This design comes from an exercise in tuning for small area, a short achievable clock period and few clock cycles per item on the open sky130 flow, not from production work. RTL that was checked went through simulation tests only; none was proved equivalent to the original. The series may have gaps, and a smaller design here may also do less where the tests do not look. Only the layout flow was run in runs 2 and 3; the RTL was not checked for function there.

==> design.v <==
module axi4_lite_slave #(
    parameter ADDRESS     = 32,
    parameter DATA_WIDTH  = 32,
    parameter REG_COUNT   = 32
) (
    input  wire                        ACLK,
    input  wire                        ARESETN,
    input  wire [ADDRESS-1:0]          S_ARADDR,
    input  wire                        S_ARVALID,
    output wire                        S_ARREADY,
    output reg  [DATA_WIDTH-1:0]       S_RDATA,
    output reg  [1:0]                  S_RRESP,
    output reg                         S_RVALID,
    input  wire                        S_RREADY,
    input  wire [ADDRESS-1:0]          S_AWADDR,
    input  wire                        S_AWVALID,
    output wire                        S_AWREADY,
    input  wire [DATA_WIDTH-1:0]       S_WDATA,
    input  wire [(DATA_WIDTH/8)-1:0]   S_WSTRB,
    input  wire                        S_WVALID,
    output wire                        S_WREADY,
    output reg  [1:0]                  S_BRESP,
    output reg                         S_BVALID,
    input  wire                        S_BREADY
);
    localparam [1:0] RESP_OKAY   = 2'b00;
    localparam [1:0] RESP_SLVERR = 2'b10;
    reg [31:0] regs [0:31];
    reg [31:0] written;
    reg        aw_v;             
    reg [4:0]  aw_idx;
    reg        aw_al;            
    reg        w_v;              
    reg [31:0] w_data;
    reg [3:0]  w_strb;
    reg        b1_v;             
    reg        b1_err;
    reg        awready_r, wready_r;
    assign S_AWREADY = awready_r;
    assign S_WREADY  = wready_r;
    wire w_commit = aw_v && w_v && !b1_v;
    wire w_ok     = aw_al && (w_strb != 4'b0000);
    wire aw_hs    = S_AWVALID && awready_r;
    wire w_hs     = S_WVALID && wready_r;
    wire b_pop    = S_BVALID && S_BREADY;
    wire aw_v_n = aw_hs || (aw_v && !w_commit);
    wire w_v_n  = w_hs  || (w_v  && !w_commit);
    wire b1_v_n = S_BVALID && !b_pop && (b1_v || w_commit);
    wire w_commit_n = aw_v_n && w_v_n && !b1_v_n;
    always @(posedge ACLK or negedge ARESETN) begin
        if (!ARESETN) begin
            aw_v      <= 1'b0;
            w_v       <= 1'b0;
            awready_r <= 1'b0;
            wready_r  <= 1'b0;
        end else begin
            aw_v      <= aw_v_n;
            w_v       <= w_v_n;
            awready_r <= !aw_v_n || w_commit_n;
            wready_r  <= !w_v_n  || w_commit_n;
        end
    end
    always @(posedge ACLK) begin
        if (awready_r) begin
            aw_idx <= S_AWADDR[6:2];
            aw_al  <= (S_AWADDR[1:0] == 2'b00);
        end
        if (wready_r) begin
            w_data <= S_WDATA;
            w_strb <= S_WSTRB;
        end
    end
    always @(posedge ACLK or negedge ARESETN) begin
        if (!ARESETN) begin
            S_BVALID <= 1'b0;
            S_BRESP  <= RESP_OKAY;
            b1_v     <= 1'b0;
            b1_err   <= 1'b0;
        end else begin
            if (!S_BVALID || b_pop) begin
                if (b1_v) begin
                    S_BVALID <= 1'b1;
                    S_BRESP  <= b1_err ? RESP_SLVERR : RESP_OKAY;
                end else begin
                    S_BVALID <= w_commit;
                    S_BRESP  <= w_ok ? RESP_OKAY : RESP_SLVERR;
                end
            end
            b1_v <= b1_v_n;
            if (w_commit)
                b1_err <= !w_ok;
        end
    end
    integer r, b;
    always @(posedge ACLK or negedge ARESETN) begin
        if (!ARESETN) begin
            written <= 32'd0;
        end else if (w_commit && w_ok) begin
            written[aw_idx] <= 1'b1;
        end
    end
    always @(posedge ACLK) begin
        for (r = 0; r < 32; r = r + 1)
            for (b = 0; b < 4; b = b + 1)
                if (w_commit && w_ok && aw_idx == r && (w_strb[b] || !written[r]))
                    regs[r][b*8 +: 8] <= w_strb[b] ? w_data[b*8 +: 8] : 8'd0;
    end
    reg        ar_v, ars_v;
    reg [4:0]  ar_idx, ars_idx;
    reg        ar_al, ars_al;
    assign S_ARREADY = !ars_v;
    wire ar_hs    = S_ARVALID && !ars_v;
    wire r_commit = ar_v && (!S_RVALID || S_RREADY);
    always @(posedge ACLK or negedge ARESETN) begin
        if (!ARESETN) begin
            ar_v     <= 1'b0;
            ars_v    <= 1'b0;
            S_RVALID <= 1'b0;
        end else begin
            if (r_commit) begin
                ar_v  <= ars_v || ar_hs;
                ars_v <= 1'b0;
            end else if (ar_hs) begin
                ar_v  <= 1'b1;
                ars_v <= ar_v;
            end
            S_RVALID <= r_commit || (S_RVALID && !S_RREADY);
        end
    end
    always @(posedge ACLK) begin
        if (r_commit || !ar_v) begin
            ar_idx <= ars_v ? ars_idx : S_ARADDR[6:2];
            ar_al  <= ars_v ? ars_al  : (S_ARADDR[1:0] == 2'b00);
        end
        if (!ars_v) begin
            ars_idx <= S_ARADDR[6:2];
            ars_al  <= (S_ARADDR[1:0] == 2'b00);
        end
    end
    always @(posedge ACLK) begin
        if (r_commit) begin
            S_RDATA <= (ar_al && written[ar_idx]) ? regs[ar_idx] : 32'd0;
            S_RRESP <= ar_al ? RESP_OKAY : RESP_SLVERR;
        end
    end
endmodule
==> run.sh <==
#!/bin/bash
# synth_recipe.tcl (not shown) runs the flow's synth.tcl, then flattens the netlist and writes it again
# the make line also repeats each setting of config.mk as NAME=value (left out here)
make -C /OpenROAD-flow-scripts/flow DESIGN_CONFIG=/design/flow/config.mk WORK_HOME=/design/flow/orfs CLKGATE_MAP_FILE= SYNTH_SCRIPT=/design/flow/synth_recipe.tcl finish
==> config.mk <==
export PLATFORM = sky130hd
export DESIGN_NAME = axi4_lite_slave
export DESIGN_NICKNAME = axi4_lite_slave
export VERILOG_FILES = /design/flow/design.v
export SDC_FILE = /design/flow/constraint.sdc
export NUM_CORES = 4
export LEC_CHECK = 0
export CAP_MARGIN = 40
export CORE_MARGIN = 2
export CORE_UTILIZATION = 40
export SLEW_MARGIN = 40
==> constraint.sdc <==
create_clock -name core_clock -period 5.0 [get_ports {ACLK}]
set_input_delay 1.0000 -clock core_clock [delete_from_list [all_inputs] [get_ports {ACLK}]]
set_output_delay 1.0000 -clock core_clock [all_outputs]
set_load 0.01 [all_outputs]
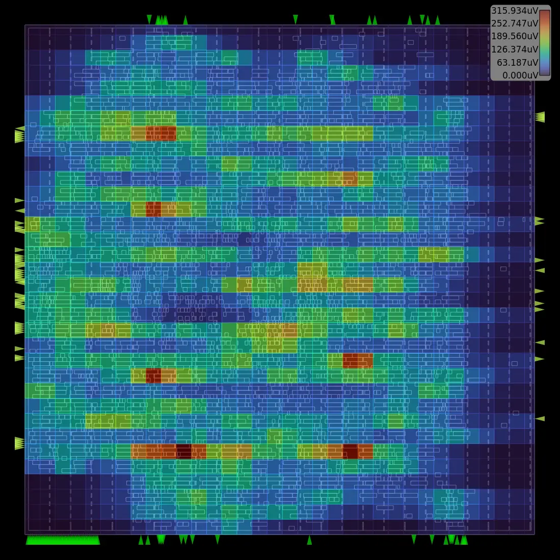
*IR drop map, run 1*

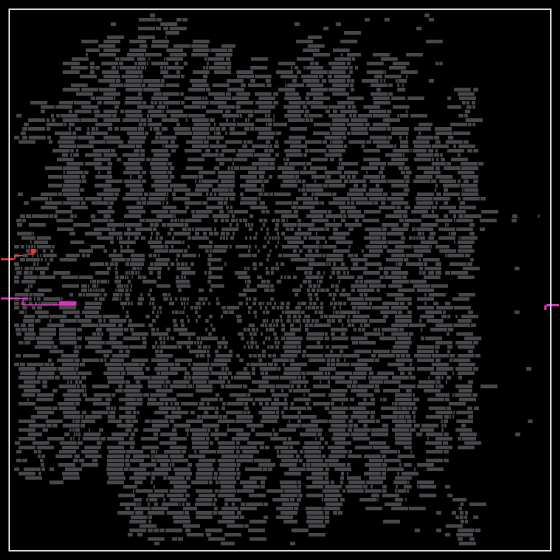
*I/O nets highlighted, run 1*
| colour | port | bits | direction | end cells | wire |
|---|---|---|---|---|---|
| magenta | S_RRESP | 2 | output | 2 | 50.5 um |
| red | S_AWVALID | 1 | input | 1 | 15.5 um |

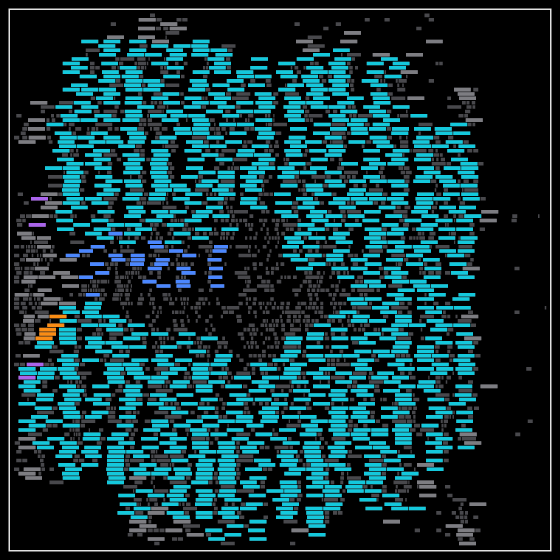
*Sequential cells coloured by netlist name, run 1*
| colour | signal | sequential cells | where |
|---|---|---|---|
| cyan | regs | 1,024 | spread over the die |
| orange | ar_idx | 5 | left middle |
| blue | written | 32 | left middle |
| purple | w_strb | 4 | left middle |
share of cell area taken by flip-flops and latches: 66.2%
Reg area: 0.0344 mm^2
final cell utilization of the core: 47.1%

-- run 1: flip-flops by register name (all words and copies together), names as in the netlist, 4 cells and up --
register / flops
ars_idx: 5
ar_idx: 5
w_strb: 4
aw_idx: 5
w_data: 32
S_RDATA: 32
written: 32
regs: 1024
-- run 1: worst paths after layout --
kind                            depth (start not counted)  slack [ns]      start           to
worst max-delay path                                    8        1.17  ar_idx[2]  S_RDATA[31]
worst min-delay path                                    1        0.29    ARESETN         ar_v
worst max register to register                          8        1.17  ar_idx[2]  S_RDATA[31]
worst min register to register                          2        0.47       b1_v     S_BVALID
max in group asynchronous                               1        4.30    ARESETN     wready_r
min in group core_clock                                 2        0.47       b1_v     S_BVALID
-- run 1: per-layer routing --
metal | global-route usage (%) | vias to the layer above | share of wire [%]
met5 | 0 | - | 0.010
met4 | 8.06 | 2 | 3.2
met3 | 4.77 | 245 | 8.0
met2 | 36.1 | 1176 | 47
met1 | 30.3 | 13274 | 42
li1 | - | 10971 | -
==> out/qor.txt, run 1 <==
==================================================================
Reg clk slew, reported paths ........................      0.06 ns
Top delay family on crit path ....................... buffers and inverters
Result of the run ...................................  timing/DRC/antenna clean
Post-Place Worst Slack ..............................      1.41 ns
Critical path's largest stage delay .................      0.76 ns
Final cell area excluding filler cells ..............  0.0519 mm^2
CP max-delay cell ...................................     edfxtp_1
Layout clock buffers ................................          142
Iter 0 DRT Violations ...............................        2,879
Post-Synth XOR/XNOR Area ............................           0%
Area of the multi-input gates ....................... 0.00921 mm^2
Number of global-route vias before repair ...........       25,744
Area share of the largest cell type after synthesis .        75.0%
Final-layout non-clock buffer area share ............        5.12%
Total number of vias ................................       25,668
Mux cell area share after synthesis .................        4.12%
Final cycle utilization of the critical path ........        76.6%
Starting density of the core ........................        40.1%
Die area ............................................   0.113 mm^2
Worst hold path class ............................... input pin to async pin
TritonCTS clock tree ................................         done
WP data arrival .....................................      4.25 ns
Fin Setup TNS .......................................         0 ns
Inserted tap cell count .............................        1,488
Number of DRC violations after detailed routing .....            0
Number of register bits inferred by synthesis .......        1,154
==================================================================
Testbench counts for the RTL of run 1, summed over its fixed seeds: cycles 2,416, items 4,800.
==> run 2: changes to the inputs <==
--- a/design.v
+++ b/design.v
@@ -107,30 +107,34 @@
     end
-    reg        ar_v, ars_v;
-    reg [4:0]  ar_idx, ars_idx;
-    reg        ar_al, ars_al;
-    assign S_ARREADY = !ars_v;
-    wire ar_hs    = S_ARVALID && !ars_v;
+    reg        ar_v, ars_v, arready_r;
+    reg [31:0] ar_sel;
+    reg        ar_al;
+    reg [4:0]  ars_idx;
+    reg        ars_al;
+    assign S_ARREADY = arready_r;
+    wire ar_hs    = S_ARVALID && arready_r;
     wire r_commit = ar_v && (!S_RVALID || S_RREADY);
+    wire ars_v_n  = !r_commit && (ars_v || (ar_hs && ar_v));
     always @(posedge ACLK or negedge ARESETN) begin
         if (!ARESETN) begin
-            ar_v     <= 1'b0;
-            ars_v    <= 1'b0;
-            S_RVALID <= 1'b0;
+            ar_v      <= 1'b0;
+            ars_v     <= 1'b0;
+            arready_r <= 1'b0;
+            S_RVALID  <= 1'b0;
         end else begin
-            if (r_commit) begin
-                ar_v  <= ars_v || ar_hs;
-                ars_v <= 1'b0;
-            end else if (ar_hs) begin
-                ar_v  <= 1'b1;
-                ars_v <= ar_v;
-            end
-            S_RVALID <= r_commit || (S_RVALID && !S_RREADY);
+            ar_v      <= ars_v || ar_hs || (ar_v && !r_commit);
+            ars_v     <= ars_v_n;
+            arready_r <= !ars_v_n;
+            S_RVALID  <= r_commit || (S_RVALID && !S_RREADY);
         end
     end
+    wire [4:0] src_idx = ars_v ? ars_idx : S_ARADDR[6:2];
+    wire       src_al  = ars_v ? ars_al  : (S_ARADDR[1:0] == 2'b00);
+    integer k;
     always @(posedge ACLK) begin
         if (r_commit || !ar_v) begin
-            ar_idx <= ars_v ? ars_idx : S_ARADDR[6:2];
-            ar_al  <= ars_v ? ars_al  : (S_ARADDR[1:0] == 2'b00);
+            for (k = 0; k < 32; k = k + 1)
+                ar_sel[k] <= src_al && written[k] && (src_idx == k);
+            ar_al <= src_al;
         end
-        if (!ars_v) begin
+        if (arready_r) begin
             ars_idx <= S_ARADDR[6:2];
@@ -139,5 +143,12 @@
     end
+    reg [31:0] rd_or;
+    integer q;
+    always @* begin
+        rd_or = 32'd0;
+        for (q = 0; q < 32; q = q + 1)
+            rd_or = rd_or | (regs[q] & {32{ar_sel[q]}});
+    end
     always @(posedge ACLK) begin
         if (r_commit) begin
-            S_RDATA <= (ar_al && written[ar_idx]) ? regs[ar_idx] : 32'd0;
+            S_RDATA <= rd_or;
             S_RRESP <= ar_al ? RESP_OKAY : RESP_SLVERR;
--- a/config.mk
+++ b/config.mk
@@ -10,2 +10,3 @@
 export CORE_UTILIZATION = 40
+export SETUP_SLACK_MARGIN = 2.8
 export SLEW_MARGIN = 40
==> run 2 against run 1 <==
Net effect: fmax grew 67%; via count grew 6.0%; die area shrank 2.4%; final cell count fell by 3.4%; sequential share of layout area decreased by 0.76 points; setup slack better by 1.5 ns; largest cell class unchanged.
==> out/qor.txt, run 2 <==
==================================================================
Top delay family on crit path ....................... buffers and inverters   unchanged
Number of global-route vias before repair ...........       26,107   was 25,744
Reg-to-reg critical path endpoint ...................  regs[3][31]   was S_RDATA[31]
WP data arrival .....................................      2.67 ns   was 4.25 ns
Area of the multi-input gates ....................... 0.00894 mm^2   was 0.00921 mm^2
Area share of the largest cell type after synthesis .        79.1%   was 75.0%
Fraction of met1 tracks used by global routing ......        35.8%   was 30.3%
Met3 wire len .......................................      18.4 mm   was 10.3 mm
Result of the run ...................................  timing/DRC/antenna clean   unchanged
Die area ............................................   0.111 mm^2   was 0.113 mm^2
Total length of routed met2 wires ...................      66.3 mm   was 60.7 mm
Post-Place Worst Slack ..............................      1.77 ns   was 1.41 ns
CP max-delay cell ...................................      dfrtp_1   was edfxtp_1
Worst hold path class ............................... input pin to async pin   unchanged
Launch point of the worst reg-to-reg path ...........         b1_v   was ar_idx[2]
Reg area ............................................  0.0353 mm^2   was 0.0344 mm^2
Final cycle utilization of the critical path ........        45.8%   was 76.6%
Cells on worst reg2reg path .........................            7   was 8
Busiest grt layer ...................................         met2   unchanged
TritonCTS clock tree ................................         done   unchanged
GR met3 Demand/Resource .............................        5.65%   was 4.77%
Largest reg by FF count .............................         regs   unchanged
Slack of the worst reg-to-reg path ..................      2.71 ns   was 1.17 ns
Critical path's largest stage delay .................      0.38 ns   was 0.76 ns
Fin Setup TNS .......................................         0 ns   unchanged
Number of DRC violations after detailed routing .....            0   unchanged
Number of flip-flops in the largest register ........        1,024   unchanged
Mux cell area share after synthesis .................           0%   was 4.12%
Final cell utilization of the core ..................        50.4%   was 47.1%
==================================================================
==> run 2: how the worst max path moves through the flow <==
stage / slack (ns) / from / cells past startpoint / to
detailed placement: 1.77 / w_strb[3] / 5 / regs[12][21]
global route: 2.70 / S_RDATA[21] / 1 / S_RDATA[21]
CTS: 2.69 / wready_r / 1 / S_WREADY
finish: 2.71 / b1_v / 7 / regs[3][31]
floorplan: 2.44 / aw_idx[0] / 4 / regs[27][0]
global placement: 1.66 / w_strb[3] / 5 / regs[9][23]
==> run 2: what timing repair did <==
action                      CTS  global route
setup endpoints to repair  1123           813
pin swaps                    48            24
gates resized for setup     257            93
setup buffers               122            36
hold buffers                  0             0
cloned                        3             4
==> run 2: final cells by class <==
cell class	instances	area share (%)
tap	1403	3.26
sequential	1182	65.4
timing repair buffer	401	7.64
multi-input combinational	1039	16.6
inverter	16	0.132
clock inverter	73	1.21
clock buffer	140	5.74
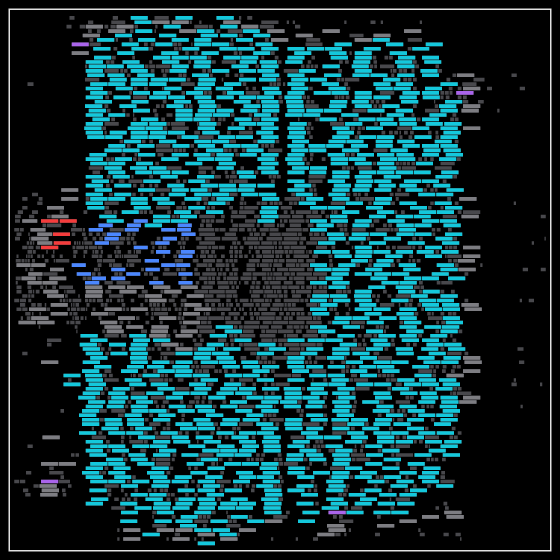
*Sequential cells coloured by netlist name, run 2*
| colour | signal | sequential cells |
|---|---|---|
| red | aw_idx | 5 |
| cyan | regs | 1,024 |
| purple | w_strb | 4 |
| blue | written | 32 |
not coloured: 117

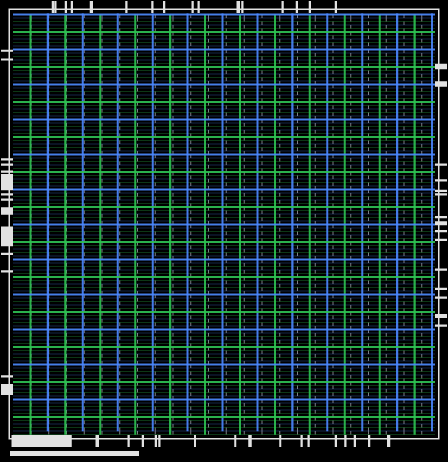
*Supply network, run 2*
The bar under the picture is 100 um long. Pins as bars on the die edge. Tap cells in grey.
| colour | net |
|---|---|
| blue | VDD |
| green | VSS |
tap cells: 1,403
met4 straps: 24
rows: 120
met1 rails: 121
Chip Height: 333 um
die width: 333 um
floorplan core area: 0.107 mm^2

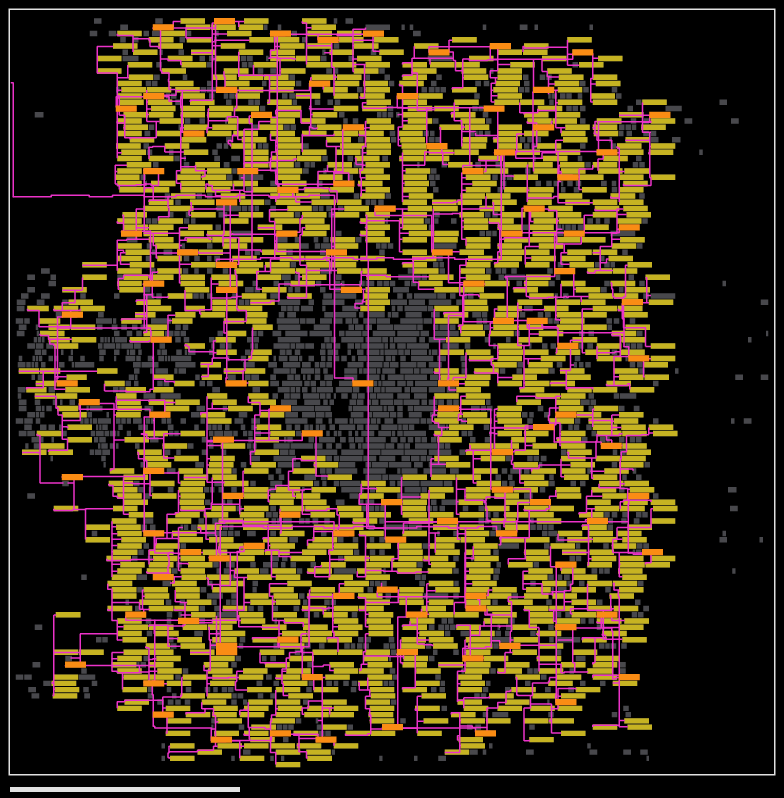
*Routed clock nets over the placement, run 2*
The bar under the picture is 100 um long.
[yellow] flip-flops | count: 1,182
[magenta] clock wires | length: 12,500 um
[orange] cells driving clock nets | count: 113
routed clock nets: 114

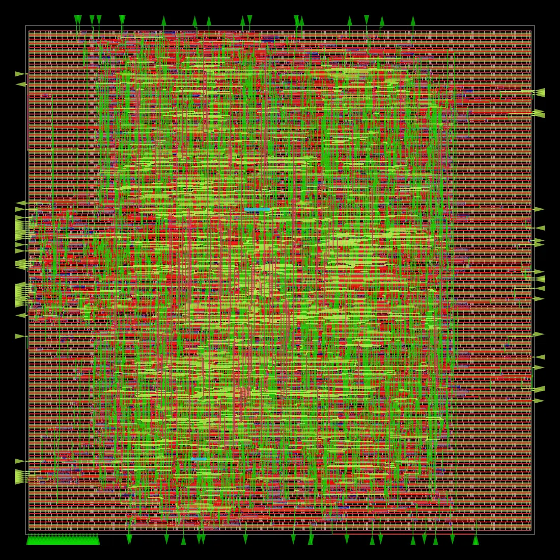
*Wires after detailed routing, run 2*
routed length per placed instance: 34.4 um
total number of vias: 27,215

==> run 3: changes to the inputs <==
--- a/config.mk
+++ b/config.mk
@@ -10,3 +10,3 @@
 export CORE_UTILIZATION = 40
-export SETUP_SLACK_MARGIN = 2.8
+export SETUP_SLACK_MARGIN = 2.4
 export SLEW_MARGIN = 40
==> run 3 against run 2 <==
Net effect: still clean on timing, DRC and antenna; fmax decreased by 12%; global-route usage about the same; clock-buffer cell count shrank 12; worst hold slack got worse by 0.0021 ns; non-clock buffer count shrank 100; sequential share of layout area rose by 3.3 points; clock skew increased by 0.0017 ns.
==> out/qor.txt, run 3 <==
==================================================================
GR met3 Demand/Resource .............................        5.57%   was 5.65%
Number of global-route vias before repair ...........       25,573   was 26,107
Fin Setup TNS .......................................         0 ns   unchanged
Number of buffers created by CTS ....................          110   was 113
Clock Tree Root .....................................    clkbuf_16   unchanged
Post-Place Worst Slack ..............................      1.52 ns   was 1.77 ns
Total number of vias ................................       26,609   was 27,215
Top delay family on crit path ....................... simple AND/OR/NAND/NOR gates   was buffers and inverters
Final cell area excluding filler cells ..............  0.0513 mm^2   was 0.0539 mm^2
Cells on worst reg2reg path .........................            6   was 7
Number of stages on the worst setup path ............            6   was 7
CTS resizes .........................................           44   was 257
Number of DRC violations after detailed routing .....            0   unchanged
WP data arrival .....................................      2.97 ns   was 2.67 ns
Worst hold path class ............................... input pin to async pin   unchanged
Met2 layer usage reported by global route ...........        39.3%   was 39.8%
Total length of routed met2 wires ...................      65.4 mm   was 66.3 mm
Final cycle utilization of the critical path ........        51.9%   was 45.8%
Critical path launch point ..........................    aw_idx[2]   was b1_v
Busiest grt layer ...................................         met2   unchanged
Number of flip-flops in the largest register ........        1,024   unchanged
Starting density of the core ........................        40.3%   unchanged
Top layer used by detailed routing ..................         met4   was met5
Chip Height .........................................       333 um   unchanged
Routed length per placed instance ...................      34.8 um   was 34.4 um
Largest reg by FF count .............................         regs   unchanged
Reg clk slew, reported paths ........................      0.06 ns   about the same
Fraction of met1 tracks used by global routing ......        36.3%   was 35.8%
Result of the run ...................................  timing/DRC/antenna clean   unchanged
TritonCTS clock tree ................................         done   unchanged
Wire length on met1 .................................      56.3 mm   was 55.8 mm
End of the critical path ............................ regs[20][11]   was regs[3][31]
Launch point of the worst reg-to-reg path ...........    aw_idx[2]   was b1_v
Floorplan core area .................................   0.107 mm^2   unchanged
Die width ...........................................       333 um   unchanged
Final cell utilization of the core ..................        47.9%   was 50.4%
Area share of the largest cell type after synthesis .        79.1%   unchanged
Number of setup buffers added after CTS .............           22   was 122
Number of register bits inferred by synthesis .......        1,182   unchanged
Iter 0 DRT Violations ...............................        3,938   was 4,099
Met3 wire len .......................................      17.5 mm   was 18.4 mm
Number of synthesis warnings ........................            2   unchanged
Die area ............................................   0.111 mm^2   unchanged
CP max-delay cell ...................................        or4_4   was dfrtp_1
Reg-to-reg critical path endpoint ................... regs[20][11]   was regs[3][31]
Critical path's largest stage delay .................      0.65 ns   was 0.38 ns
==================================================================
## run 3: cell families after synthesis
logic type	Yosys count	synth area share, %
other	1	0.00868
adders and majority gates	6	0.174
DFF	1182	81.7
AOI/OAI and AO/OA	703	12.0
buffers and inverters	149	1.37
and+or+nand+nor	324	4.74
## run 3: how the worst min path moves through the flow
stage | endpoint | slack, ns
global placement | S_RVALID | 0.49
finish | wready_r | 0.28
CTS | b1_v | 0.29
global route | wready_r | 0.32
floorplan | b1_err | 0.46
detailed placement | b1_err | 0.50
## run 3: layout make-up
type / count / area [um^2]
Clock buffer: 128 / 2910
Fill cell: 8839 / 55800
Sequential cell: 1182 / 35300
Clock inverter: 79 / 626
Tap cell: 1403 / 1760
Antenna cell: 1 / 2.50
Timing Repair Buffer: 301 / 2790
Inverter: 16 / 60.1
Multi-Input combinational cell: 1036 / 7890
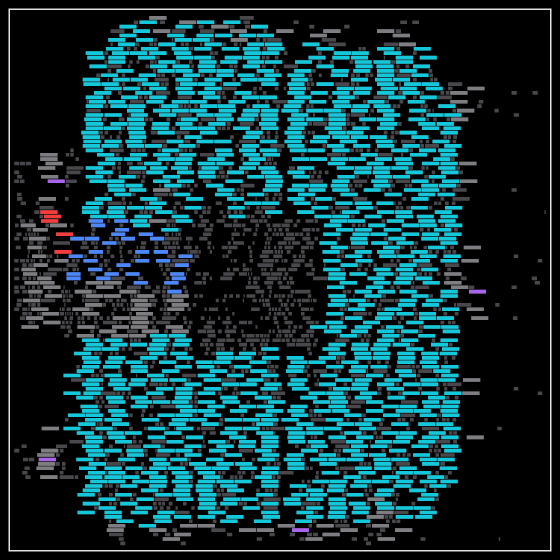
*Sequential cells coloured by netlist name, run 3*
| colour | signal | sequential cells |
|---|---|---|
| red | aw_idx | 5 |
| blue | written | 32 |
| cyan | regs | 1,024 |
| purple | w_strb | 4 |

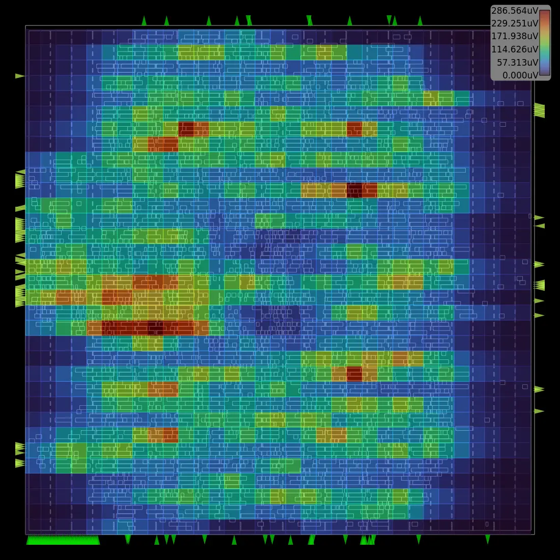
*IR drop map, run 3*

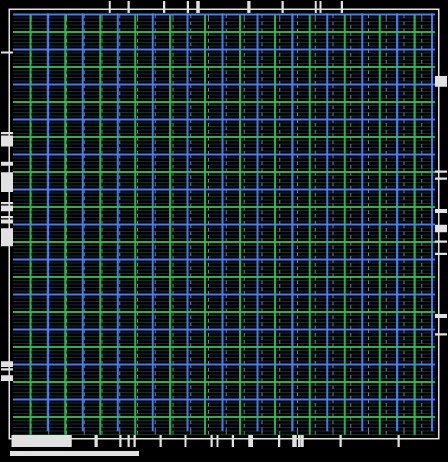
*Supply network, run 3*
The bar under the picture is 100 um long. Pins as bars on the die edge. Tap cells in grey.
| colour | net |
|---|---|
| blue | VDD |
| green | VSS |
met1 rails: 121
tap cells: 1,403
signal pins: 148

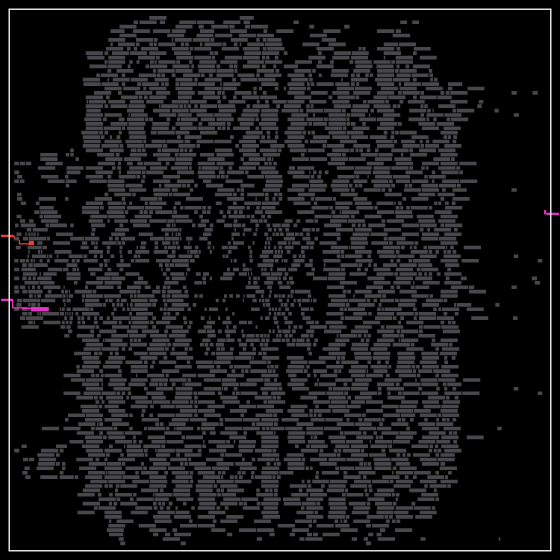
*I/O nets highlighted, run 3*
| colour | port | bits | direction | end cells | wire |
|---|---|---|---|---|---|
| red | S_AWVALID | 1 | input | 1 | 14.1 um |
| magenta | S_RRESP | 2 | output | 2 | 34.1 um |

==> run 4: changes to the inputs <==
--- a/design.v
+++ b/design.v
@@ -29,10 +29,6 @@
     reg [31:0] written;
-    reg        aw_v;             
-    reg [4:0]  aw_idx;
-    reg        aw_al;            
-    reg        w_v;              
-    reg [31:0] w_data;
-    reg [3:0]  w_strb;
-    reg        b1_v;             
-    reg        b1_err;
+    reg        aw_v, aws_v;
+    reg [4:0]  aw_idx, aws_idx;
+    reg        aw_al, aws_al;
+    reg        b1_v, b1_err;
     reg        awready_r, wready_r;
@@ -40,11 +36,9 @@
     assign S_WREADY  = wready_r;
-    wire w_commit = aw_v && w_v && !b1_v;
-    wire w_ok     = aw_al && (w_strb != 4'b0000);
-    wire aw_hs    = S_AWVALID && awready_r;
-    wire w_hs     = S_WVALID && wready_r;
-    wire b_pop    = S_BVALID && S_BREADY;
-    wire aw_v_n = aw_hs || (aw_v && !w_commit);
-    wire w_v_n  = w_hs  || (w_v  && !w_commit);
-    wire b1_v_n = S_BVALID && !b_pop && (b1_v || w_commit);
-    wire w_commit_n = aw_v_n && w_v_n && !b1_v_n;
+    wire aw_hs = S_AWVALID && awready_r;
+    wire w_hs  = S_WVALID && wready_r;
+    wire b_pop = S_BVALID && S_BREADY;
+    wire w_ok  = aw_al && (S_WSTRB != 4'b0000);
+    wire aw_v_n  = aws_v || aw_hs || (aw_v && !w_hs);
+    wire aws_v_n = !w_hs && (aws_v || (aw_hs && aw_v));
+    wire b1_v_n  = S_BVALID && !b_pop && (b1_v || w_hs);
     always @(posedge ACLK or negedge ARESETN) begin
@@ -52,29 +46,17 @@
             aw_v      <= 1'b0;
-            w_v       <= 1'b0;
+            aws_v     <= 1'b0;
             awready_r <= 1'b0;
             wready_r  <= 1'b0;
+            b1_v      <= 1'b0;
+            b1_err    <= 1'b0;
+            S_BVALID  <= 1'b0;
+            S_BRESP   <= RESP_OKAY;
         end else begin
             aw_v      <= aw_v_n;
-            w_v       <= w_v_n;
-            awready_r <= !aw_v_n || w_commit_n;
-            wready_r  <= !w_v_n  || w_commit_n;
-        end
-    end
-    always @(posedge ACLK) begin
-        if (awready_r) begin
-            aw_idx <= S_AWADDR[6:2];
-            aw_al  <= (S_AWADDR[1:0] == 2'b00);
-        end
-        if (wready_r) begin
-            w_data <= S_WDATA;
-            w_strb <= S_WSTRB;
-        end
-    end
-    always @(posedge ACLK or negedge ARESETN) begin
-        if (!ARESETN) begin
-            S_BVALID <= 1'b0;
-            S_BRESP  <= RESP_OKAY;
-            b1_v     <= 1'b0;
-            b1_err   <= 1'b0;
-        end else begin
+            aws_v     <= aws_v_n;
+            awready_r <= !aws_v_n;
+            wready_r  <= aw_v_n && !b1_v_n;
+            b1_v      <= b1_v_n;
+            if (w_hs)
+                b1_err <= !w_ok;
             if (!S_BVALID || b_pop) begin
@@ -84,3 +66,3 @@
                 end else begin
-                    S_BVALID <= w_commit;
+                    S_BVALID <= w_hs;
                     S_BRESP  <= w_ok ? RESP_OKAY : RESP_SLVERR;
@@ -88,5 +70,12 @@
             end
-            b1_v <= b1_v_n;
-            if (w_commit)
-                b1_err <= !w_ok;
+        end
+    end
+    always @(posedge ACLK) begin
+        if (w_hs || !aw_v) begin
+            aw_idx <= aws_v ? aws_idx : S_AWADDR[6:2];
+            aw_al  <= aws_v ? aws_al  : (S_AWADDR[1:0] == 2'b00);
+        end
+        if (awready_r) begin
+            aws_idx <= S_AWADDR[6:2];
+            aws_al  <= (S_AWADDR[1:0] == 2'b00);
         end
@@ -97,3 +86,3 @@
             written <= 32'd0;
-        end else if (w_commit && w_ok) begin
+        end else if (w_hs && aw_al) begin
             written[aw_idx] <= 1'b1;
@@ -104,4 +93,4 @@
             for (b = 0; b < 4; b = b + 1)
-                if (w_commit && w_ok && aw_idx == r && (w_strb[b] || !written[r]))
-                    regs[r][b*8 +: 8] <= w_strb[b] ? w_data[b*8 +: 8] : 8'd0;
+                if (w_hs && aw_al && aw_idx == r && (S_WSTRB[b] || !written[r]))
+                    regs[r][b*8 +: 8] <= S_WSTRB[b] ? S_WDATA[b*8 +: 8] : 8'd0;
     end
--- a/config.mk
+++ b/config.mk
@@ -10,3 +10,3 @@
 export CORE_UTILIZATION = 40
-export SETUP_SLACK_MARGIN = 2.4
+export SETUP_SLACK_MARGIN = 2.8
 export SLEW_MARGIN = 40
==> run 4 against run 3 <==
Net effect: design area up 2.8%; clock-buffer cell count down 3; non-clock buffer count up 28; critical path type is now register to primary output; critical endpoint is now S_ARREADY.
==> out/qor.txt, run 4 <==
==================================================================
Floorplan core area .................................   0.104 mm^2   was 0.107 mm^2
Seq Cell Count ......................................        1,152   was 1,182
Reg-to-reg critical path endpoint ...................  regs[8][30]   was regs[20][11]
Critical path's largest stage delay .................      0.43 ns   was 0.65 ns
Clock Tree Root .....................................    clkbuf_16   unchanged
Final-layout non-clock buffer area share ............        7.55%   was 5.43%
Number of synthesis warnings ........................            2   unchanged
Die area ............................................   0.108 mm^2   was 0.111 mm^2
Number of antenna repair diodes .....................            1   unchanged
Hold buffers post-CTS ...............................            0   unchanged
Iter 0 DRT Violations ...............................        3,961   was 3,938
CP max-delay cell ...................................      dfrtp_2   was or4_4
Reg clk slew, reported paths ........................      0.06 ns   about the same
Number of stages on the worst setup path ............            1   was 6
Layout clock buffers ................................          125   was 128
Number of buffers created by CTS ....................          109   was 110
Result of the run ...................................  timing/DRC/antenna clean   unchanged
Share of cell area taken by flip-flops and latches ..        65.2%   was 68.8%
Inverter count ......................................           11   was 16
TritonCTS clock tree ................................         done   unchanged
Fraction of area in multi-input gates ...............        16.9%   was 15.4%
Largest contributor to cell area by class ........... flip-flops and latches   unchanged
Critical path launch point ..........................    arready_r   was aw_idx[2]
Launch point of the worst reg-to-reg path ...........    aw_idx[2]   unchanged
Area share of the largest cell type after synthesis .        79.1%   about the same
Clock buffers and inverters, area share .............        6.91%   was 6.88%
Final cycle utilization of the critical path ........        44.9%   was 51.9%
Worst hold path class ............................... input pin to async pin   unchanged
End of the critical path ............................    S_ARREADY   was regs[20][11]
Slack of the worst reg-to-reg path ..................      2.77 ns   was 2.41 ns
Fin Setup TNS .......................................         0 ns   unchanged
Inserted tap cell count .............................        1,380   was 1,403
Area of the multi-input gates ....................... 0.00893 mm^2   was 0.00789 mm^2
Number of global-route vias before repair ...........       25,695   was 25,573
Final cell area excluding filler cells ..............  0.0527 mm^2   was 0.0513 mm^2
Largest reg by FF count .............................         regs   unchanged
==================================================================
Testbench counts for the RTL of run 4, summed over its fixed seeds: cycles 2,416, items 4,800.
[run 4: cell count changes in the layout (fill, tap and decap cells not counted), sizes merged, moves of 17 or more]
cell / change
nand3: +33
dlygate4sd2: -21
clkdlybuf4s50: -17
a21oi: +48
buf: +68
edfxtp: -30
a2111oi: -48
[run 4: what timing repair did]
| item | 4_1_cts | 5_1_grt |
|---|---|---|
| buffers inserted | 138 | 12 |
| cloned | 1 | 0 |
| resized for setup | 276 | 43 |
| pin swaps | 33 | 8 |
| setup endpoints to repair | 1462 | 747 |
| hold endpoints to repair | 0 | 0 |
[run 4: cell families after synthesis]
logic type               after synthesis  synth area share [%]
AO/OA/AOI/OAI                        691                  11.6
XOR/XNOR                               3                0.0625
adder cells (fa/ha/maj)                6                 0.178
buffers and inverters                137                  1.31
flip-flops                          1152                  81.7
multiplexers                          10                 0.262
other                                  1               0.00891
AND/OR/NAND/NOR                      331                  4.90
[run 4: metal layers]
layer  part of all wire [%]  GRT usage, %  wire length (um)  up-vias
met5                      0             0                 0        -
met4                    3.8          9.62              5540        0
met3                     12          6.35             17200      326
met2                     46          41.6             66800     1909
met1                     38          36.5             55200    13752
li1                       -             -                 -    10452
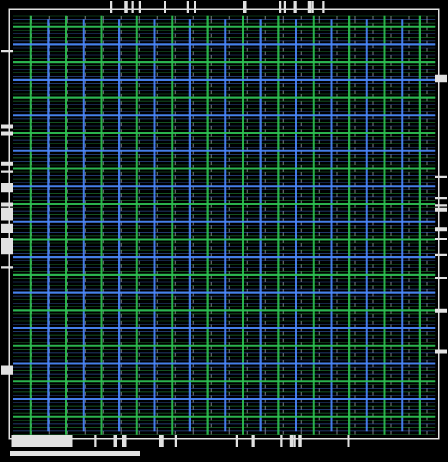
*Supply network, run 4*
The bar under the picture is 100 um long. Pins as bars on the die edge. Tap cells in grey.
| colour | net |
|---|---|
| green | VSS |
| blue | VDD |
met1 rails: 119
met4 straps: 23
tap cells: 1,380
die width: 328 um

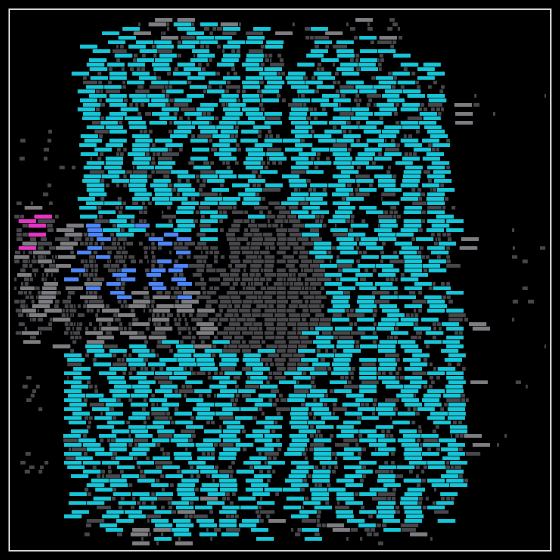
*Sequential cells coloured by netlist name, run 4*
| colour | signal | sequential cells |
|---|---|---|
| magenta | aws_idx | 5 |
| blue | written | 32 |
| cyan | regs | 1,024 |
not coloured: 91
final cell utilization of the core: 50.7%

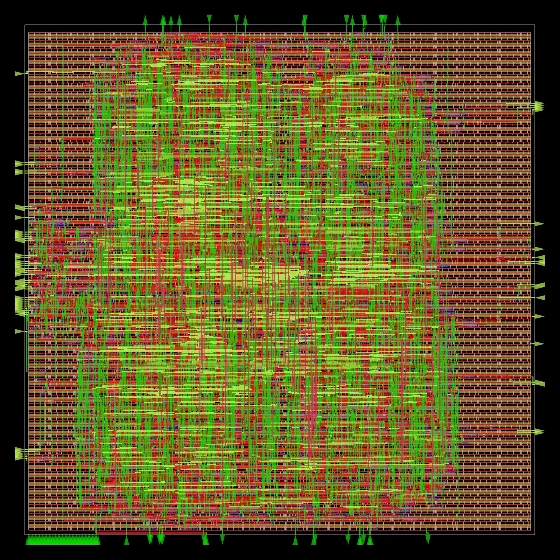
*Wires after detailed routing, run 4*
wire length on met1: 55.2 mm
total number of vias: 26,439
routed length per placed instance: 35.1 um
top layer used by detailed routing: met4

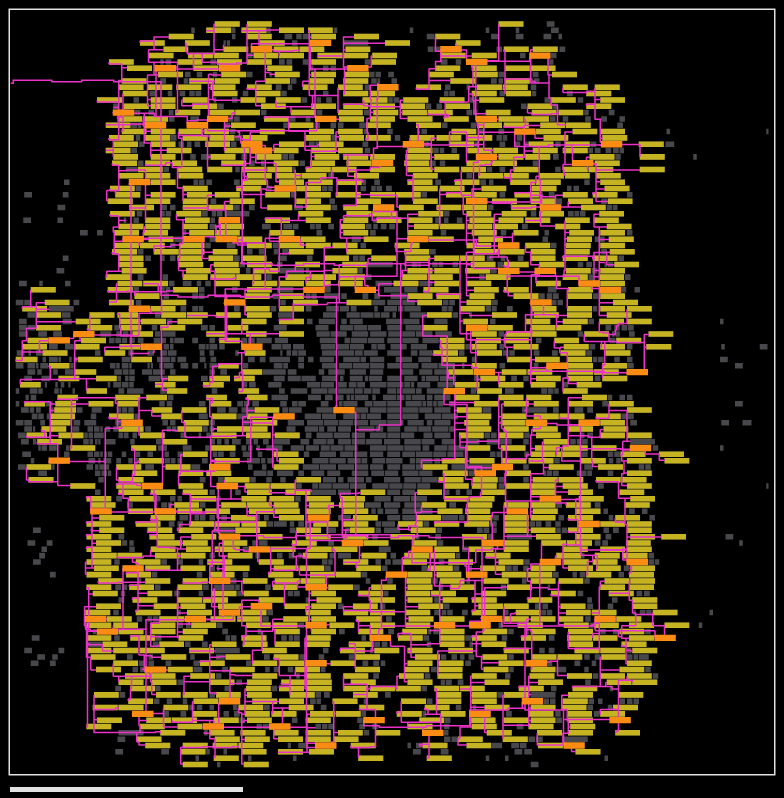
*Routed clock nets over the placement, run 4*
The bar under the picture is 100 um long.
[orange] cells driving clock nets | count: 109
[yellow] flip-flops | count: 1,152
[magenta] clock wires | length: 12,100 um
routed clock nets: 110

==> run 5: changes to the inputs <==
--- a/config.mk
+++ b/config.mk
@@ -7,6 +7,8 @@
 export LEC_CHECK = 0
-export CAP_MARGIN = 40
+export CAP_MARGIN = 20
 export CORE_MARGIN = 2
 export CORE_UTILIZATION = 40
+export CTS_CLUSTER_DIAMETER = 100
+export CTS_CLUSTER_SIZE = 30
 export SETUP_SLACK_MARGIN = 2.8
-export SLEW_MARGIN = 40
+export SLEW_MARGIN = 20
==> run 5 against run 4 <==
Net effect: sequential cell count did not move; register-to-register slack barely moved; critical path type is now register to register; critical endpoint is now S_RDATA[4].
==> out/qor.txt, run 5 <==
============================================================
Clock Tree Root ...............................    clkbuf_16   unchanged
Die width .....................................       328 um   unchanged
Number of register bits inferred by synthesis .        1,152   unchanged
Number of buffers created by CTS ..............           44   was 109
Iter 0 DRT Violations .........................        4,317   was 3,961
Number of flip-flops in the largest register ..        1,024   unchanged
Number of antenna repair diodes ...............            0   was 1
Launch point of the worst reg-to-reg path .....   ar_sel[31]   was aw_idx[2]
Die area ......................................   0.108 mm^2   unchanged
Starting density of the core ..................        40.5%   unchanged
Reg-to-reg critical path endpoint .............   S_RDATA[4]   was regs[8][30]
Cells on worst reg2reg path ...................            4   unchanged
Floorplan core area ...........................   0.104 mm^2   unchanged
Critical path launch point ....................   ar_sel[31]   was arready_r
Result of the run .............................  timing/DRC/antenna clean   unchanged
Final cycle utilization of the critical path ..        44.8%   was 44.9%
Hold buffers post-CTS .........................            0   unchanged
End of the critical path ......................   S_RDATA[4]   was S_ARREADY
Fin Setup TNS .................................         0 ns   unchanged
WP data arrival ...............................      2.63 ns   was 1.25 ns
TritonCTS clock tree ..........................         done   unchanged
Worst hold path class ......................... input pin to async pin   unchanged
Slack of the worst reg-to-reg path ............      2.76 ns   was 2.77 ns
============================================================
[run 5: cell counts after synthesis]
No cell type changed its count.
[run 5: cell families after synthesis]
logic type | count (synthesis) | synth area share, %
flops | 1152 | 81.7
mux | 10 | 0.262
xor+xnor | 3 | 0.0625
other cells | 1 | 0.00891
buf+inv | 137 | 1.31
simple gates | 331 | 4.90
fa+ha+maj | 6 | 0.178
compound gates | 691 | 11.6
[run 5: layout make-up]
cell class              instances  area, um^2
flip-flops and latches       1152       34400
clock buffers                  60        1180
fillers                      8564       53600
clock inverters                 2        21.3
repair buffers                325        4010
inverters                      11        66.3
well taps                    1380        1730
multi-input cells            1044        8950
[run 5: what timing repair did]
action	in CTS	in global routing
pin swaps	32	11
endpoints found under the hold margin	0	0
setup buffers	144	15
setup endpoints to repair	1980	1004
gates resized for setup	304	64
cloned	0	2
[run 5: worst max-delay path, cell delays in order, from the launching register on]
cell,delay [ns]
edfxtp_1,0.54
buf_4,0.32
a22oi_1,0.21
nand4_1,0.27
or4_1,0.63
[run 5: routing by layer]
layer  wire (um)  track usage, %
met2       66000            41.0
met3       17200            5.34
met4        5010            8.06
met5           0               0
met1       54600            37.0
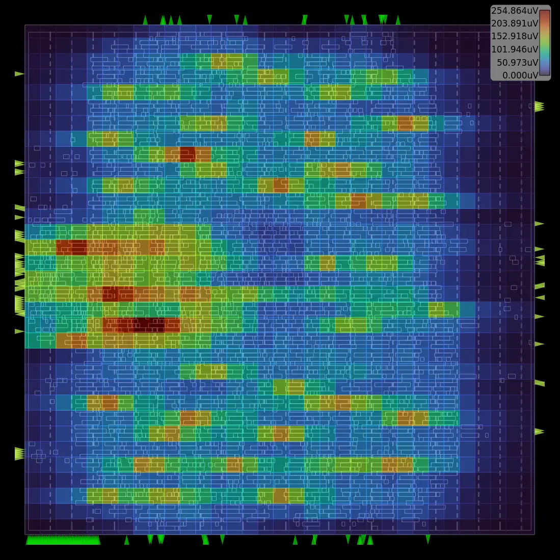
*IR drop map, run 5*

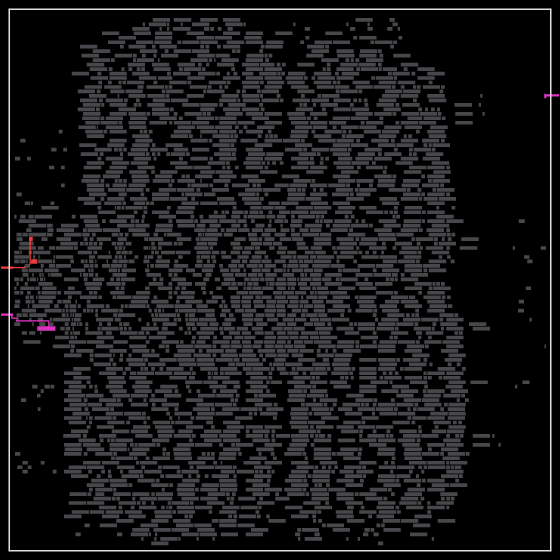
*I/O nets highlighted, run 5*
| colour | port | bits | direction | end cells | wire |
|---|---|---|---|---|---|
| magenta | S_RRESP | 2 | output | 2 | 37.8 um |
| red | S_AWVALID | 1 | input | 2 | 30.1 um |
IO buf count: 95
I/O pin total: 148

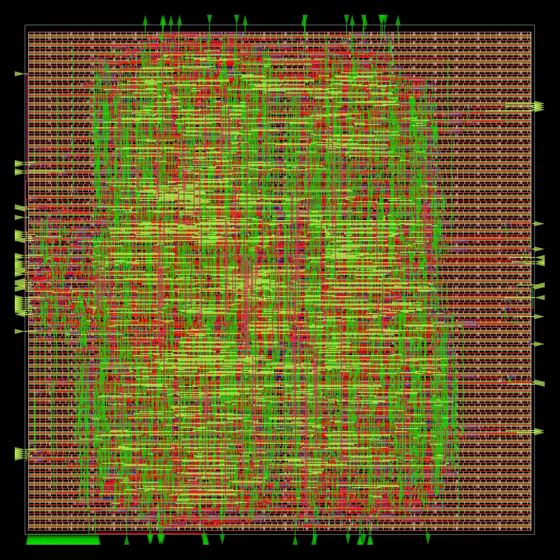
*Wires after detailed routing, run 5*
wire length on met1: 54.6 mm
met3 wire len: 17.2 mm
Total Routed Length: 143 mm
total number of vias: 25,886
routed length per placed instance: 35.9 um

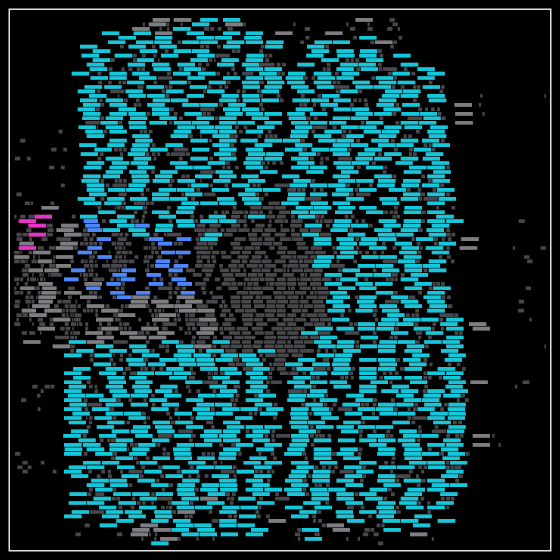
*Sequential cells coloured by netlist name, run 5*
| colour | signal | sequential cells |
|---|---|---|
| blue | written | 32 |
| magenta | aws_idx | 5 |
| cyan | regs | 1,024 |
not coloured: 91
Reg area: 0.0344 mm^2
final cell utilization of the core: 48.4%
share of cell area taken by flip-flops and latches: 68.3%

==> run 6: changes to the inputs <==
--- a/config.mk
+++ b/config.mk
@@ -10,5 +10,5 @@
 export CORE_UTILIZATION = 40
-export CTS_CLUSTER_DIAMETER = 100
-export CTS_CLUSTER_SIZE = 30
-export SETUP_SLACK_MARGIN = 2.8
+export CTS_CLUSTER_DIAMETER = 80
+export CTS_CLUSTER_SIZE = 25
+export SETUP_SLACK_MARGIN = 2.7
 export SLEW_MARGIN = 20
==> run 6 against run 5 <==
Net effect: still clean; clock-buffer cell count increased by 15; fmax decreased by 3.8%; area after synthesis unchanged; non-clock buffer count increased by 11; worst hold slack improved by 0.21 ns; setup slack got worse by 0.089 ns; design area decreased by 1.9%; utilization decreased by 0.90 points; first-iteration DRC count decreased by 8.3%; final cell count increased by 0.96%.
==> out/qor.txt, run 6 <==
==================================================================
Number of antenna repair diodes .....................            1   was 0
Number of global-route vias before repair ...........       24,876   was 24,972
Comb_multi_in .......................................        1,044   unchanged
Number of flip-flops in the largest register ........        1,024   unchanged
Final cycle utilization of the critical path ........        46.5%   was 44.8%
Number of register bits inferred by synthesis .......        1,152   unchanged
Largest reg by FF count .............................         regs   unchanged
Inverter count ......................................           12   was 11
Fin Setup TNS .......................................         0 ns   unchanged
Total length of routed met2 wires ...................      66.8 mm   was 66.0 mm
WP data arrival .....................................      2.69 ns   was 2.63 ns
Number of DRC violations after detailed routing .....            0   unchanged
Area of the multi-input gates ....................... 0.00816 mm^2   was 0.00895 mm^2
Area share of fa/ha/maj cells after synthesis .......       0.178%   unchanged
Area share of the largest cell type after synthesis .        79.1%   unchanged
Total number of vias ................................       26,017   was 25,886
CP max-delay cell ...................................     edfxtp_1   was or4_1
CTS resizes .........................................          279   was 304
Iter 0 DRT Violations ...............................        3,960   was 4,317
Wire length on met1 .................................      55.2 mm   was 54.6 mm
Post-Place Worst Slack ..............................      1.16 ns   was 1.10 ns
Reg area ............................................  0.0344 mm^2   unchanged
TritonCTS clock tree ................................         done   unchanged
Mux cell area share after synthesis .................       0.262%   unchanged
Worst hold path class ............................... input pin to async pin   unchanged
Post-Synth XOR/XNOR Area ............................      0.0625%   unchanged
Clock Tree Root .....................................    clkbuf_16   unchanged
Worst Path Buf+Inv ..................................            1   unchanged
Top delay family on crit path ....................... simple AND/OR/NAND/NOR gates   unchanged
IO buf count ........................................           95   unchanged
Final cell utilization of the core ..................        47.5%   was 48.4%
Number of synthesis warnings ........................            2   unchanged
Critical path's largest stage delay .................      0.64 ns   was 0.63 ns
Hold buffers post-CTS ...............................            0   unchanged
Final-layout non-clock buffer area share ............        6.93%   was 7.96%
Synth Area in Compound Gates ........................        11.6%   unchanged
Layout clock buffers ................................           75   was 60
Final cell area excluding filler cells ..............  0.0494 mm^2   was 0.0503 mm^2
Number of setup buffers added after CTS .............          123   was 144
Share of cell area taken by flip-flops and latches ..        69.6%   was 68.3%
Number of buffers created by CTS ....................           55   was 44
Largest family of logic cells by synthesized area ... compound AO/OA/AOI/OAI gates   unchanged
Result of the run ...................................  timing/DRC/antenna clean   unchanged
I/O pin total .......................................          148   unchanged
Cell breakdown of the critical path ................. nor2b_4 -> nand3_1 -> a21oi_1 -> buf_4   was buf_4 -> a22oi_1 -> nand4_1 -> or4_1
==================================================================
-- run 6: cell types whose count changed in the layout (fill, tap and decap cells not counted), moves of 6 or more --
cell       delta
a21oi_1      +47
buf_12       -52
a21oi_4      -54
a21oi_2       +7
a22oi_2       -8
nand3_4      -11
nand3_1      +10
clkbuf_16     +9
or4_1         +6
or4_4         -6
buf_4        +68
buf_6        -12
a22oi_1       +8
-- run 6: worst paths after layout --
kind | from | to | slack (ns) | cells past startpoint
worst max-delay path | aw_idx[4] | regs[20][2] | 2.67 | 4
worst min-delay path | ARESETN | S_BVALID | 0.43 | 2
worst max register to register | aw_idx[4] | regs[20][2] | 2.67 | 4
worst min register to register | b1_err | b1_err | 0.52 | 1
max in group asynchronous | ARESETN | arready_r | 4.04 | 2
min in group core_clock | b1_err | b1_err | 0.52 | 1
-- run 6: per-layer routing --
layer	vias to the layer above	track usage [%]
met1	13588	36.7
met4	0	9.92
li1	10269	-
met2	1845	41.4
met3	315	5.26
met5	-	0
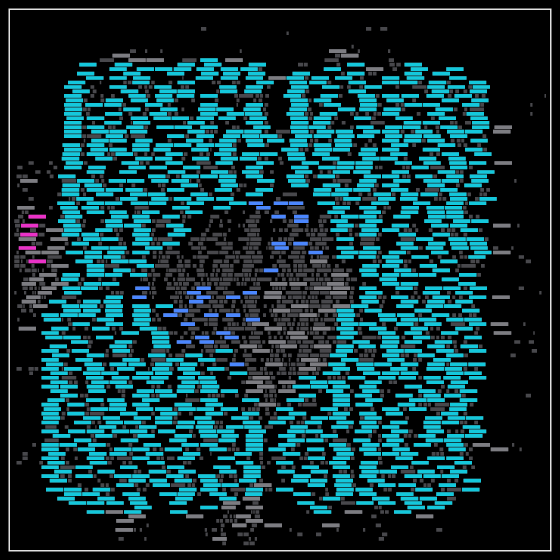
*Sequential cells coloured by netlist name, run 6*
| colour | signal | sequential cells | where |
|---|---|---|---|
| blue | written | 32 | middle |
| cyan | regs | 1,024 | spread over the die |
| magenta | aws_idx | 5 | left middle |

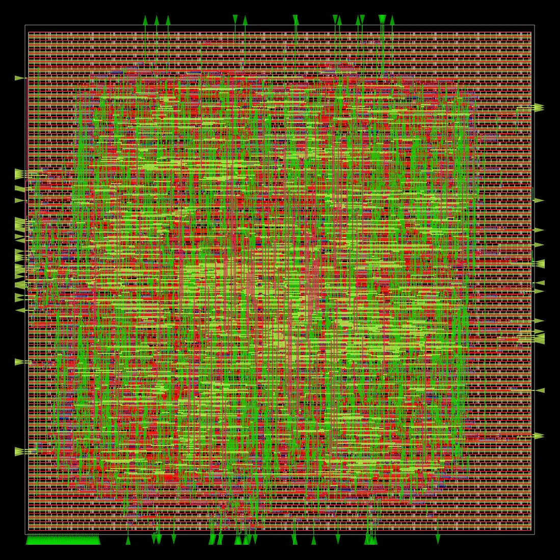
*Wires after detailed routing, run 6*
overall track demand over capacity in global routing: 26.5%
routed length per placed instance: 36.2 um
met3 wire len: 16.8 mm

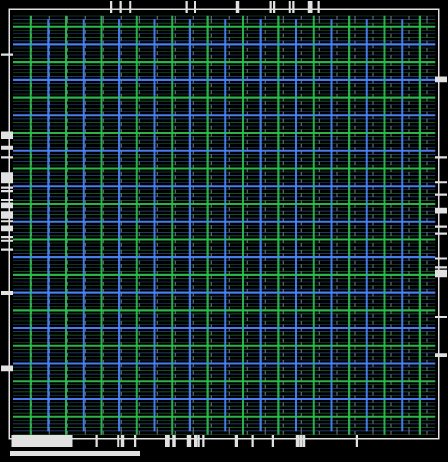
*Supply network, run 6*
The bar under the picture is 100 um long. Pins as bars on the die edge. Tap cells in grey.
| colour | net |
|---|---|
| green | VSS |
| blue | VDD |
met4 straps: 23
signal pins: 148
met1 rails: 119
met5 straps: 23

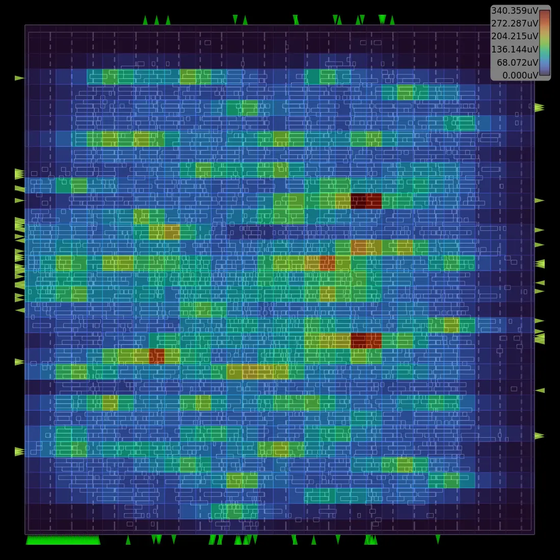
*IR drop map, run 6*

==> run 7: changes to the inputs <==
--- a/config.mk
+++ b/config.mk
@@ -12,3 +12,3 @@
 export CTS_CLUSTER_SIZE = 25
-export SETUP_SLACK_MARGIN = 2.7
+export SETUP_SLACK_MARGIN = 3.0
 export SLEW_MARGIN = 20
==> run 7 against run 6 <==
Net effect: largest cell class unchanged; clock skew fell by 0.0040 ns; still clean; register-to-register slack improved by 0.13 ns; final cell count rose by 2.0%.
==> out/qor.txt, run 7 <==
===================================================================
Fraction of met1 tracks used by global routing .......        38.3%   was 36.7%
Die area .............................................   0.108 mm^2   unchanged
I/O pin total ........................................          148   unchanged
Reg-to-reg critical path endpoint ....................  S_RDATA[25]   was regs[20][2]
CP max-delay cell ....................................     edfxtp_1   unchanged
Share of cell area taken by flip-flops and latches ...        64.0%   was 69.6%
Number of antenna repair diodes ......................            2   was 1
Hold buffers post-CTS ................................            0   unchanged
Reg clk slew, reported paths .........................      0.10 ns   about the same
Final cycle utilization of the critical path .........        45.2%   was 46.5%
Overall track demand over capacity in global routing .        27.9%   was 26.5%
Die width ............................................       328 um   unchanged
Number of register bits inferred by synthesis ........        1,152   unchanged
IO buf count .........................................           95   unchanged
Most used flip-flop cell after synthesis .............     edfxtp_1   unchanged
Reg area .............................................  0.0344 mm^2   about the same
Inverter count .......................................           11   was 12
Number of setup buffers added after CTS ..............          238   was 123
Area of the multi-input gates ........................ 0.00986 mm^2   was 0.00816 mm^2
Worst hold path class ................................ input pin to async pin   unchanged
Number of global-route vias before repair ............       25,836   was 24,876
RePlAce Congestion ...................................        0.929   was 1.03
WP data arrival ......................................      1.26 ns   was 2.69 ns
Number of buffers created by CTS .....................           53   was 55
Iter 0 DRT Violations ................................        4,804   was 3,960
Cell breakdown of the critical path ..................        buf_2   was nor2b_4 -> nand3_1 -> a21oi_1 -> buf_4
Final cell area excluding filler cells ...............  0.0537 mm^2   was 0.0494 mm^2
Number of synthesis warnings .........................            2   unchanged
Fin Setup TNS ........................................         0 ns   unchanged
Area share of the largest cell type after synthesis ..        79.1%   unchanged
Overall overflow remaining after global route ........            0   unchanged
Layout clock buffers .................................           74   was 75
Cells on worst reg2reg path ..........................            7   was 4
Routed length per placed instance ....................      37.4 um   was 36.2 um
Seq Cell Count .......................................        1,152   unchanged
Critical path's largest stage delay ..................      0.43 ns   was 0.64 ns
Met3 wire len ........................................      19.0 mm   was 16.8 mm
Fraction of area in multi-input gates ................        18.3%   was 16.5%
Clock Tree Root ......................................    clkbuf_16   unchanged
Number of inserted filler cells in the final layout ..        8,096   was 8,670
Inserted tap cell count ..............................        1,380   unchanged
Post-Place Worst Slack ...............................      1.28 ns   was 1.16 ns
Largest contributor to cell area by class ............ flip-flops and latches   unchanged
Final-layout non-clock buffer area share .............        11.5%   was 6.93%
Top delay family on crit path ........................   flip-flops   was simple AND/OR/NAND/NOR gates
TritonCTS clock tree .................................         done   unchanged
Met2 layer usage reported by global route ............        42.7%   was 41.4%
Final cell utilization of the core ...................        51.7%   was 47.5%
Clock buffers and inverters, area share ..............        2.86%   was 3.35%
Total number of vias .................................       27,001   was 26,017
Comb_multi_in ........................................        1,044   unchanged
CTS resizes ..........................................          448   was 279
Result of the run ....................................  timing/DRC/antenna clean   unchanged
Total Routed Length ..................................       153 mm   was 145 mm
Worst Path Buf+Inv ...................................            1   unchanged
Wire length on met1 ..................................      56.3 mm   was 55.2 mm
Final-layout worst hold slack ........................     0.188 ns   was 0.427 ns
Repair and plain buffers .............................          422   was 336
===================================================================
[run 7: cell types whose count changed in the layout (fill, tap and decap cells not counted), sizes merged, moves of 3 or more]
cell,before,now
buf,275,360
clkdlybuf4s50,52,46
clkdlybuf4s15,5,0
inv,17,13
clkinvlp,3,0
dlygate4sd2,0,3
[run 7: worst max-delay path by stage]
| stage | endpoint | cells after the start | start |
|---|---|---|---|
| floorplan | ar_al | 1 | S_RREADY |
| global placement | regs[1][14] | 4 | S_WSTRB[1] |
| detailed placement | regs[1][14] | 4 | S_WSTRB[1] |
| CTS | S_RDATA[22] | 1 | S_RDATA[22] |
| global route | S_RDATA[22] | 1 | S_RDATA[22] |
| finish | S_RDATA[22] | 1 | S_RDATA[22] |
[run 7: cell families (layout without fill, tap and decap cells)]
family / Yosys count / after routing / synth area share [%]
compound gates: 691 / 691 / 11.6
xor+xnor: 3 / 3 / 0.0625
fa+ha+maj: 6 / 6 / 0.178
buf+inv: 137 / 513 / 1.31
flops: 1152 / 1152 / 81.7
mux: 10 / 10 / 0.262
other cells: 1 / 4 / 0.00891
simple gates: 331 / 332 / 4.90
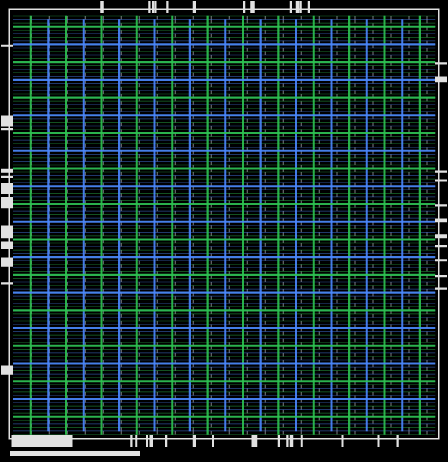
*Supply network, run 7*
The bar under the picture is 100 um long. Pins as bars on the die edge. Tap cells in grey.
| colour | net |
|---|---|
| blue | VDD |
| green | VSS |
tap cells: 1,380
met5 straps: 23
met1 rails: 119
met4 straps: 23
Chip Height: 328 um
floorplan core area: 0.104 mm^2

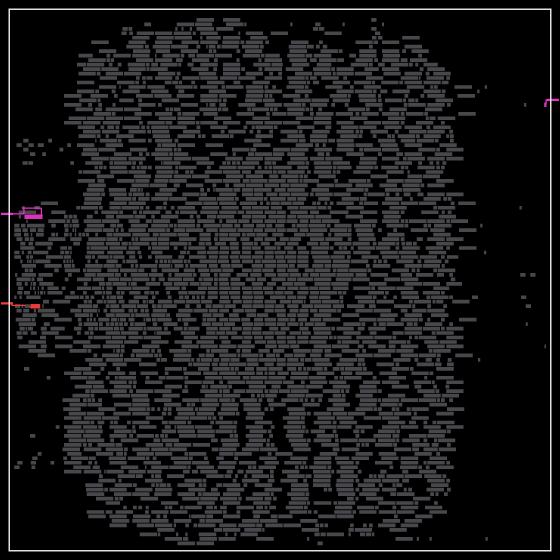
*I/O nets highlighted, run 7*
| colour | port | bits | direction | end cells | wire |
|---|---|---|---|---|---|
| magenta | S_RRESP | 2 | output | 2 | 31.7 um |
| red | S_AWVALID | 1 | input | 2 | 16.1 um |

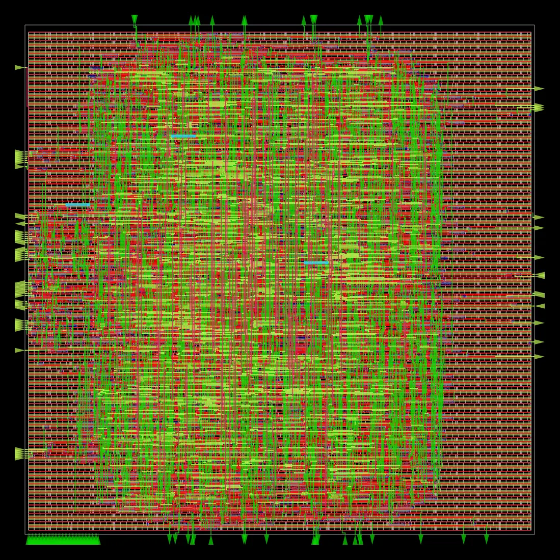
*Wires after detailed routing, run 7*
top layer used by detailed routing: met5
total length of routed met2 wires: 69.3 mm

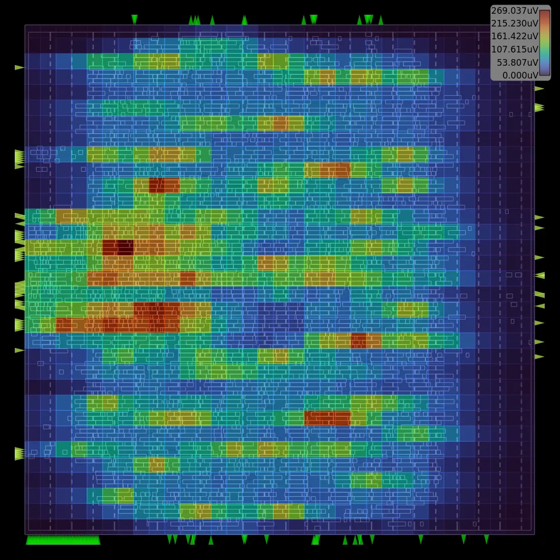
*IR drop map, run 7*

==> run 8: changes to the inputs <==
--- a/config.mk
+++ b/config.mk
@@ -12,3 +12,3 @@
 export CTS_CLUSTER_SIZE = 25
-export SETUP_SLACK_MARGIN = 3.0
+export SETUP_SLACK_MARGIN = 2.8
 export SLEW_MARGIN = 20
==> run 8 against run 7 <==
Net effect: non-clock buffer count fell by 97; area after synthesis did not move; utilization fell by 3.0 points; final cell count fell by 2.4%; sequential share of layout area rose by 3.9 points; synthesized cell count did not move; via count fell by 4.1%; global-route usage fell by 1.7 points.
==> out/qor.txt, run 8 <==
===================================================================
Result of the run ....................................  timing/DRC/antenna clean   unchanged
Iter 0 DRT Violations ................................        4,042   was 4,804
Number of global-route vias before repair ............       25,029   was 25,836
Number of antenna repair diodes ......................            1   was 2
Clock Tree Root ......................................    clkbuf_16   unchanged
Total Routed Length ..................................       143 mm   was 153 mm
Starting density of the core .........................        40.5%   unchanged
Largest reg by FF count ..............................         regs   unchanged
Cells on worst reg2reg path ..........................            7   unchanged
Number of buffers created by CTS .....................           53   unchanged
Clock buffers and inverters, area share ..............        3.04%   was 2.86%
RePlAce Congestion ...................................        0.964   was 0.929
Die area .............................................   0.108 mm^2   unchanged
Number of stages on the worst setup path .............            3   was 1
Reg area .............................................  0.0344 mm^2   about the same
Number of DRC violations after detailed routing ......            0   unchanged
Overall overflow remaining after global route ........            0   unchanged
Cell breakdown of the critical path .................. clkdlybuf4s50_1 -> buf_4 -> and2_2   was buf_2
Number of setup buffers added after CTS ..............          141   was 238
Fin Setup TNS ........................................         0 ns   unchanged
Most used flip-flop cell after synthesis .............     edfxtp_1   unchanged
Top delay family on crit path ........................ buffers and inverters   was flip-flops
Number of flip-flops in the largest register .........        1,024   unchanged
Area of the multi-input gates ........................ 0.00893 mm^2   was 0.00986 mm^2
Launch point of the worst reg-to-reg path ............   ar_sel[18]   was ar_sel[28]
Fraction of area in multi-input gates ................        17.6%   was 18.3%
Comb_multi_in ........................................        1,043   was 1,044
Final-layout non-clock buffer area share .............        7.92%   was 11.5%
Overall track demand over capacity in global routing .        26.2%   was 27.9%
Die width ............................................       328 um   unchanged
CP max-delay cell .................................... clkdlybuf4s50_1   was edfxtp_1
Number of inserted filler cells in the final layout ..        8,558   was 8,096
I/O pin total ........................................          148   unchanged
Chip Height ..........................................       328 um   unchanged
Final-layout worst hold slack ........................     0.199 ns   was 0.188 ns
Reg clk slew, reported paths .........................      0.10 ns   about the same
===================================================================
[run 8: cell counts after synthesis]
No cell type changed its count.
[run 8: kinds of logic (layout without fill, tap and decap cells)]
| family | count (synthesis) | count (layout) | share of synthesized area [%] |
|---|---|---|---|
| compound gates | 691 | 691 | 11.6 |
| xor+xnor | 3 | 3 | 0.0625 |
| fa+ha+maj | 6 | 6 | 0.178 |
| buf+inv | 137 | 418 | 1.31 |
| flops | 1152 | 1152 | 81.7 |
| mux | 10 | 10 | 0.262 |
| other cells | 1 | 3 | 0.00891 |
| simple gates | 331 | 331 | 4.90 |
[run 8: layer usage]
| metal | part of all wire, % | global-route usage (%) | vias to the layer above | wire length (um) |
|---|---|---|---|---|
| met2 | 46 | 41.0 | 1799 | 66300 |
| met5 | 0 | 0 | - | 0 |
| met1 | 38 | 36.3 | 13564 | 54900 |
| li1 | - | - | 10244 | - |
| met3 | 12 | 6.51 | 281 | 17200 |
| met4 | 3.4 | 7.94 | 0 | 4880 |
[run 8: worst register-to-register path, cell delays in order, from the launching register on]
cell	delay, ns
edfxtp_1	0.54
buf_12	0.22
buf_16	0.16
buf_12	0.15
buf_4	0.17
a22oi_1	0.16
nand4_1	0.16
or4_4	0.46
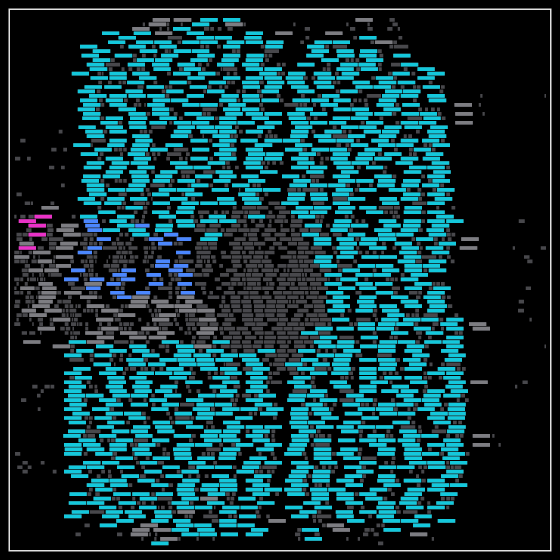
*Sequential cells coloured by netlist name, run 8*
| colour | signal | sequential cells |
|---|---|---|
| magenta | aws_idx | 5 |
| cyan | regs | 1,024 |
| blue | written | 32 |
share of cell area taken by flip-flops and latches: 67.9%
final cell utilization of the core: 48.7%

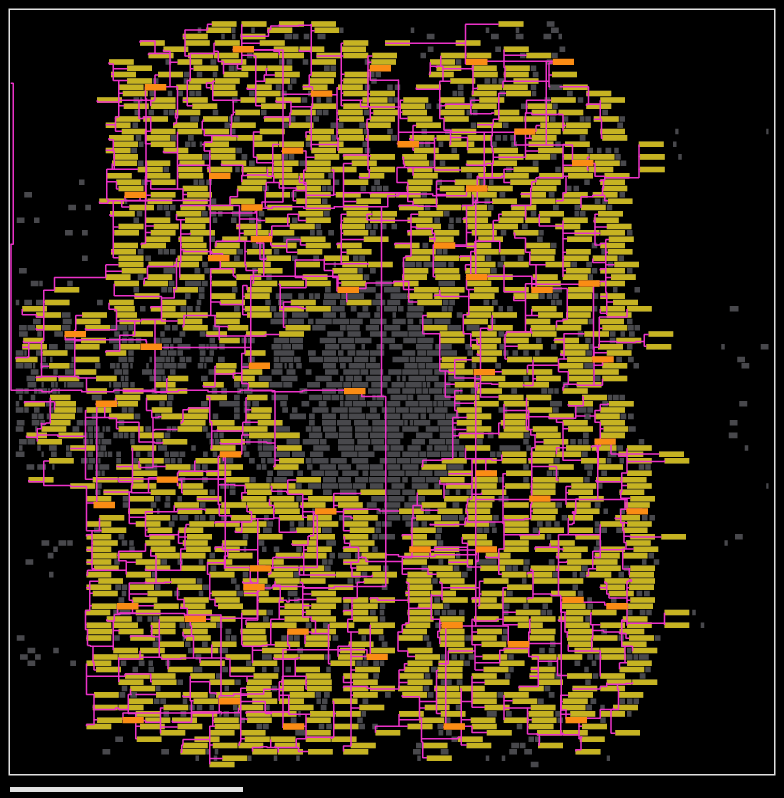
*Routed clock nets over the placement, run 8*
The bar under the picture is 100 um long.
[magenta] clock wires | length: 11,200 um
[orange] cells driving clock nets | count: 53
[yellow] flip-flops | count: 1,152
routed clock nets: 54
Worst Skew: 0.0407 ns

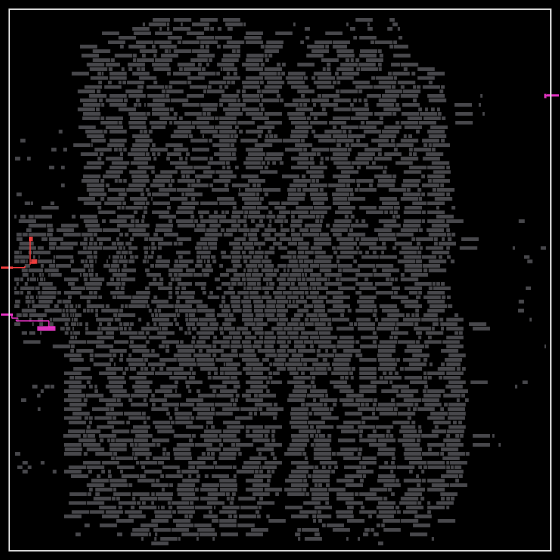
*I/O nets highlighted, run 8*
| colour | port | bits | direction | end cells | wire |
|---|---|---|---|---|---|
| magenta | S_RRESP | 2 | output | 2 | 36.8 um |
| red | S_AWVALID | 1 | input | 2 | 30.4 um |

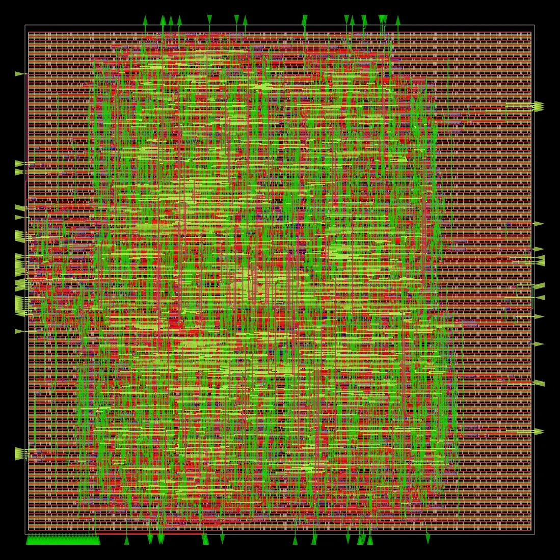
*Wires after detailed routing, run 8*
top layer used by detailed routing: met4
total number of vias: 25,888
wire length on met1: 54.9 mm
met3 wire len: 17.2 mm

==> run 9: changes to the inputs <==
--- a/config.mk
+++ b/config.mk
@@ -9,3 +9,3 @@
 export CORE_MARGIN = 2
-export CORE_UTILIZATION = 40
+export CORE_UTILIZATION = 55
 export CTS_CLUSTER_DIAMETER = 80
==> run 9 against run 8 <==
Net effect: synthesized cell count is the same; non-clock buffer count increased by 26; sequential share of layout area increased by 0.45 points; first-iteration DRC count up 14%; final cell count is 9.3% lower; critical path depth is 3 higher; largest cell class unchanged; highest routed layer is now met5.
==> out/qor.txt, run 9 <==
==================================================================
Busiest grt layer ...................................         met2   unchanged
Worst hold path class ............................... input pin to async pin   unchanged
I/O pin total .......................................          148   unchanged
Final cycle utilization of the critical path ........        45.5%   was 45.8%
IO buf count ........................................           95   unchanged
Met3 wire len .......................................      19.2 mm   was 17.2 mm
Cell breakdown of the critical path ................. buf_4 -> ha_4 -> and2b_2 -> nand3_2 -> a21oi_4 -> buf_4   was clkdlybuf4s50_1 -> buf_4 -> and2_2
Iter 0 DRT Violations ...............................        4,592   was 4,042
Number of stages on the worst setup path ............            6   was 3
Fraction of met1 tracks used by global routing ......        54.4%   was 36.3%
Area share of the largest cell type after synthesis .        79.1%   unchanged
Slack of the worst reg-to-reg path ..................      2.72 ns   was 2.73 ns
End of the critical path ............................  regs[27][8]   was regs[24][8]
Synth Area in Compound Gates ........................        11.6%   unchanged
CP max-delay cell ...................................     edfxtp_1   was clkdlybuf4s50_1
Result of the run ...................................  timing/DRC/antenna clean   unchanged
Number of inserted filler cells in the final layout .        5,176   was 8,558
Most used flip-flop cell after synthesis ............     edfxtp_1   unchanged
Launch point of the worst reg-to-reg path ...........    aw_idx[0]   was ar_sel[18]
Die area ............................................  0.0787 mm^2   was 0.108 mm^2
WP data arrival .....................................      2.64 ns   was 2.67 ns
Number of flip-flops in the largest register ........        1,024   unchanged
Mux cell area share after synthesis .................       0.262%   unchanged
Post-Synth XOR/XNOR Area ............................      0.0625%   unchanged
Final cell area excluding filler cells ..............  0.0503 mm^2   was 0.0506 mm^2
Critical path's largest stage delay .................      0.42 ns   was 0.73 ns
Final-layout worst hold slack .......................     0.346 ns   was 0.199 ns
Number of synthesis warnings ........................            2   unchanged
Number of DRC violations after detailed routing .....            0   unchanged
GR met3 Demand/Resource .............................        8.04%   was 6.51%
Routed length per placed instance ...................      40.3 um   was 35.9 um
Reg clk slew, reported paths ........................      0.10 ns   about the same
==================================================================
==> run 9: cell type report <==
| cell class | count | area [um^2] | share of cell area (%) |
|---|---|---|---|
| timing repair buffer | 351 | 4110 | 8.17 |
| inverter | 11 | 66.3 | 0.132 |
| multi-input combinational | 1045 | 8960 | 17.8 |
| sequential | 1152 | 34400 | 68.3 |
| antenna | 1 | 2.50 | 0.00497 |
| clock inverter | 9 | 95.1 | 0.189 |
| clock buffer | 76 | 1480 | 2.93 |
| tap | 978 | 1220 | 2.43 |
==> run 9: cells by family after synthesis <==
family | count (synthesis)
AOI/OAI and AO/OA | 691
xor gates and xnor gates | 3
adders and majority gates | 6
buffers and inverters | 137
DFF | 1152
muxes | 10
other | 1
and+or+nand+nor | 331
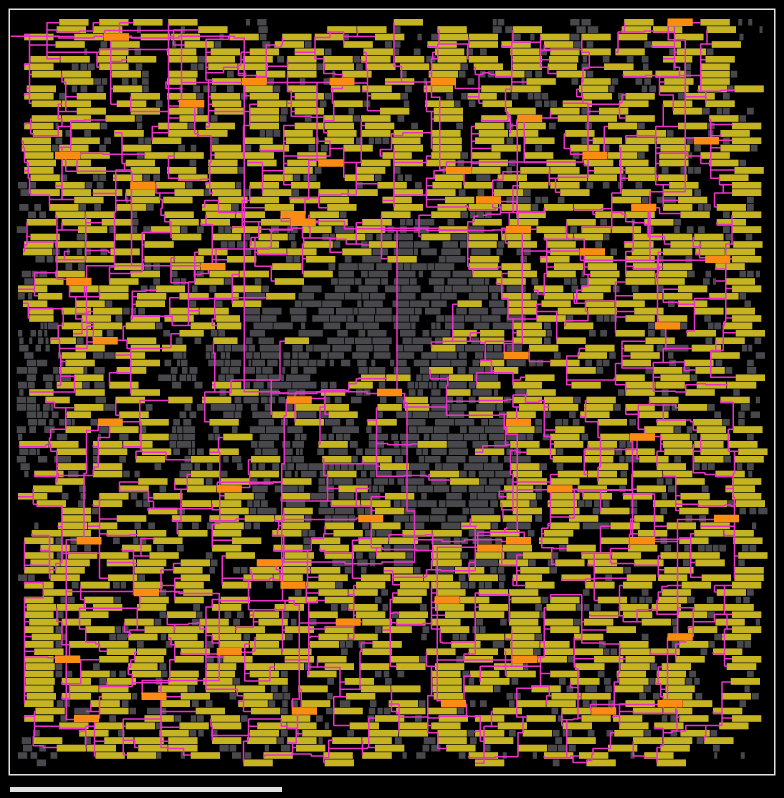
*Routed clock nets over the placement, run 9*
The bar under the picture is 100 um long.
[yellow] flip-flops | count: 1,152
[magenta] clock wires | length: 11,000 um
[orange] cells driving clock nets | count: 53
flops lie: spread over the die
Worst-Skew Late Latency: 0.67 ns
Worst Skew: 0.0404 ns

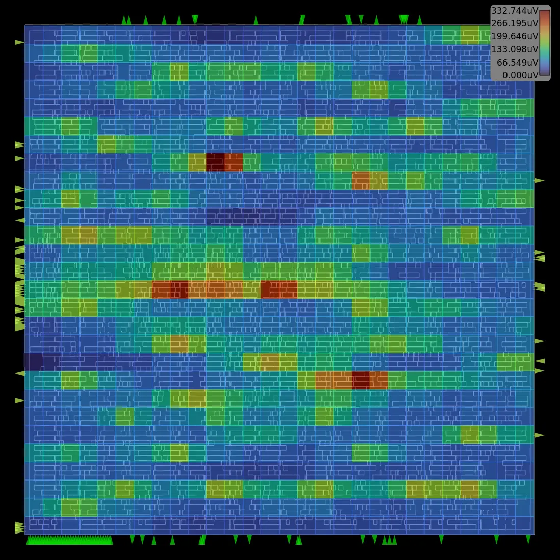
*IR drop map, run 9*

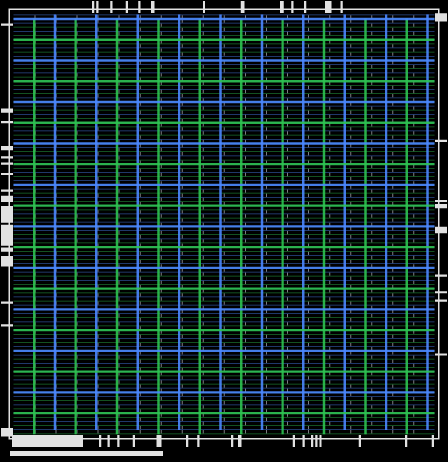
*Supply network, run 9*
The bar under the picture is 100 um long. Pins as bars on the die edge. Tap cells in grey.
| colour | net |
|---|---|
| blue | VDD |
| green | VSS |
met1 rails: 102
rows: 101
signal pins: 148
tap cells: 978
floorplan core area: 0.0758 mm^2
die width: 281 um

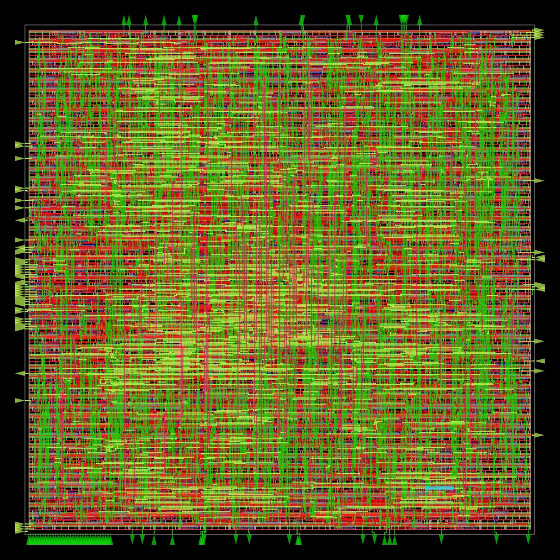
*Wires after detailed routing, run 9*
Total Routed Length: 146 mm
wire length on met1: 55.7 mm
total length of routed met2 wires: 65.8 mm
overall track demand over capacity in global routing: 37.0%
total number of vias: 26,446

==> run 10: changes to the inputs <==
==> flow/run.sh (new file) <==
#!/bin/bash
set -euo pipefail
bash standard.sh "BUFFER_PORTS_ARGS=-buffer_cell sky130_fd_sc_hd__buf_2" finish > standard.log 2>&1
==> standard.sh (new file) <==
#!/bin/bash
# synth_recipe.tcl (not shown) runs the flow's synth.tcl, then flattens the netlist and writes it again
# the make line also repeats each setting of config.mk as NAME=value (left out here)
make -C /OpenROAD-flow-scripts/flow DESIGN_CONFIG=/design/flow/config.mk WORK_HOME=/design/flow/orfs CLKGATE_MAP_FILE= SYNTH_SCRIPT=/design/flow/synth_recipe.tcl "${@:-finish}"
--- a/config.mk
+++ b/config.mk
@@ -9,3 +9,3 @@
 export CORE_MARGIN = 2
-export CORE_UTILIZATION = 55
+export CORE_UTILIZATION = 40
 export CTS_CLUSTER_DIAMETER = 80
removed: run.sh
==> run 10 against run 9 <==
Net effect: utilization shrank 18 points; fmax grew 0.75%; first-iteration DRC count shrank 1.9%; sequential share of layout area grew 0.67 points; critical path type is now register to primary output; register-to-register slack gained 0.02 ns; clock skew shrank 0.0082 ns.
==> out/qor.txt, run 10 <==
==================================================================
Routed length per placed instance ...................      36.4 um   was 40.3 um
Iter 0 DRT Violations ...............................        4,505   was 4,592
Number of register bits inferred by synthesis .......        1,152   unchanged
Cell breakdown of the critical path .................        buf_2   was buf_4 -> ha_4 -> and2b_2 -> nand3_2 -> a21oi_4 -> buf_4
Worst Skew ..........................................    0.0322 ns   was 0.0404 ns
Chip Height .........................................       328 um   was 281 um
RePlAce Congestion ..................................        0.979   was 1.04
I/O pin total .......................................          148   unchanged
Reg area ............................................  0.0344 mm^2   unchanged
Area share of the largest cell type after synthesis .        79.1%   unchanged
Final-layout worst hold slack .......................     0.308 ns   was 0.346 ns
IO buf count ........................................           95   unchanged
Post-Place Worst Slack ..............................      1.62 ns   was 1.10 ns
Result of the run ...................................  timing/DRC/antenna clean   unchanged
Final cell area excluding filler cells ..............  0.0498 mm^2   was 0.0503 mm^2
Most used flip-flop cell after synthesis ............     edfxtp_1   unchanged
Number of setup buffers added after CTS .............          113   was 155
Clock Tree Root .....................................    clkbuf_16   unchanged
TritonCTS clock tree ................................         done   unchanged
Number of synthesis warnings ........................            2   unchanged
Slack of the worst reg-to-reg path ..................      2.74 ns   was 2.72 ns
Floorplan core area .................................   0.104 mm^2   was 0.0758 mm^2
Worst-Skew Late Latency .............................      0.69 ns   was 0.67 ns
Total number of vias ................................       25,818   was 26,446
Area of the multi-input gates ....................... 0.00892 mm^2   was 0.00896 mm^2
Number of DRC violations after detailed routing .....            0   unchanged
Worst hold path class ............................... input pin to async pin   unchanged
Overall overflow remaining after global route .......            0   unchanged
Largest reg by FF count .............................         regs   unchanged
Number of inserted filler cells in the final layout .        8,538   was 5,176
Number of flip-flops in the largest register ........        1,024   unchanged
Number of global-route vias before repair ...........       24,559   was 24,680
Starting density of the core ........................        40.5%   was 55.5%
CP max-delay cell ...................................     edfxtp_1   unchanged
Final cell utilization of the core ..................        47.9%   was 66.4%
Number of buffers created by CTS ....................           54   was 53
Critical path's largest stage delay .................      0.43 ns   was 0.42 ns
Reg clk slew, reported paths ........................      0.09 ns   was 0.10 ns
==================================================================
## run 10: path summary, 6_finish.rpt
kind	depth (start not counted)	end	from
hold / removal	1	S_BRESP[1]	ARESETN
setup reg to reg	6	regs[27][17]	aw_idx[1]
max in group asynchronous	1	awready_r	ARESETN
min in group core_clock	1	ars_idx[4]	S_ARADDR[6]
setup / recovery	1	S_RDATA[8]	S_RDATA[8]
hold reg to reg	1	b1_err	b1_err
## run 10: logic make-up after synthesis
family	count (synthesis)	synth area share [%]
compound gates	691	11.6
xor+xnor	3	0.0625
fa+ha+maj	6	0.178
buf+inv	137	1.31
flops	1152	81.7
mux	10	0.262
other cells	1	0.00891
simple gates	331	4.90
## run 10: final cells by class
type / instances / area share, %
timing repair buffer: 282 / 6.34
inverter: 11 / 0.103
clock buffer: 74 / 3.00
antenna: 1 / 0.00502
multi-input combinational: 1043 / 17.9
tap: 1380 / 3.47
sequential: 1152 / 69.0
clock inverter: 10 / 0.188
## run 10: layer usage
layer | GRT usage, % | up-vias | share of wire, %
li1 | - | 10171 | -
met1 | 36.5 | 13470 | 38
met2 | 40.7 | 1856 | 46
met3 | 5.31 | 321 | 12
met4 | 9.11 | 0 | 4.1
met5 | 0 | - | 0
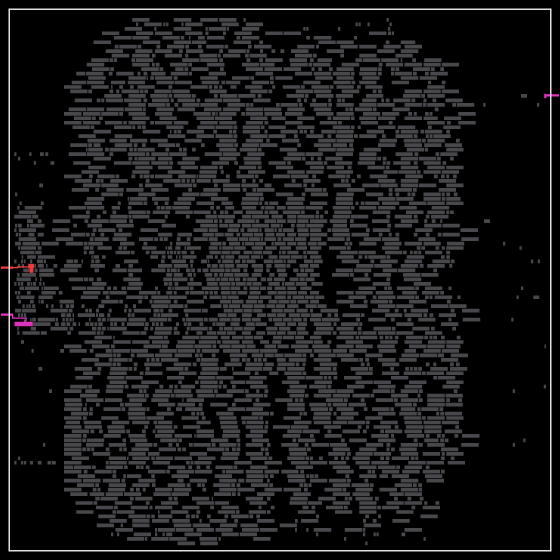
*I/O nets highlighted, run 10*
| colour | port | bits | direction | end cells | wire |
|---|---|---|---|---|---|
| red | S_AWVALID | 1 | input | 2 | 17.7 um |
| magenta | S_RRESP | 2 | output | 2 | 20.3 um |

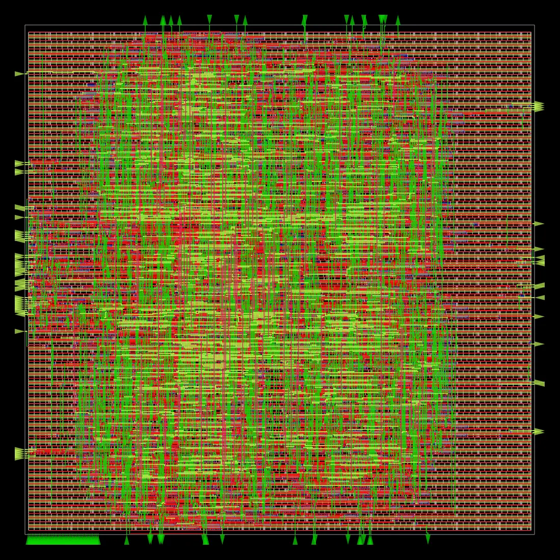
*Wires after detailed routing, run 10*
Total Routed Length: 144 mm
wire length on met1: 55.2 mm
total length of routed met2 wires: 66.0 mm

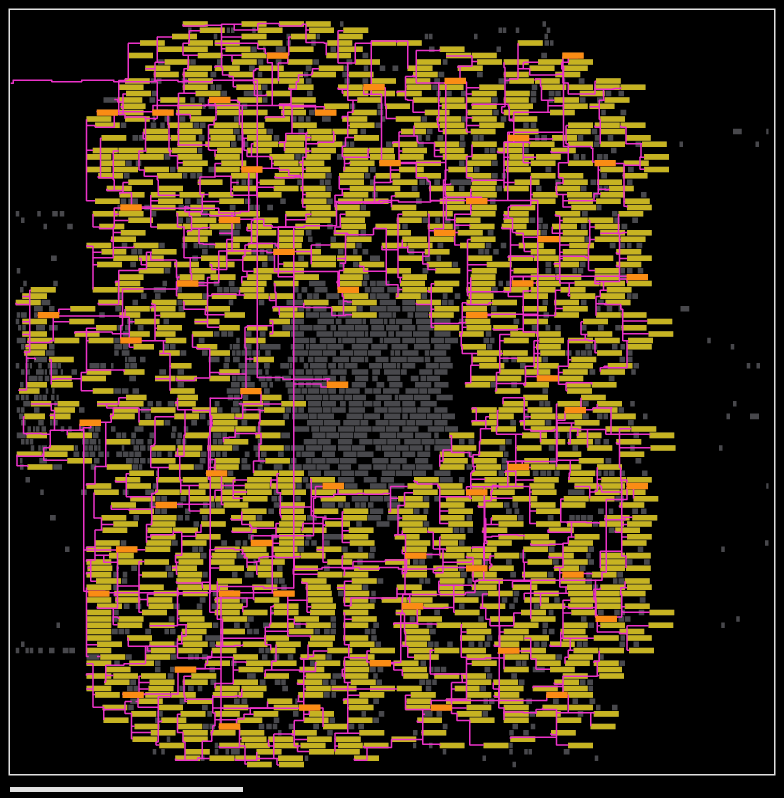
*Routed clock nets over the placement, run 10*
The bar under the picture is 100 um long.
[orange] cells driving clock nets | count: 54
[yellow] flip-flops | count: 1,152
[magenta] clock wires | length: 11,300 um
routed clock nets: 55

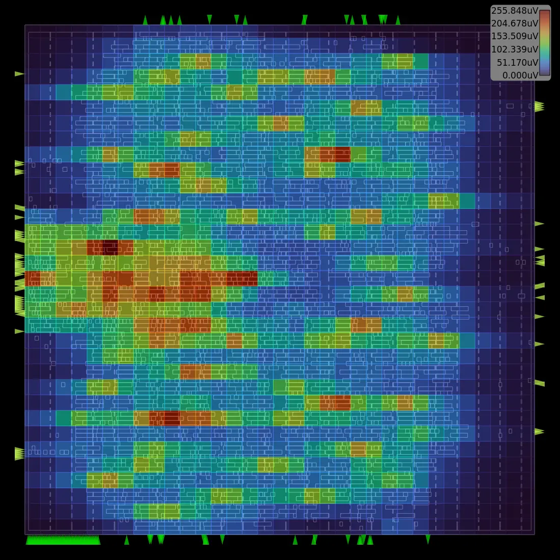
*IR drop map, run 10*

==> run 11: changes to the inputs <==
==> flow/run.sh (replaced) <==
#!/bin/bash
set -euo pipefail
bash standard.sh "BUFFER_PORTS_ARGS=-buffer_cell sky130_fd_sc_hd__buf_4" finish > standard.log 2>&1
==> run 11 against run 10 <==
Net effect: die area is the same; synthesized cell count is the same; utilization grew 0.57 points; wire length grew 0.17%; still clean; setup slack lost 0.045 ns; critical path type is now register to register; critical endpoint is now regs[18][26]; via count shrank 0.19%.
==> out/qor.txt, run 11 <==
==================================================================
Final cell area excluding filler cells ..............  0.0504 mm^2   was 0.0498 mm^2
Number of setup buffers added after CTS .............          120   was 113
Most used flip-flop cell after synthesis ............     edfxtp_1   unchanged
Final setup violating endpoints .....................            0   unchanged
Fraction of met1 tracks used by global routing ......        36.2%   was 36.5%
Final cycle utilization of the critical path ........        46.1%   was 45.2%
Launch point of the worst reg-to-reg path ...........    aw_idx[2]   was aw_idx[1]
Total Routed Length .................................       144 mm   about the same
Largest reg by FF count .............................         regs   unchanged
Final-layout worst hold slack .......................     0.325 ns   was 0.308 ns
TritonCTS clock tree ................................         done   unchanged
CTS resizes .........................................          158   was 130
Clock Tree Root .....................................    clkbuf_16   unchanged
Reg clk slew, reported paths ........................      0.10 ns   was 0.09 ns
Starting density of the core ........................        40.5%   unchanged
Post-Place Worst Slack ..............................      1.70 ns   was 1.62 ns
Fin Setup TNS .......................................         0 ns   unchanged
WP data arrival .....................................      2.66 ns   was 1.26 ns
Met2 layer usage reported by global route ...........        41.1%   was 40.7%
Total length of routed met2 wires ...................      67.2 mm   was 66.0 mm
Cell breakdown of the critical path ................. and4b_4 -> buf_4 -> nand3_2 -> a21oi_1 -> buf_4   was buf_2
Top layer used by detailed routing ..................         met4   unchanged
Area of the multi-input gates ....................... 0.00893 mm^2   was 0.00892 mm^2
Busiest grt layer ...................................         met2   unchanged
Reg area ............................................  0.0344 mm^2   about the same
Cells on worst reg2reg path .........................            5   was 6
Worst-Skew Late Latency .............................      0.66 ns   was 0.69 ns
Worst hold path class ............................... input pin to async pin   unchanged
Die width ...........................................       328 um   unchanged
Slack of the worst reg-to-reg path ..................      2.70 ns   was 2.74 ns
RePlAce Congestion ..................................        0.958   was 0.979
Result of the run ...................................  timing/DRC/antenna clean   unchanged
I/O pin total .......................................          148   unchanged
Routed length per placed instance ...................      36.3 um   was 36.4 um
Number of inserted filler cells in the final layout .        8,516   was 8,538
Wire length on met1 .................................      55.9 mm   was 55.2 mm
Number of DRC violations after detailed routing .....            0   unchanged
Overall overflow remaining after global route .......            0   unchanged
Area share of the largest cell type after synthesis .        79.1%   unchanged
Reg-to-reg critical path endpoint ................... regs[18][26]   was regs[27][17]
Number of antenna repair diodes .....................            0   was 1
CP max-delay cell ...................................     edfxtp_1   unchanged
Number of register bits inferred by synthesis .......        1,152   unchanged
IO buf count ........................................           95   unchanged
Critical path's largest stage delay .................      0.51 ns   was 0.43 ns
Number of global-route vias before repair ...........       24,637   was 24,559
Final cell utilization of the core ..................        48.5%   was 47.9%
Worst Skew ..........................................    0.0186 ns   was 0.0322 ns
Iter 0 DRT Violations ...............................        4,165   was 4,505
Worst Path Buf+Inv ..................................            2   was 1
Top delay family on crit path ....................... simple AND/OR/NAND/NOR gates   was flip-flops
==================================================================
[run 11: cell counts after synthesis]
No cell type changed its count.
[run 11: logic make-up after synthesis]
group | after synthesis | share of synthesized area, %
DFF | 1152 | 81.7
AOI/OAI and AO/OA | 691 | 11.6
and+or+nand+nor | 331 | 4.90
buffers and inverters | 137 | 1.31
muxes | 10 | 0.262
adders and majority gates | 6 | 0.178
xor gates and xnor gates | 3 | 0.0625
other | 1 | 0.00891
[run 11: cell type report]
| class | count | area share [%] |
|---|---|---|
| flip-flops and latches | 1152 | 68.2 |
| multi-input cells | 1043 | 17.7 |
| repair buffers | 308 | 7.67 |
| well taps | 1380 | 3.43 |
| clock buffers | 71 | 2.76 |
| clock inverters | 6 | 0.114 |
| inverters | 11 | 0.102 |
[run 11: worst max path at each step]
stage,from,cells after the start,end,slack [ns]
3_3_place_gp,aw_idx[3],3,regs[8][28],1.45
5_1_grt,aw_idx[0],7,regs[9][16],2.69
4_1_cts,aw_idx[1],5,regs[9][10],2.70
6_report,aw_idx[2],5,regs[18][26],2.70
2_1_floorplan,S_RREADY,1,ar_al,2.58
3_5_place_dp,S_WVALID,4,regs[28][3],1.70
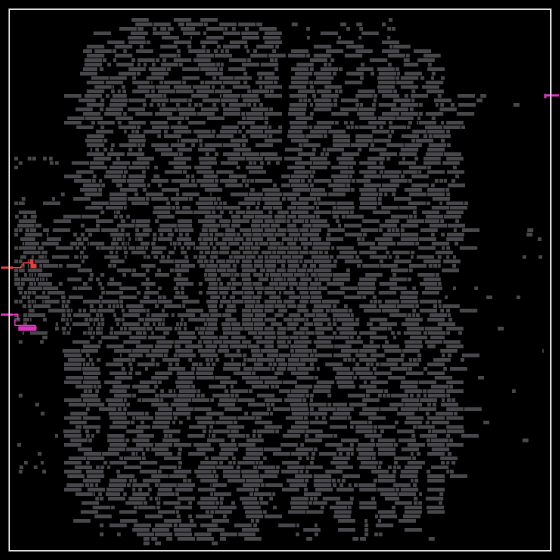
*I/O nets highlighted, run 11*
| colour | port | bits | direction | end cells | wire |
|---|---|---|---|---|---|
| red | S_AWVALID | 1 | input | 2 | 17.7 um |
| magenta | S_RRESP | 2 | output | 2 | 27.2 um |

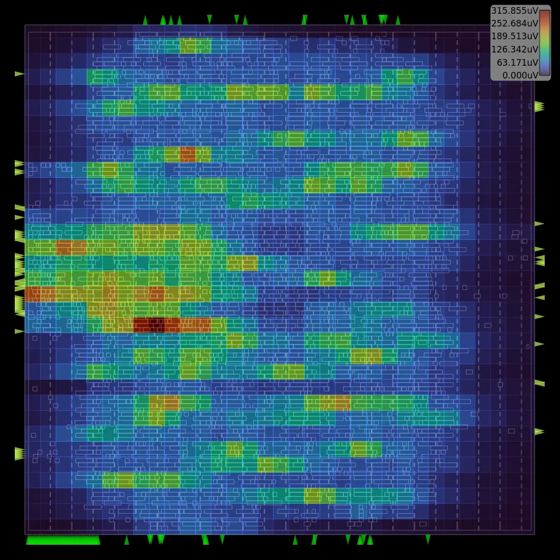
*IR drop map, run 11*

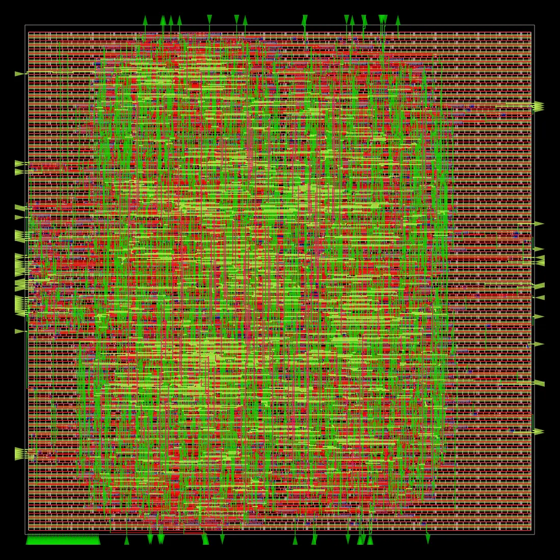
*Wires after detailed routing, run 11*
met3 wire len: 15.7 mm
overall track demand over capacity in global routing: 26.1%
total number of vias: 25,770

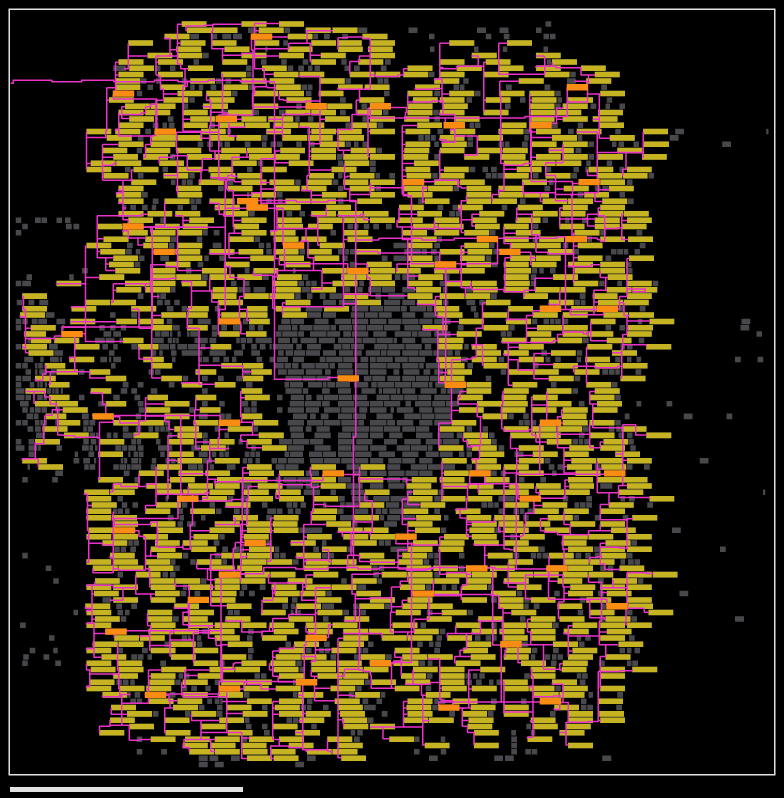
*Routed clock nets over the placement, run 11*
The bar under the picture is 100 um long.
[orange] cells driving clock nets | count: 53
[magenta] clock wires | length: 11,200 um
[yellow] flip-flops | count: 1,152
routed clock nets: 54

==> run 12: changes to the inputs <==
--- a/design.v
+++ b/design.v
@@ -30,4 +30,7 @@
     reg        aw_v, aws_v;
-    reg [4:0]  aw_idx, aws_idx;
-    reg        aw_al, aws_al;
+    reg [3:0]  aw_lo;            
+    reg [7:0]  aw_hi;            
+    reg        aw_al;
+    reg [4:0]  aws_idx;
+    reg        aws_al;
     reg        b1_v, b1_err;
@@ -72,6 +75,12 @@
     end
+    wire [4:0] aw_src_idx = aws_v ? aws_idx : S_AWADDR[6:2];
+    wire       aw_src_al  = aws_v ? aws_al  : (S_AWADDR[1:0] == 2'b00);
+    integer j;
     always @(posedge ACLK) begin
         if (w_hs || !aw_v) begin
-            aw_idx <= aws_v ? aws_idx : S_AWADDR[6:2];
-            aw_al  <= aws_v ? aws_al  : (S_AWADDR[1:0] == 2'b00);
+            for (j = 0; j < 4; j = j + 1)
+                aw_lo[j] <= (aw_src_idx[1:0] == j);
+            for (j = 0; j < 8; j = j + 1)
+                aw_hi[j] <= aw_src_al && (aw_src_idx[4:2] == j);
+            aw_al <= aw_src_al;
         end
@@ -86,4 +95,6 @@
             written <= 32'd0;
-        end else if (w_hs && aw_al) begin
-            written[aw_idx] <= 1'b1;
+        end else if (w_hs) begin
+            for (r = 0; r < 32; r = r + 1)
+                if (aw_lo[r % 4] && aw_hi[r / 4])
+                    written[r] <= 1'b1;
         end
@@ -93,3 +104,3 @@
             for (b = 0; b < 4; b = b + 1)
-                if (w_hs && aw_al && aw_idx == r && (S_WSTRB[b] || !written[r]))
+                if (w_hs && aw_lo[r % 4] && aw_hi[r / 4] && (S_WSTRB[b] || !written[r]))
                     regs[r][b*8 +: 8] <= S_WSTRB[b] ? S_WDATA[b*8 +: 8] : 8'd0;
==> flow/run.sh (replaced) <==
#!/bin/bash
set -euo pipefail
bash standard.sh "BUFFER_PORTS_ARGS=-buffer_cell sky130_fd_sc_hd__buf_2" finish > standard.log 2>&1
==> run 12 against run 11 <==
Net effect: clock skew is 0.00087 ns higher; largest cell class unchanged; still clean; setup slack worse by 0.14 ns; synthesized cell count is 0.99% lower; critical path type is now input pin to register; critical endpoint is now regs[7][16].
==> out/qor.txt, run 12 <==
==================================================================
Result of the run ...................................  timing/DRC/antenna clean   unchanged
Worst hold path class ............................... input pin to async pin   unchanged
Cells on worst reg2reg path .........................            3   was 5
Launch point of the worst reg-to-reg path ...........     wready_r   was aw_idx[2]
Hold buffers post-CTS ...............................            0   unchanged
Normalized max-slew margin ..........................        25.7%   was 20.9%
Final cell area excluding filler cells ..............  0.0486 mm^2   was 0.0504 mm^2
End of the critical path ............................  regs[7][16]   was regs[18][26]
Routed length per placed instance ...................      32.3 um   was 36.3 um
Overall overflow remaining after global route .......            0   unchanged
CTS resizes .........................................          111   was 158
WP data arrival .....................................      2.75 ns   was 2.66 ns
Simple-gate area share of the yosys netlist .........        4.94%   was 4.90%
Inserted tap cell count .............................        1,380   unchanged
Clock Tree Root .....................................    clkbuf_16   unchanged
Number of global-route vias before repair ...........       23,532   was 24,637
Number of flip-flops in the largest register ........        1,024   unchanged
Number of DRC violations after detailed routing .....            0   unchanged
Final-layout non-clock buffer area share ............        4.77%   was 7.67%
Total number of vias ................................       24,219   was 25,770
Largest family of logic cells by synthesized area ... compound AO/OA/AOI/OAI gates   unchanged
I/O pin total .......................................          148   unchanged
Iter 0 DRT Violations ...............................        3,486   was 4,165
Reg area ............................................  0.0346 mm^2   was 0.0344 mm^2
Area of the multi-input gates ....................... 0.00833 mm^2   was 0.00893 mm^2
Seq Cell Count ......................................        1,159   was 1,152
Fraction of area in multi-input gates ...............        17.1%   was 17.7%
RePlAce Congestion ..................................        0.975   was 0.958
Area share of the largest cell type after synthesis .        79.7%   was 79.1%
Number of buffers created by CTS ....................           54   was 53
Worst Skew ..........................................    0.0195 ns   was 0.0186 ns
Post-Place Worst Slack ..............................      1.72 ns   was 1.70 ns
Final cycle utilization of the critical path ........        48.9%   was 46.1%
Share of cell area taken by flip-flops and latches ..        71.2%   was 68.2%
Reg-to-reg critical path endpoint ...................  regs[7][16]   was regs[18][26]
Final cell utilization of the core ..................        46.8%   was 48.5%
Fin Setup TNS .......................................         0 ns   unchanged
Starting density of the core ........................        40.5%   about the same
Area share of fa/ha/maj cells after synthesis .......           0%   was 0.178%
Number of register bits inferred by synthesis .......        1,159   was 1,152
Final setup violating endpoints .....................            0   unchanged
TritonCTS clock tree ................................         done   unchanged
Number of inserted filler cells in the final layout .        8,494   was 8,516
Number of setup buffers added after CTS .............           47   was 120
Die area ............................................   0.108 mm^2   about the same
Critical path launch point ..........................     S_WVALID   was aw_idx[2]
Number of synthesis warnings ........................            2   unchanged
Largest reg by FF count .............................         regs   unchanged
Slack of the worst reg-to-reg path ..................      2.60 ns   was 2.70 ns
Clock buffers and inverters, area share .............        3.25%   was 2.88%
Reg clk slew, reported paths ........................      0.10 ns   about the same
Most used flip-flop cell after synthesis ............     edfxtp_1   unchanged
Final-layout worst hold slack .......................     0.414 ns   was 0.325 ns
Synth Area in Compound Gates ........................        11.3%   was 11.6%
==================================================================
Testbench counts for the RTL of run 12, summed over its fixed seeds: cycles 2,416, items 4,800.
run 12: cell count changes after synthesis, moves of 7 or more:
cell	change
nand2b_1	+33
a21o_1	-16
clkbuf_1	-50
a22oi_2	+8
buf_2	+46
nand2_1	+26
nand3_1	-35
a31o_2	-8
edfxtp_1	+7
run 12: per-layer routing:
metal | share of wire [%] | GRT usage [%] | vias to the layer above
li1 | - | - | 9927
met1 | 39 | 31.0 | 12613
met2 | 48 | 36.8 | 1436
met3 | 10 | 4.38 | 243
met4 | 3.4 | 6.93 | 0
met5 | 0 | 0 | -
run 12: critical path: stages:
cell,delay [ns]
buf_2,0.14
and3_1,0.46
nand2_1,0.49
a21oi_2,0.64
run 12: kinds of logic (layout without fill, tap and decap cells):
group,after synthesis,after routing
DFF,1159,1159
AOI/OAI and AO/OA,671,671
and+or+nand+nor,343,343
buffers and inverters,132,327
muxes,2,2
other,1,3
run 12: how the worst min path moves through the flow:
stage                     to
CTS                    ars_v
finish                 ars_v
global route           ars_v
floorplan           S_BVALID
detailed placement    b1_err
global placement      b1_err
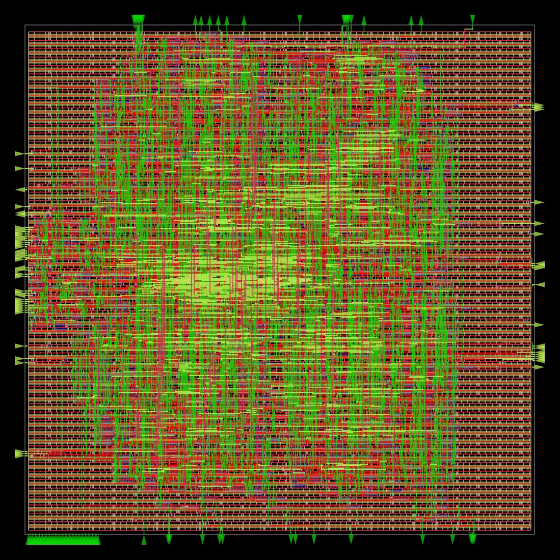
*Wires after detailed routing, run 12*
met3 wire len: 12.9 mm
overall track demand over capacity in global routing: 22.7%
wire length on met1: 48.6 mm
total length of routed met2 wires: 59.6 mm
Total Routed Length: 125 mm

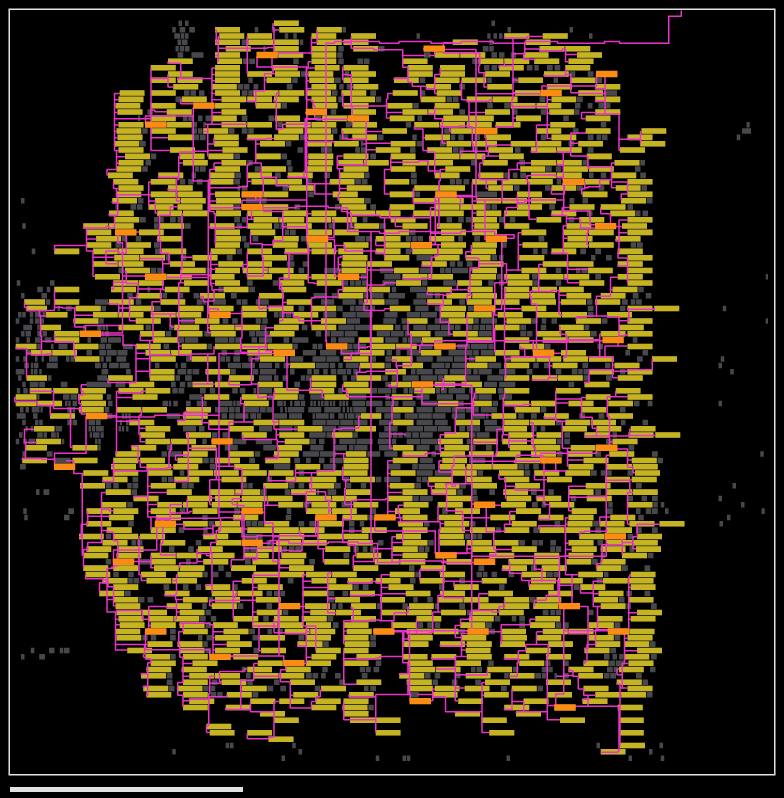
*Routed clock nets over the placement, run 12*
The bar under the picture is 100 um long.
[magenta] clock wires | length: 11,500 um
[yellow] flip-flops | count: 1,159
[orange] cells driving clock nets | count: 54
routed clock nets: 55

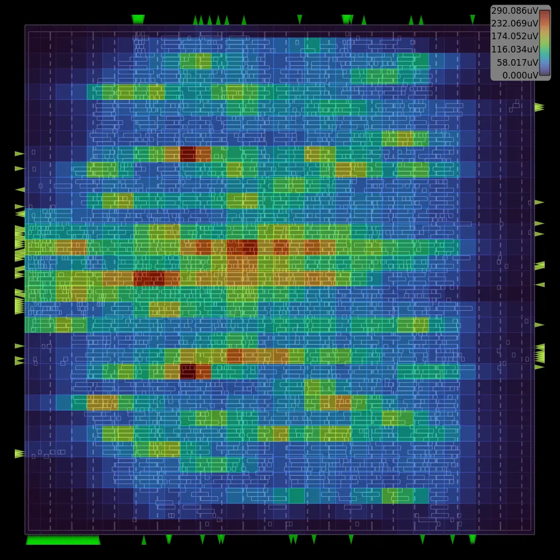
*IR drop map, run 12*

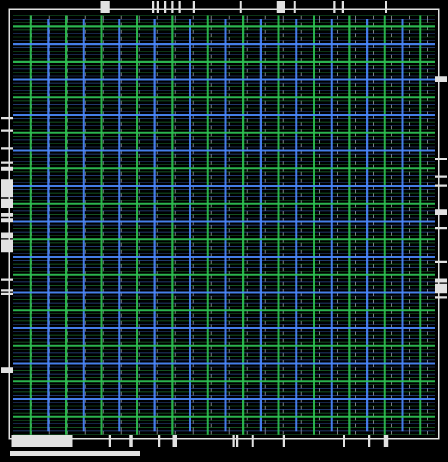
*Supply network, run 12*
The bar under the picture is 100 um long. Pins as bars on the die edge. Tap cells in grey.
| colour | net |
|---|---|
| green | VSS |
| blue | VDD |
tap cells: 1,380
signal pins: 148
met5 straps: 23
die width: 328 um
floorplan core area: 0.104 mm^2

==> run 13: changes to the inputs <==
==> run.sh (new file) <==
#!/bin/bash
# synth_recipe.tcl (not shown) runs the flow's synth.tcl, then flattens the netlist and writes it again
# the make line also repeats each setting of config.mk as NAME=value (left out here)
make -C /OpenROAD-flow-scripts/flow DESIGN_CONFIG=/design/flow/config.mk WORK_HOME=/design/flow/orfs CLKGATE_MAP_FILE= SYNTH_SCRIPT=/design/flow/synth_recipe.tcl finish
removed: flow/run.sh
removed: standard.sh
==> run 13 against run 12 <==
Net effect: global-route usage up 1.2 points; setup slack better by 0.21 ns; sequential cell count unchanged; register-to-register slack better by 0.19 ns; area after synthesis unchanged; clock skew up 0.018 ns.
==> out/qor.txt, run 13 <==
==================================================================
Area share of the largest cell type after synthesis .        79.7%   unchanged
IO buf count ........................................           95   unchanged
Clock Tree Root .....................................    clkbuf_16   unchanged
Fraction of area in multi-input gates ...............        16.9%   was 17.1%
Synth Area in Compound Gates ........................        11.3%   unchanged
Floorplan core area .................................   0.104 mm^2   unchanged
Number of stages on the worst setup path ............            1   was 4
Area of the multi-input gates ....................... 0.00857 mm^2   was 0.00833 mm^2
Post-Synth XOR/XNOR Area ............................           0%   unchanged
Number of global-route vias before repair ...........       24,810   was 23,532
Worst hold path class ............................... input pin to async pin   unchanged
Worst Skew ..........................................    0.0378 ns   was 0.0195 ns
Mux cell area share after synthesis .................      0.0536%   unchanged
Final cycle utilization of the critical path ........        44.7%   was 48.9%
Die width ...........................................       328 um   unchanged
Reg clk slew, reported paths ........................      0.10 ns   about the same
Chip Height .........................................       328 um   unchanged
Routed length per placed instance ...................      32.8 um   was 32.3 um
Final-layout non-clock buffer area share ............        8.19%   was 4.77%
Comb_multi_in .......................................        1,018   unchanged
End of the critical path ............................   S_RDATA[4]   was regs[7][16]
Critical path's largest stage delay .................      0.40 ns   was 0.64 ns
Slack of the worst reg-to-reg path ..................      2.79 ns   was 2.60 ns
TritonCTS clock tree ................................         done   unchanged
Reg area ............................................  0.0346 mm^2   about the same
Worst Path Buf+Inv ..................................            1   unchanged
Share of cell area taken by flip-flops and latches ..        68.2%   was 71.2%
Busiest grt layer ...................................         met2   unchanged
Seq Cell Count ......................................        1,159   unchanged
Result of the run ...................................  timing/DRC/antenna clean   unchanged
Most used flip-flop cell after synthesis ............     edfxtp_1   unchanged
Number of DRC violations after detailed routing .....            0   unchanged
Largest contributor to cell area by class ........... flip-flops and latches   unchanged
Worst-Skew Late Latency .............................      0.69 ns   was 0.67 ns
Number of register bits inferred by synthesis .......        1,159   unchanged
Number of antenna repair diodes .....................            2   was 1
Iter 0 DRT Violations ...............................        3,988   was 3,486
Inverter count ......................................           14   unchanged
RePlAce Congestion ..................................        0.998   was 0.975
Number of flip-flops in the largest register ........        1,024   unchanged
Number of buffers created by CTS ....................           55   was 54
WP data arrival .....................................      1.24 ns   was 2.75 ns
Critical path launch point ..........................   S_RDATA[4]   was S_WVALID
Area share of fa/ha/maj cells after synthesis .......           0%   unchanged
Met2 layer usage reported by global route ...........        38.1%   was 36.8%
Largest reg by FF count .............................         regs   unchanged
Layout clock buffers ................................           79   was 70
Repair and plain buffers ............................          327   was 236
Fin Setup TNS .......................................         0 ns   unchanged
Top delay family on crit path .......................   flip-flops   was simple AND/OR/NAND/NOR gates
Starting density of the core ........................        40.5%   unchanged
==================================================================
## run 13: cell types whose count changed in the layout (fill, tap and decap cells not counted), sizes merged, moves of 2 or more
| cell | previous run | this run |
|---|---|---|
| clkdlybuf4s50 | 0 | 51 |
| clkbuf | 70 | 79 |
| clkinv | 2 | 10 |
| dlygate4sd2 | 0 | 3 |
| clkinvlp | 2 | 4 |
| buf | 236 | 272 |
## run 13: kinds of logic after synthesis
group / after synthesis
other cells: 1
simple gates: 343
mux: 2
buf+inv: 132
compound gates: 671
flops: 1159
## run 13: per-stage QoR
step                setup WS, ns  cells  util, %  hold slack [ns]
global route                2.70   3994     48.9            0.460
floorplan                   2.58   2309        -            0.468
global placement            1.46   3709     43.3            0.495
CTS                         2.72   3985     48.6            0.420
detailed placement          1.40   3709     43.3            0.494
finish                      2.76   3996     48.9            0.434
## run 13: what timing repair did
action | CTS | global route
setup endpoints to repair | 2106 | 762
hold buffers | 0 | 0
pin swaps | 9 | 11
setup buffers | 180 | 9
resized for setup | 369 | 30
endpoints found under the hold margin | 0 | 0
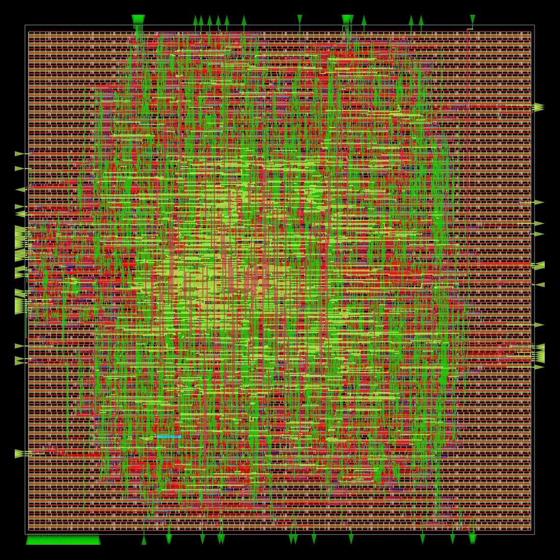
*Wires after detailed routing, run 13*
Total Routed Length: 131 mm
top layer used by detailed routing: met5
met3 wire len: 14.3 mm
total length of routed met2 wires: 61.1 mm

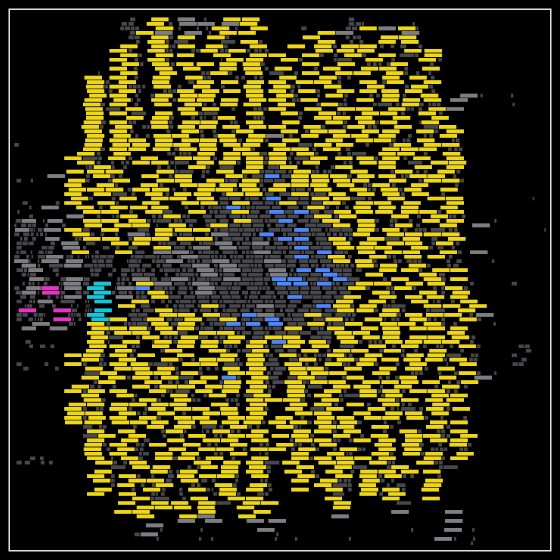
*Sequential cells coloured by netlist name, run 13*
| colour | signal | sequential cells |
|---|---|---|
| cyan | aw_hi | 8 |
| yellow | regs | 1,024 |
| magenta | aws_idx | 5 |
| blue | written | 32 |

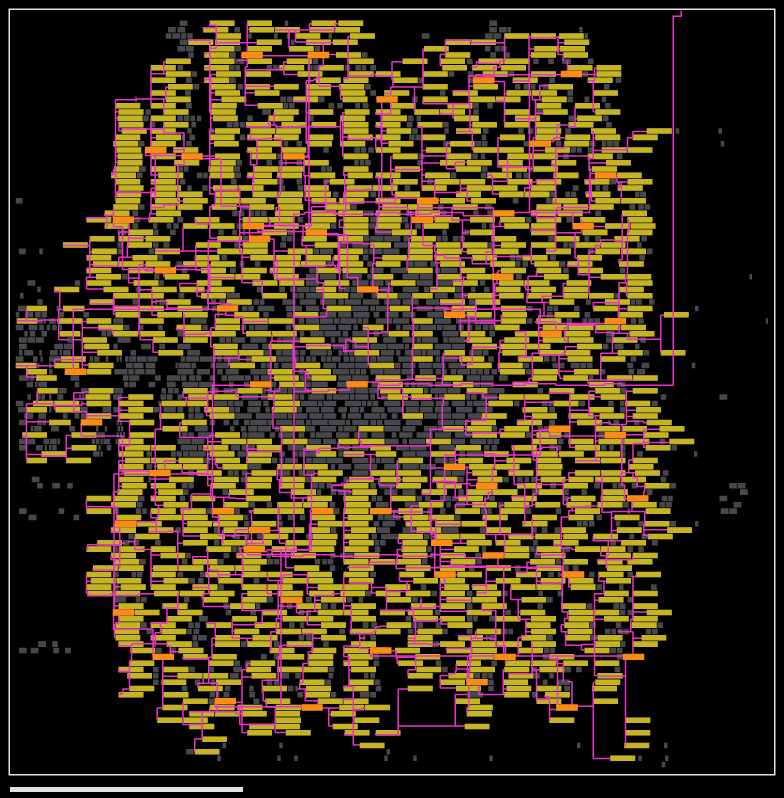
*Routed clock nets over the placement, run 13*
The bar under the picture is 100 um long.
[yellow] flip-flops | count: 1,159
[magenta] clock wires | length: 11,500 um
[orange] cells driving clock nets | count: 55
routed clock nets: 56
flops lie: spread over the die

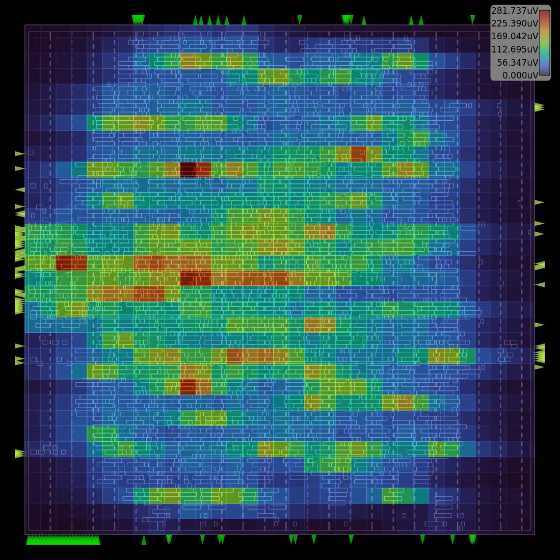
*IR drop map, run 13*

## what the ideal ports hide
Ports are ideal in the flow. The routed layouts listed here were re-timed in OpenROAD. Step 1 assumes that a clkbuf_16 drives the clock port and a buf_2 every other input. Step 2 adds t to the input delays and takes it off the output delays; t is the mean of the earliest and latest rising clock arrival at the registers after step 1. Input paths then give back, and output paths get back, about the clock's delay inside the block. Three values: ideal, step 1, step 2; two values: the first two.
run | shift t [ns] | slack for setup (ns) | hold WS [ns] | clock arrival spread, ns | pins driven straight from the clock port
run 1 | 0.761 | 1.170 / 1.170 / 1.170 | 0.293 / 0.254 / 0.468 | 0.024 / 0.024 | 1
run 2 | 0.760 | 2.708 / 2.664 / 2.147 | 0.285 / 0.241 / 0.513 | 0.031 / 0.031 | 1
run 3 | 0.756 | 2.406 / 2.368 / 2.037 | 0.283 / 0.240 / 0.510 | 0.031 / 0.031 | 1
run 4 | 0.756 | 2.753 / 2.681 / 2.059 | 0.303 / 0.256 / 0.519 | 0.024 / 0.024 | 1
run 5 | 0.710 | 2.762 / 2.706 / 2.093 | 0.219 / 0.171 / 0.522 | 0.029 / 0.029 | 1
run 6 | 0.726 | 2.673 / 2.664 / 2.019 | 0.427 / 0.385 / 0.518 | 0.037 / 0.036 | 1
run 7 | 0.744 | 2.740 / 2.670 / 2.282 | 0.188 / 0.144 / 0.534 | 0.031 / 0.032 | 1
run 8 | 0.720 | 2.708 / 2.696 / 2.019 | 0.199 / 0.154 / 0.519 | 0.045 / 0.045 | 1
run 9 | 0.725 | 2.724 / 2.699 / 2.059 | 0.346 / 0.296 / 0.539 | 0.042 / 0.042 | 1
run 10 | 0.740 | 2.741 / 2.672 / 2.170 | 0.308 / 0.267 / 0.541 | 0.033 / 0.033 | 1
run 11 | 0.720 | 2.696 / 2.696 / 2.164 | 0.325 / 0.283 / 0.531 | 0.020 / 0.020 | 1
run 12 | 0.733 | 2.555 / 2.600 / 1.871 | 0.414 / 0.366 / 0.513 | 0.023 / 0.024 | 1
run 13 | 0.746 | 2.765 / 2.692 / 2.059 | 0.434 / 0.382 / 0.513 | 0.040 / 0.039 | 1
After both steps every run listed still meets setup and hold. For run 13, which loses most, drivers alone change the setup slack by -0.073 ns; drivers and shift together by -0.706 ns.
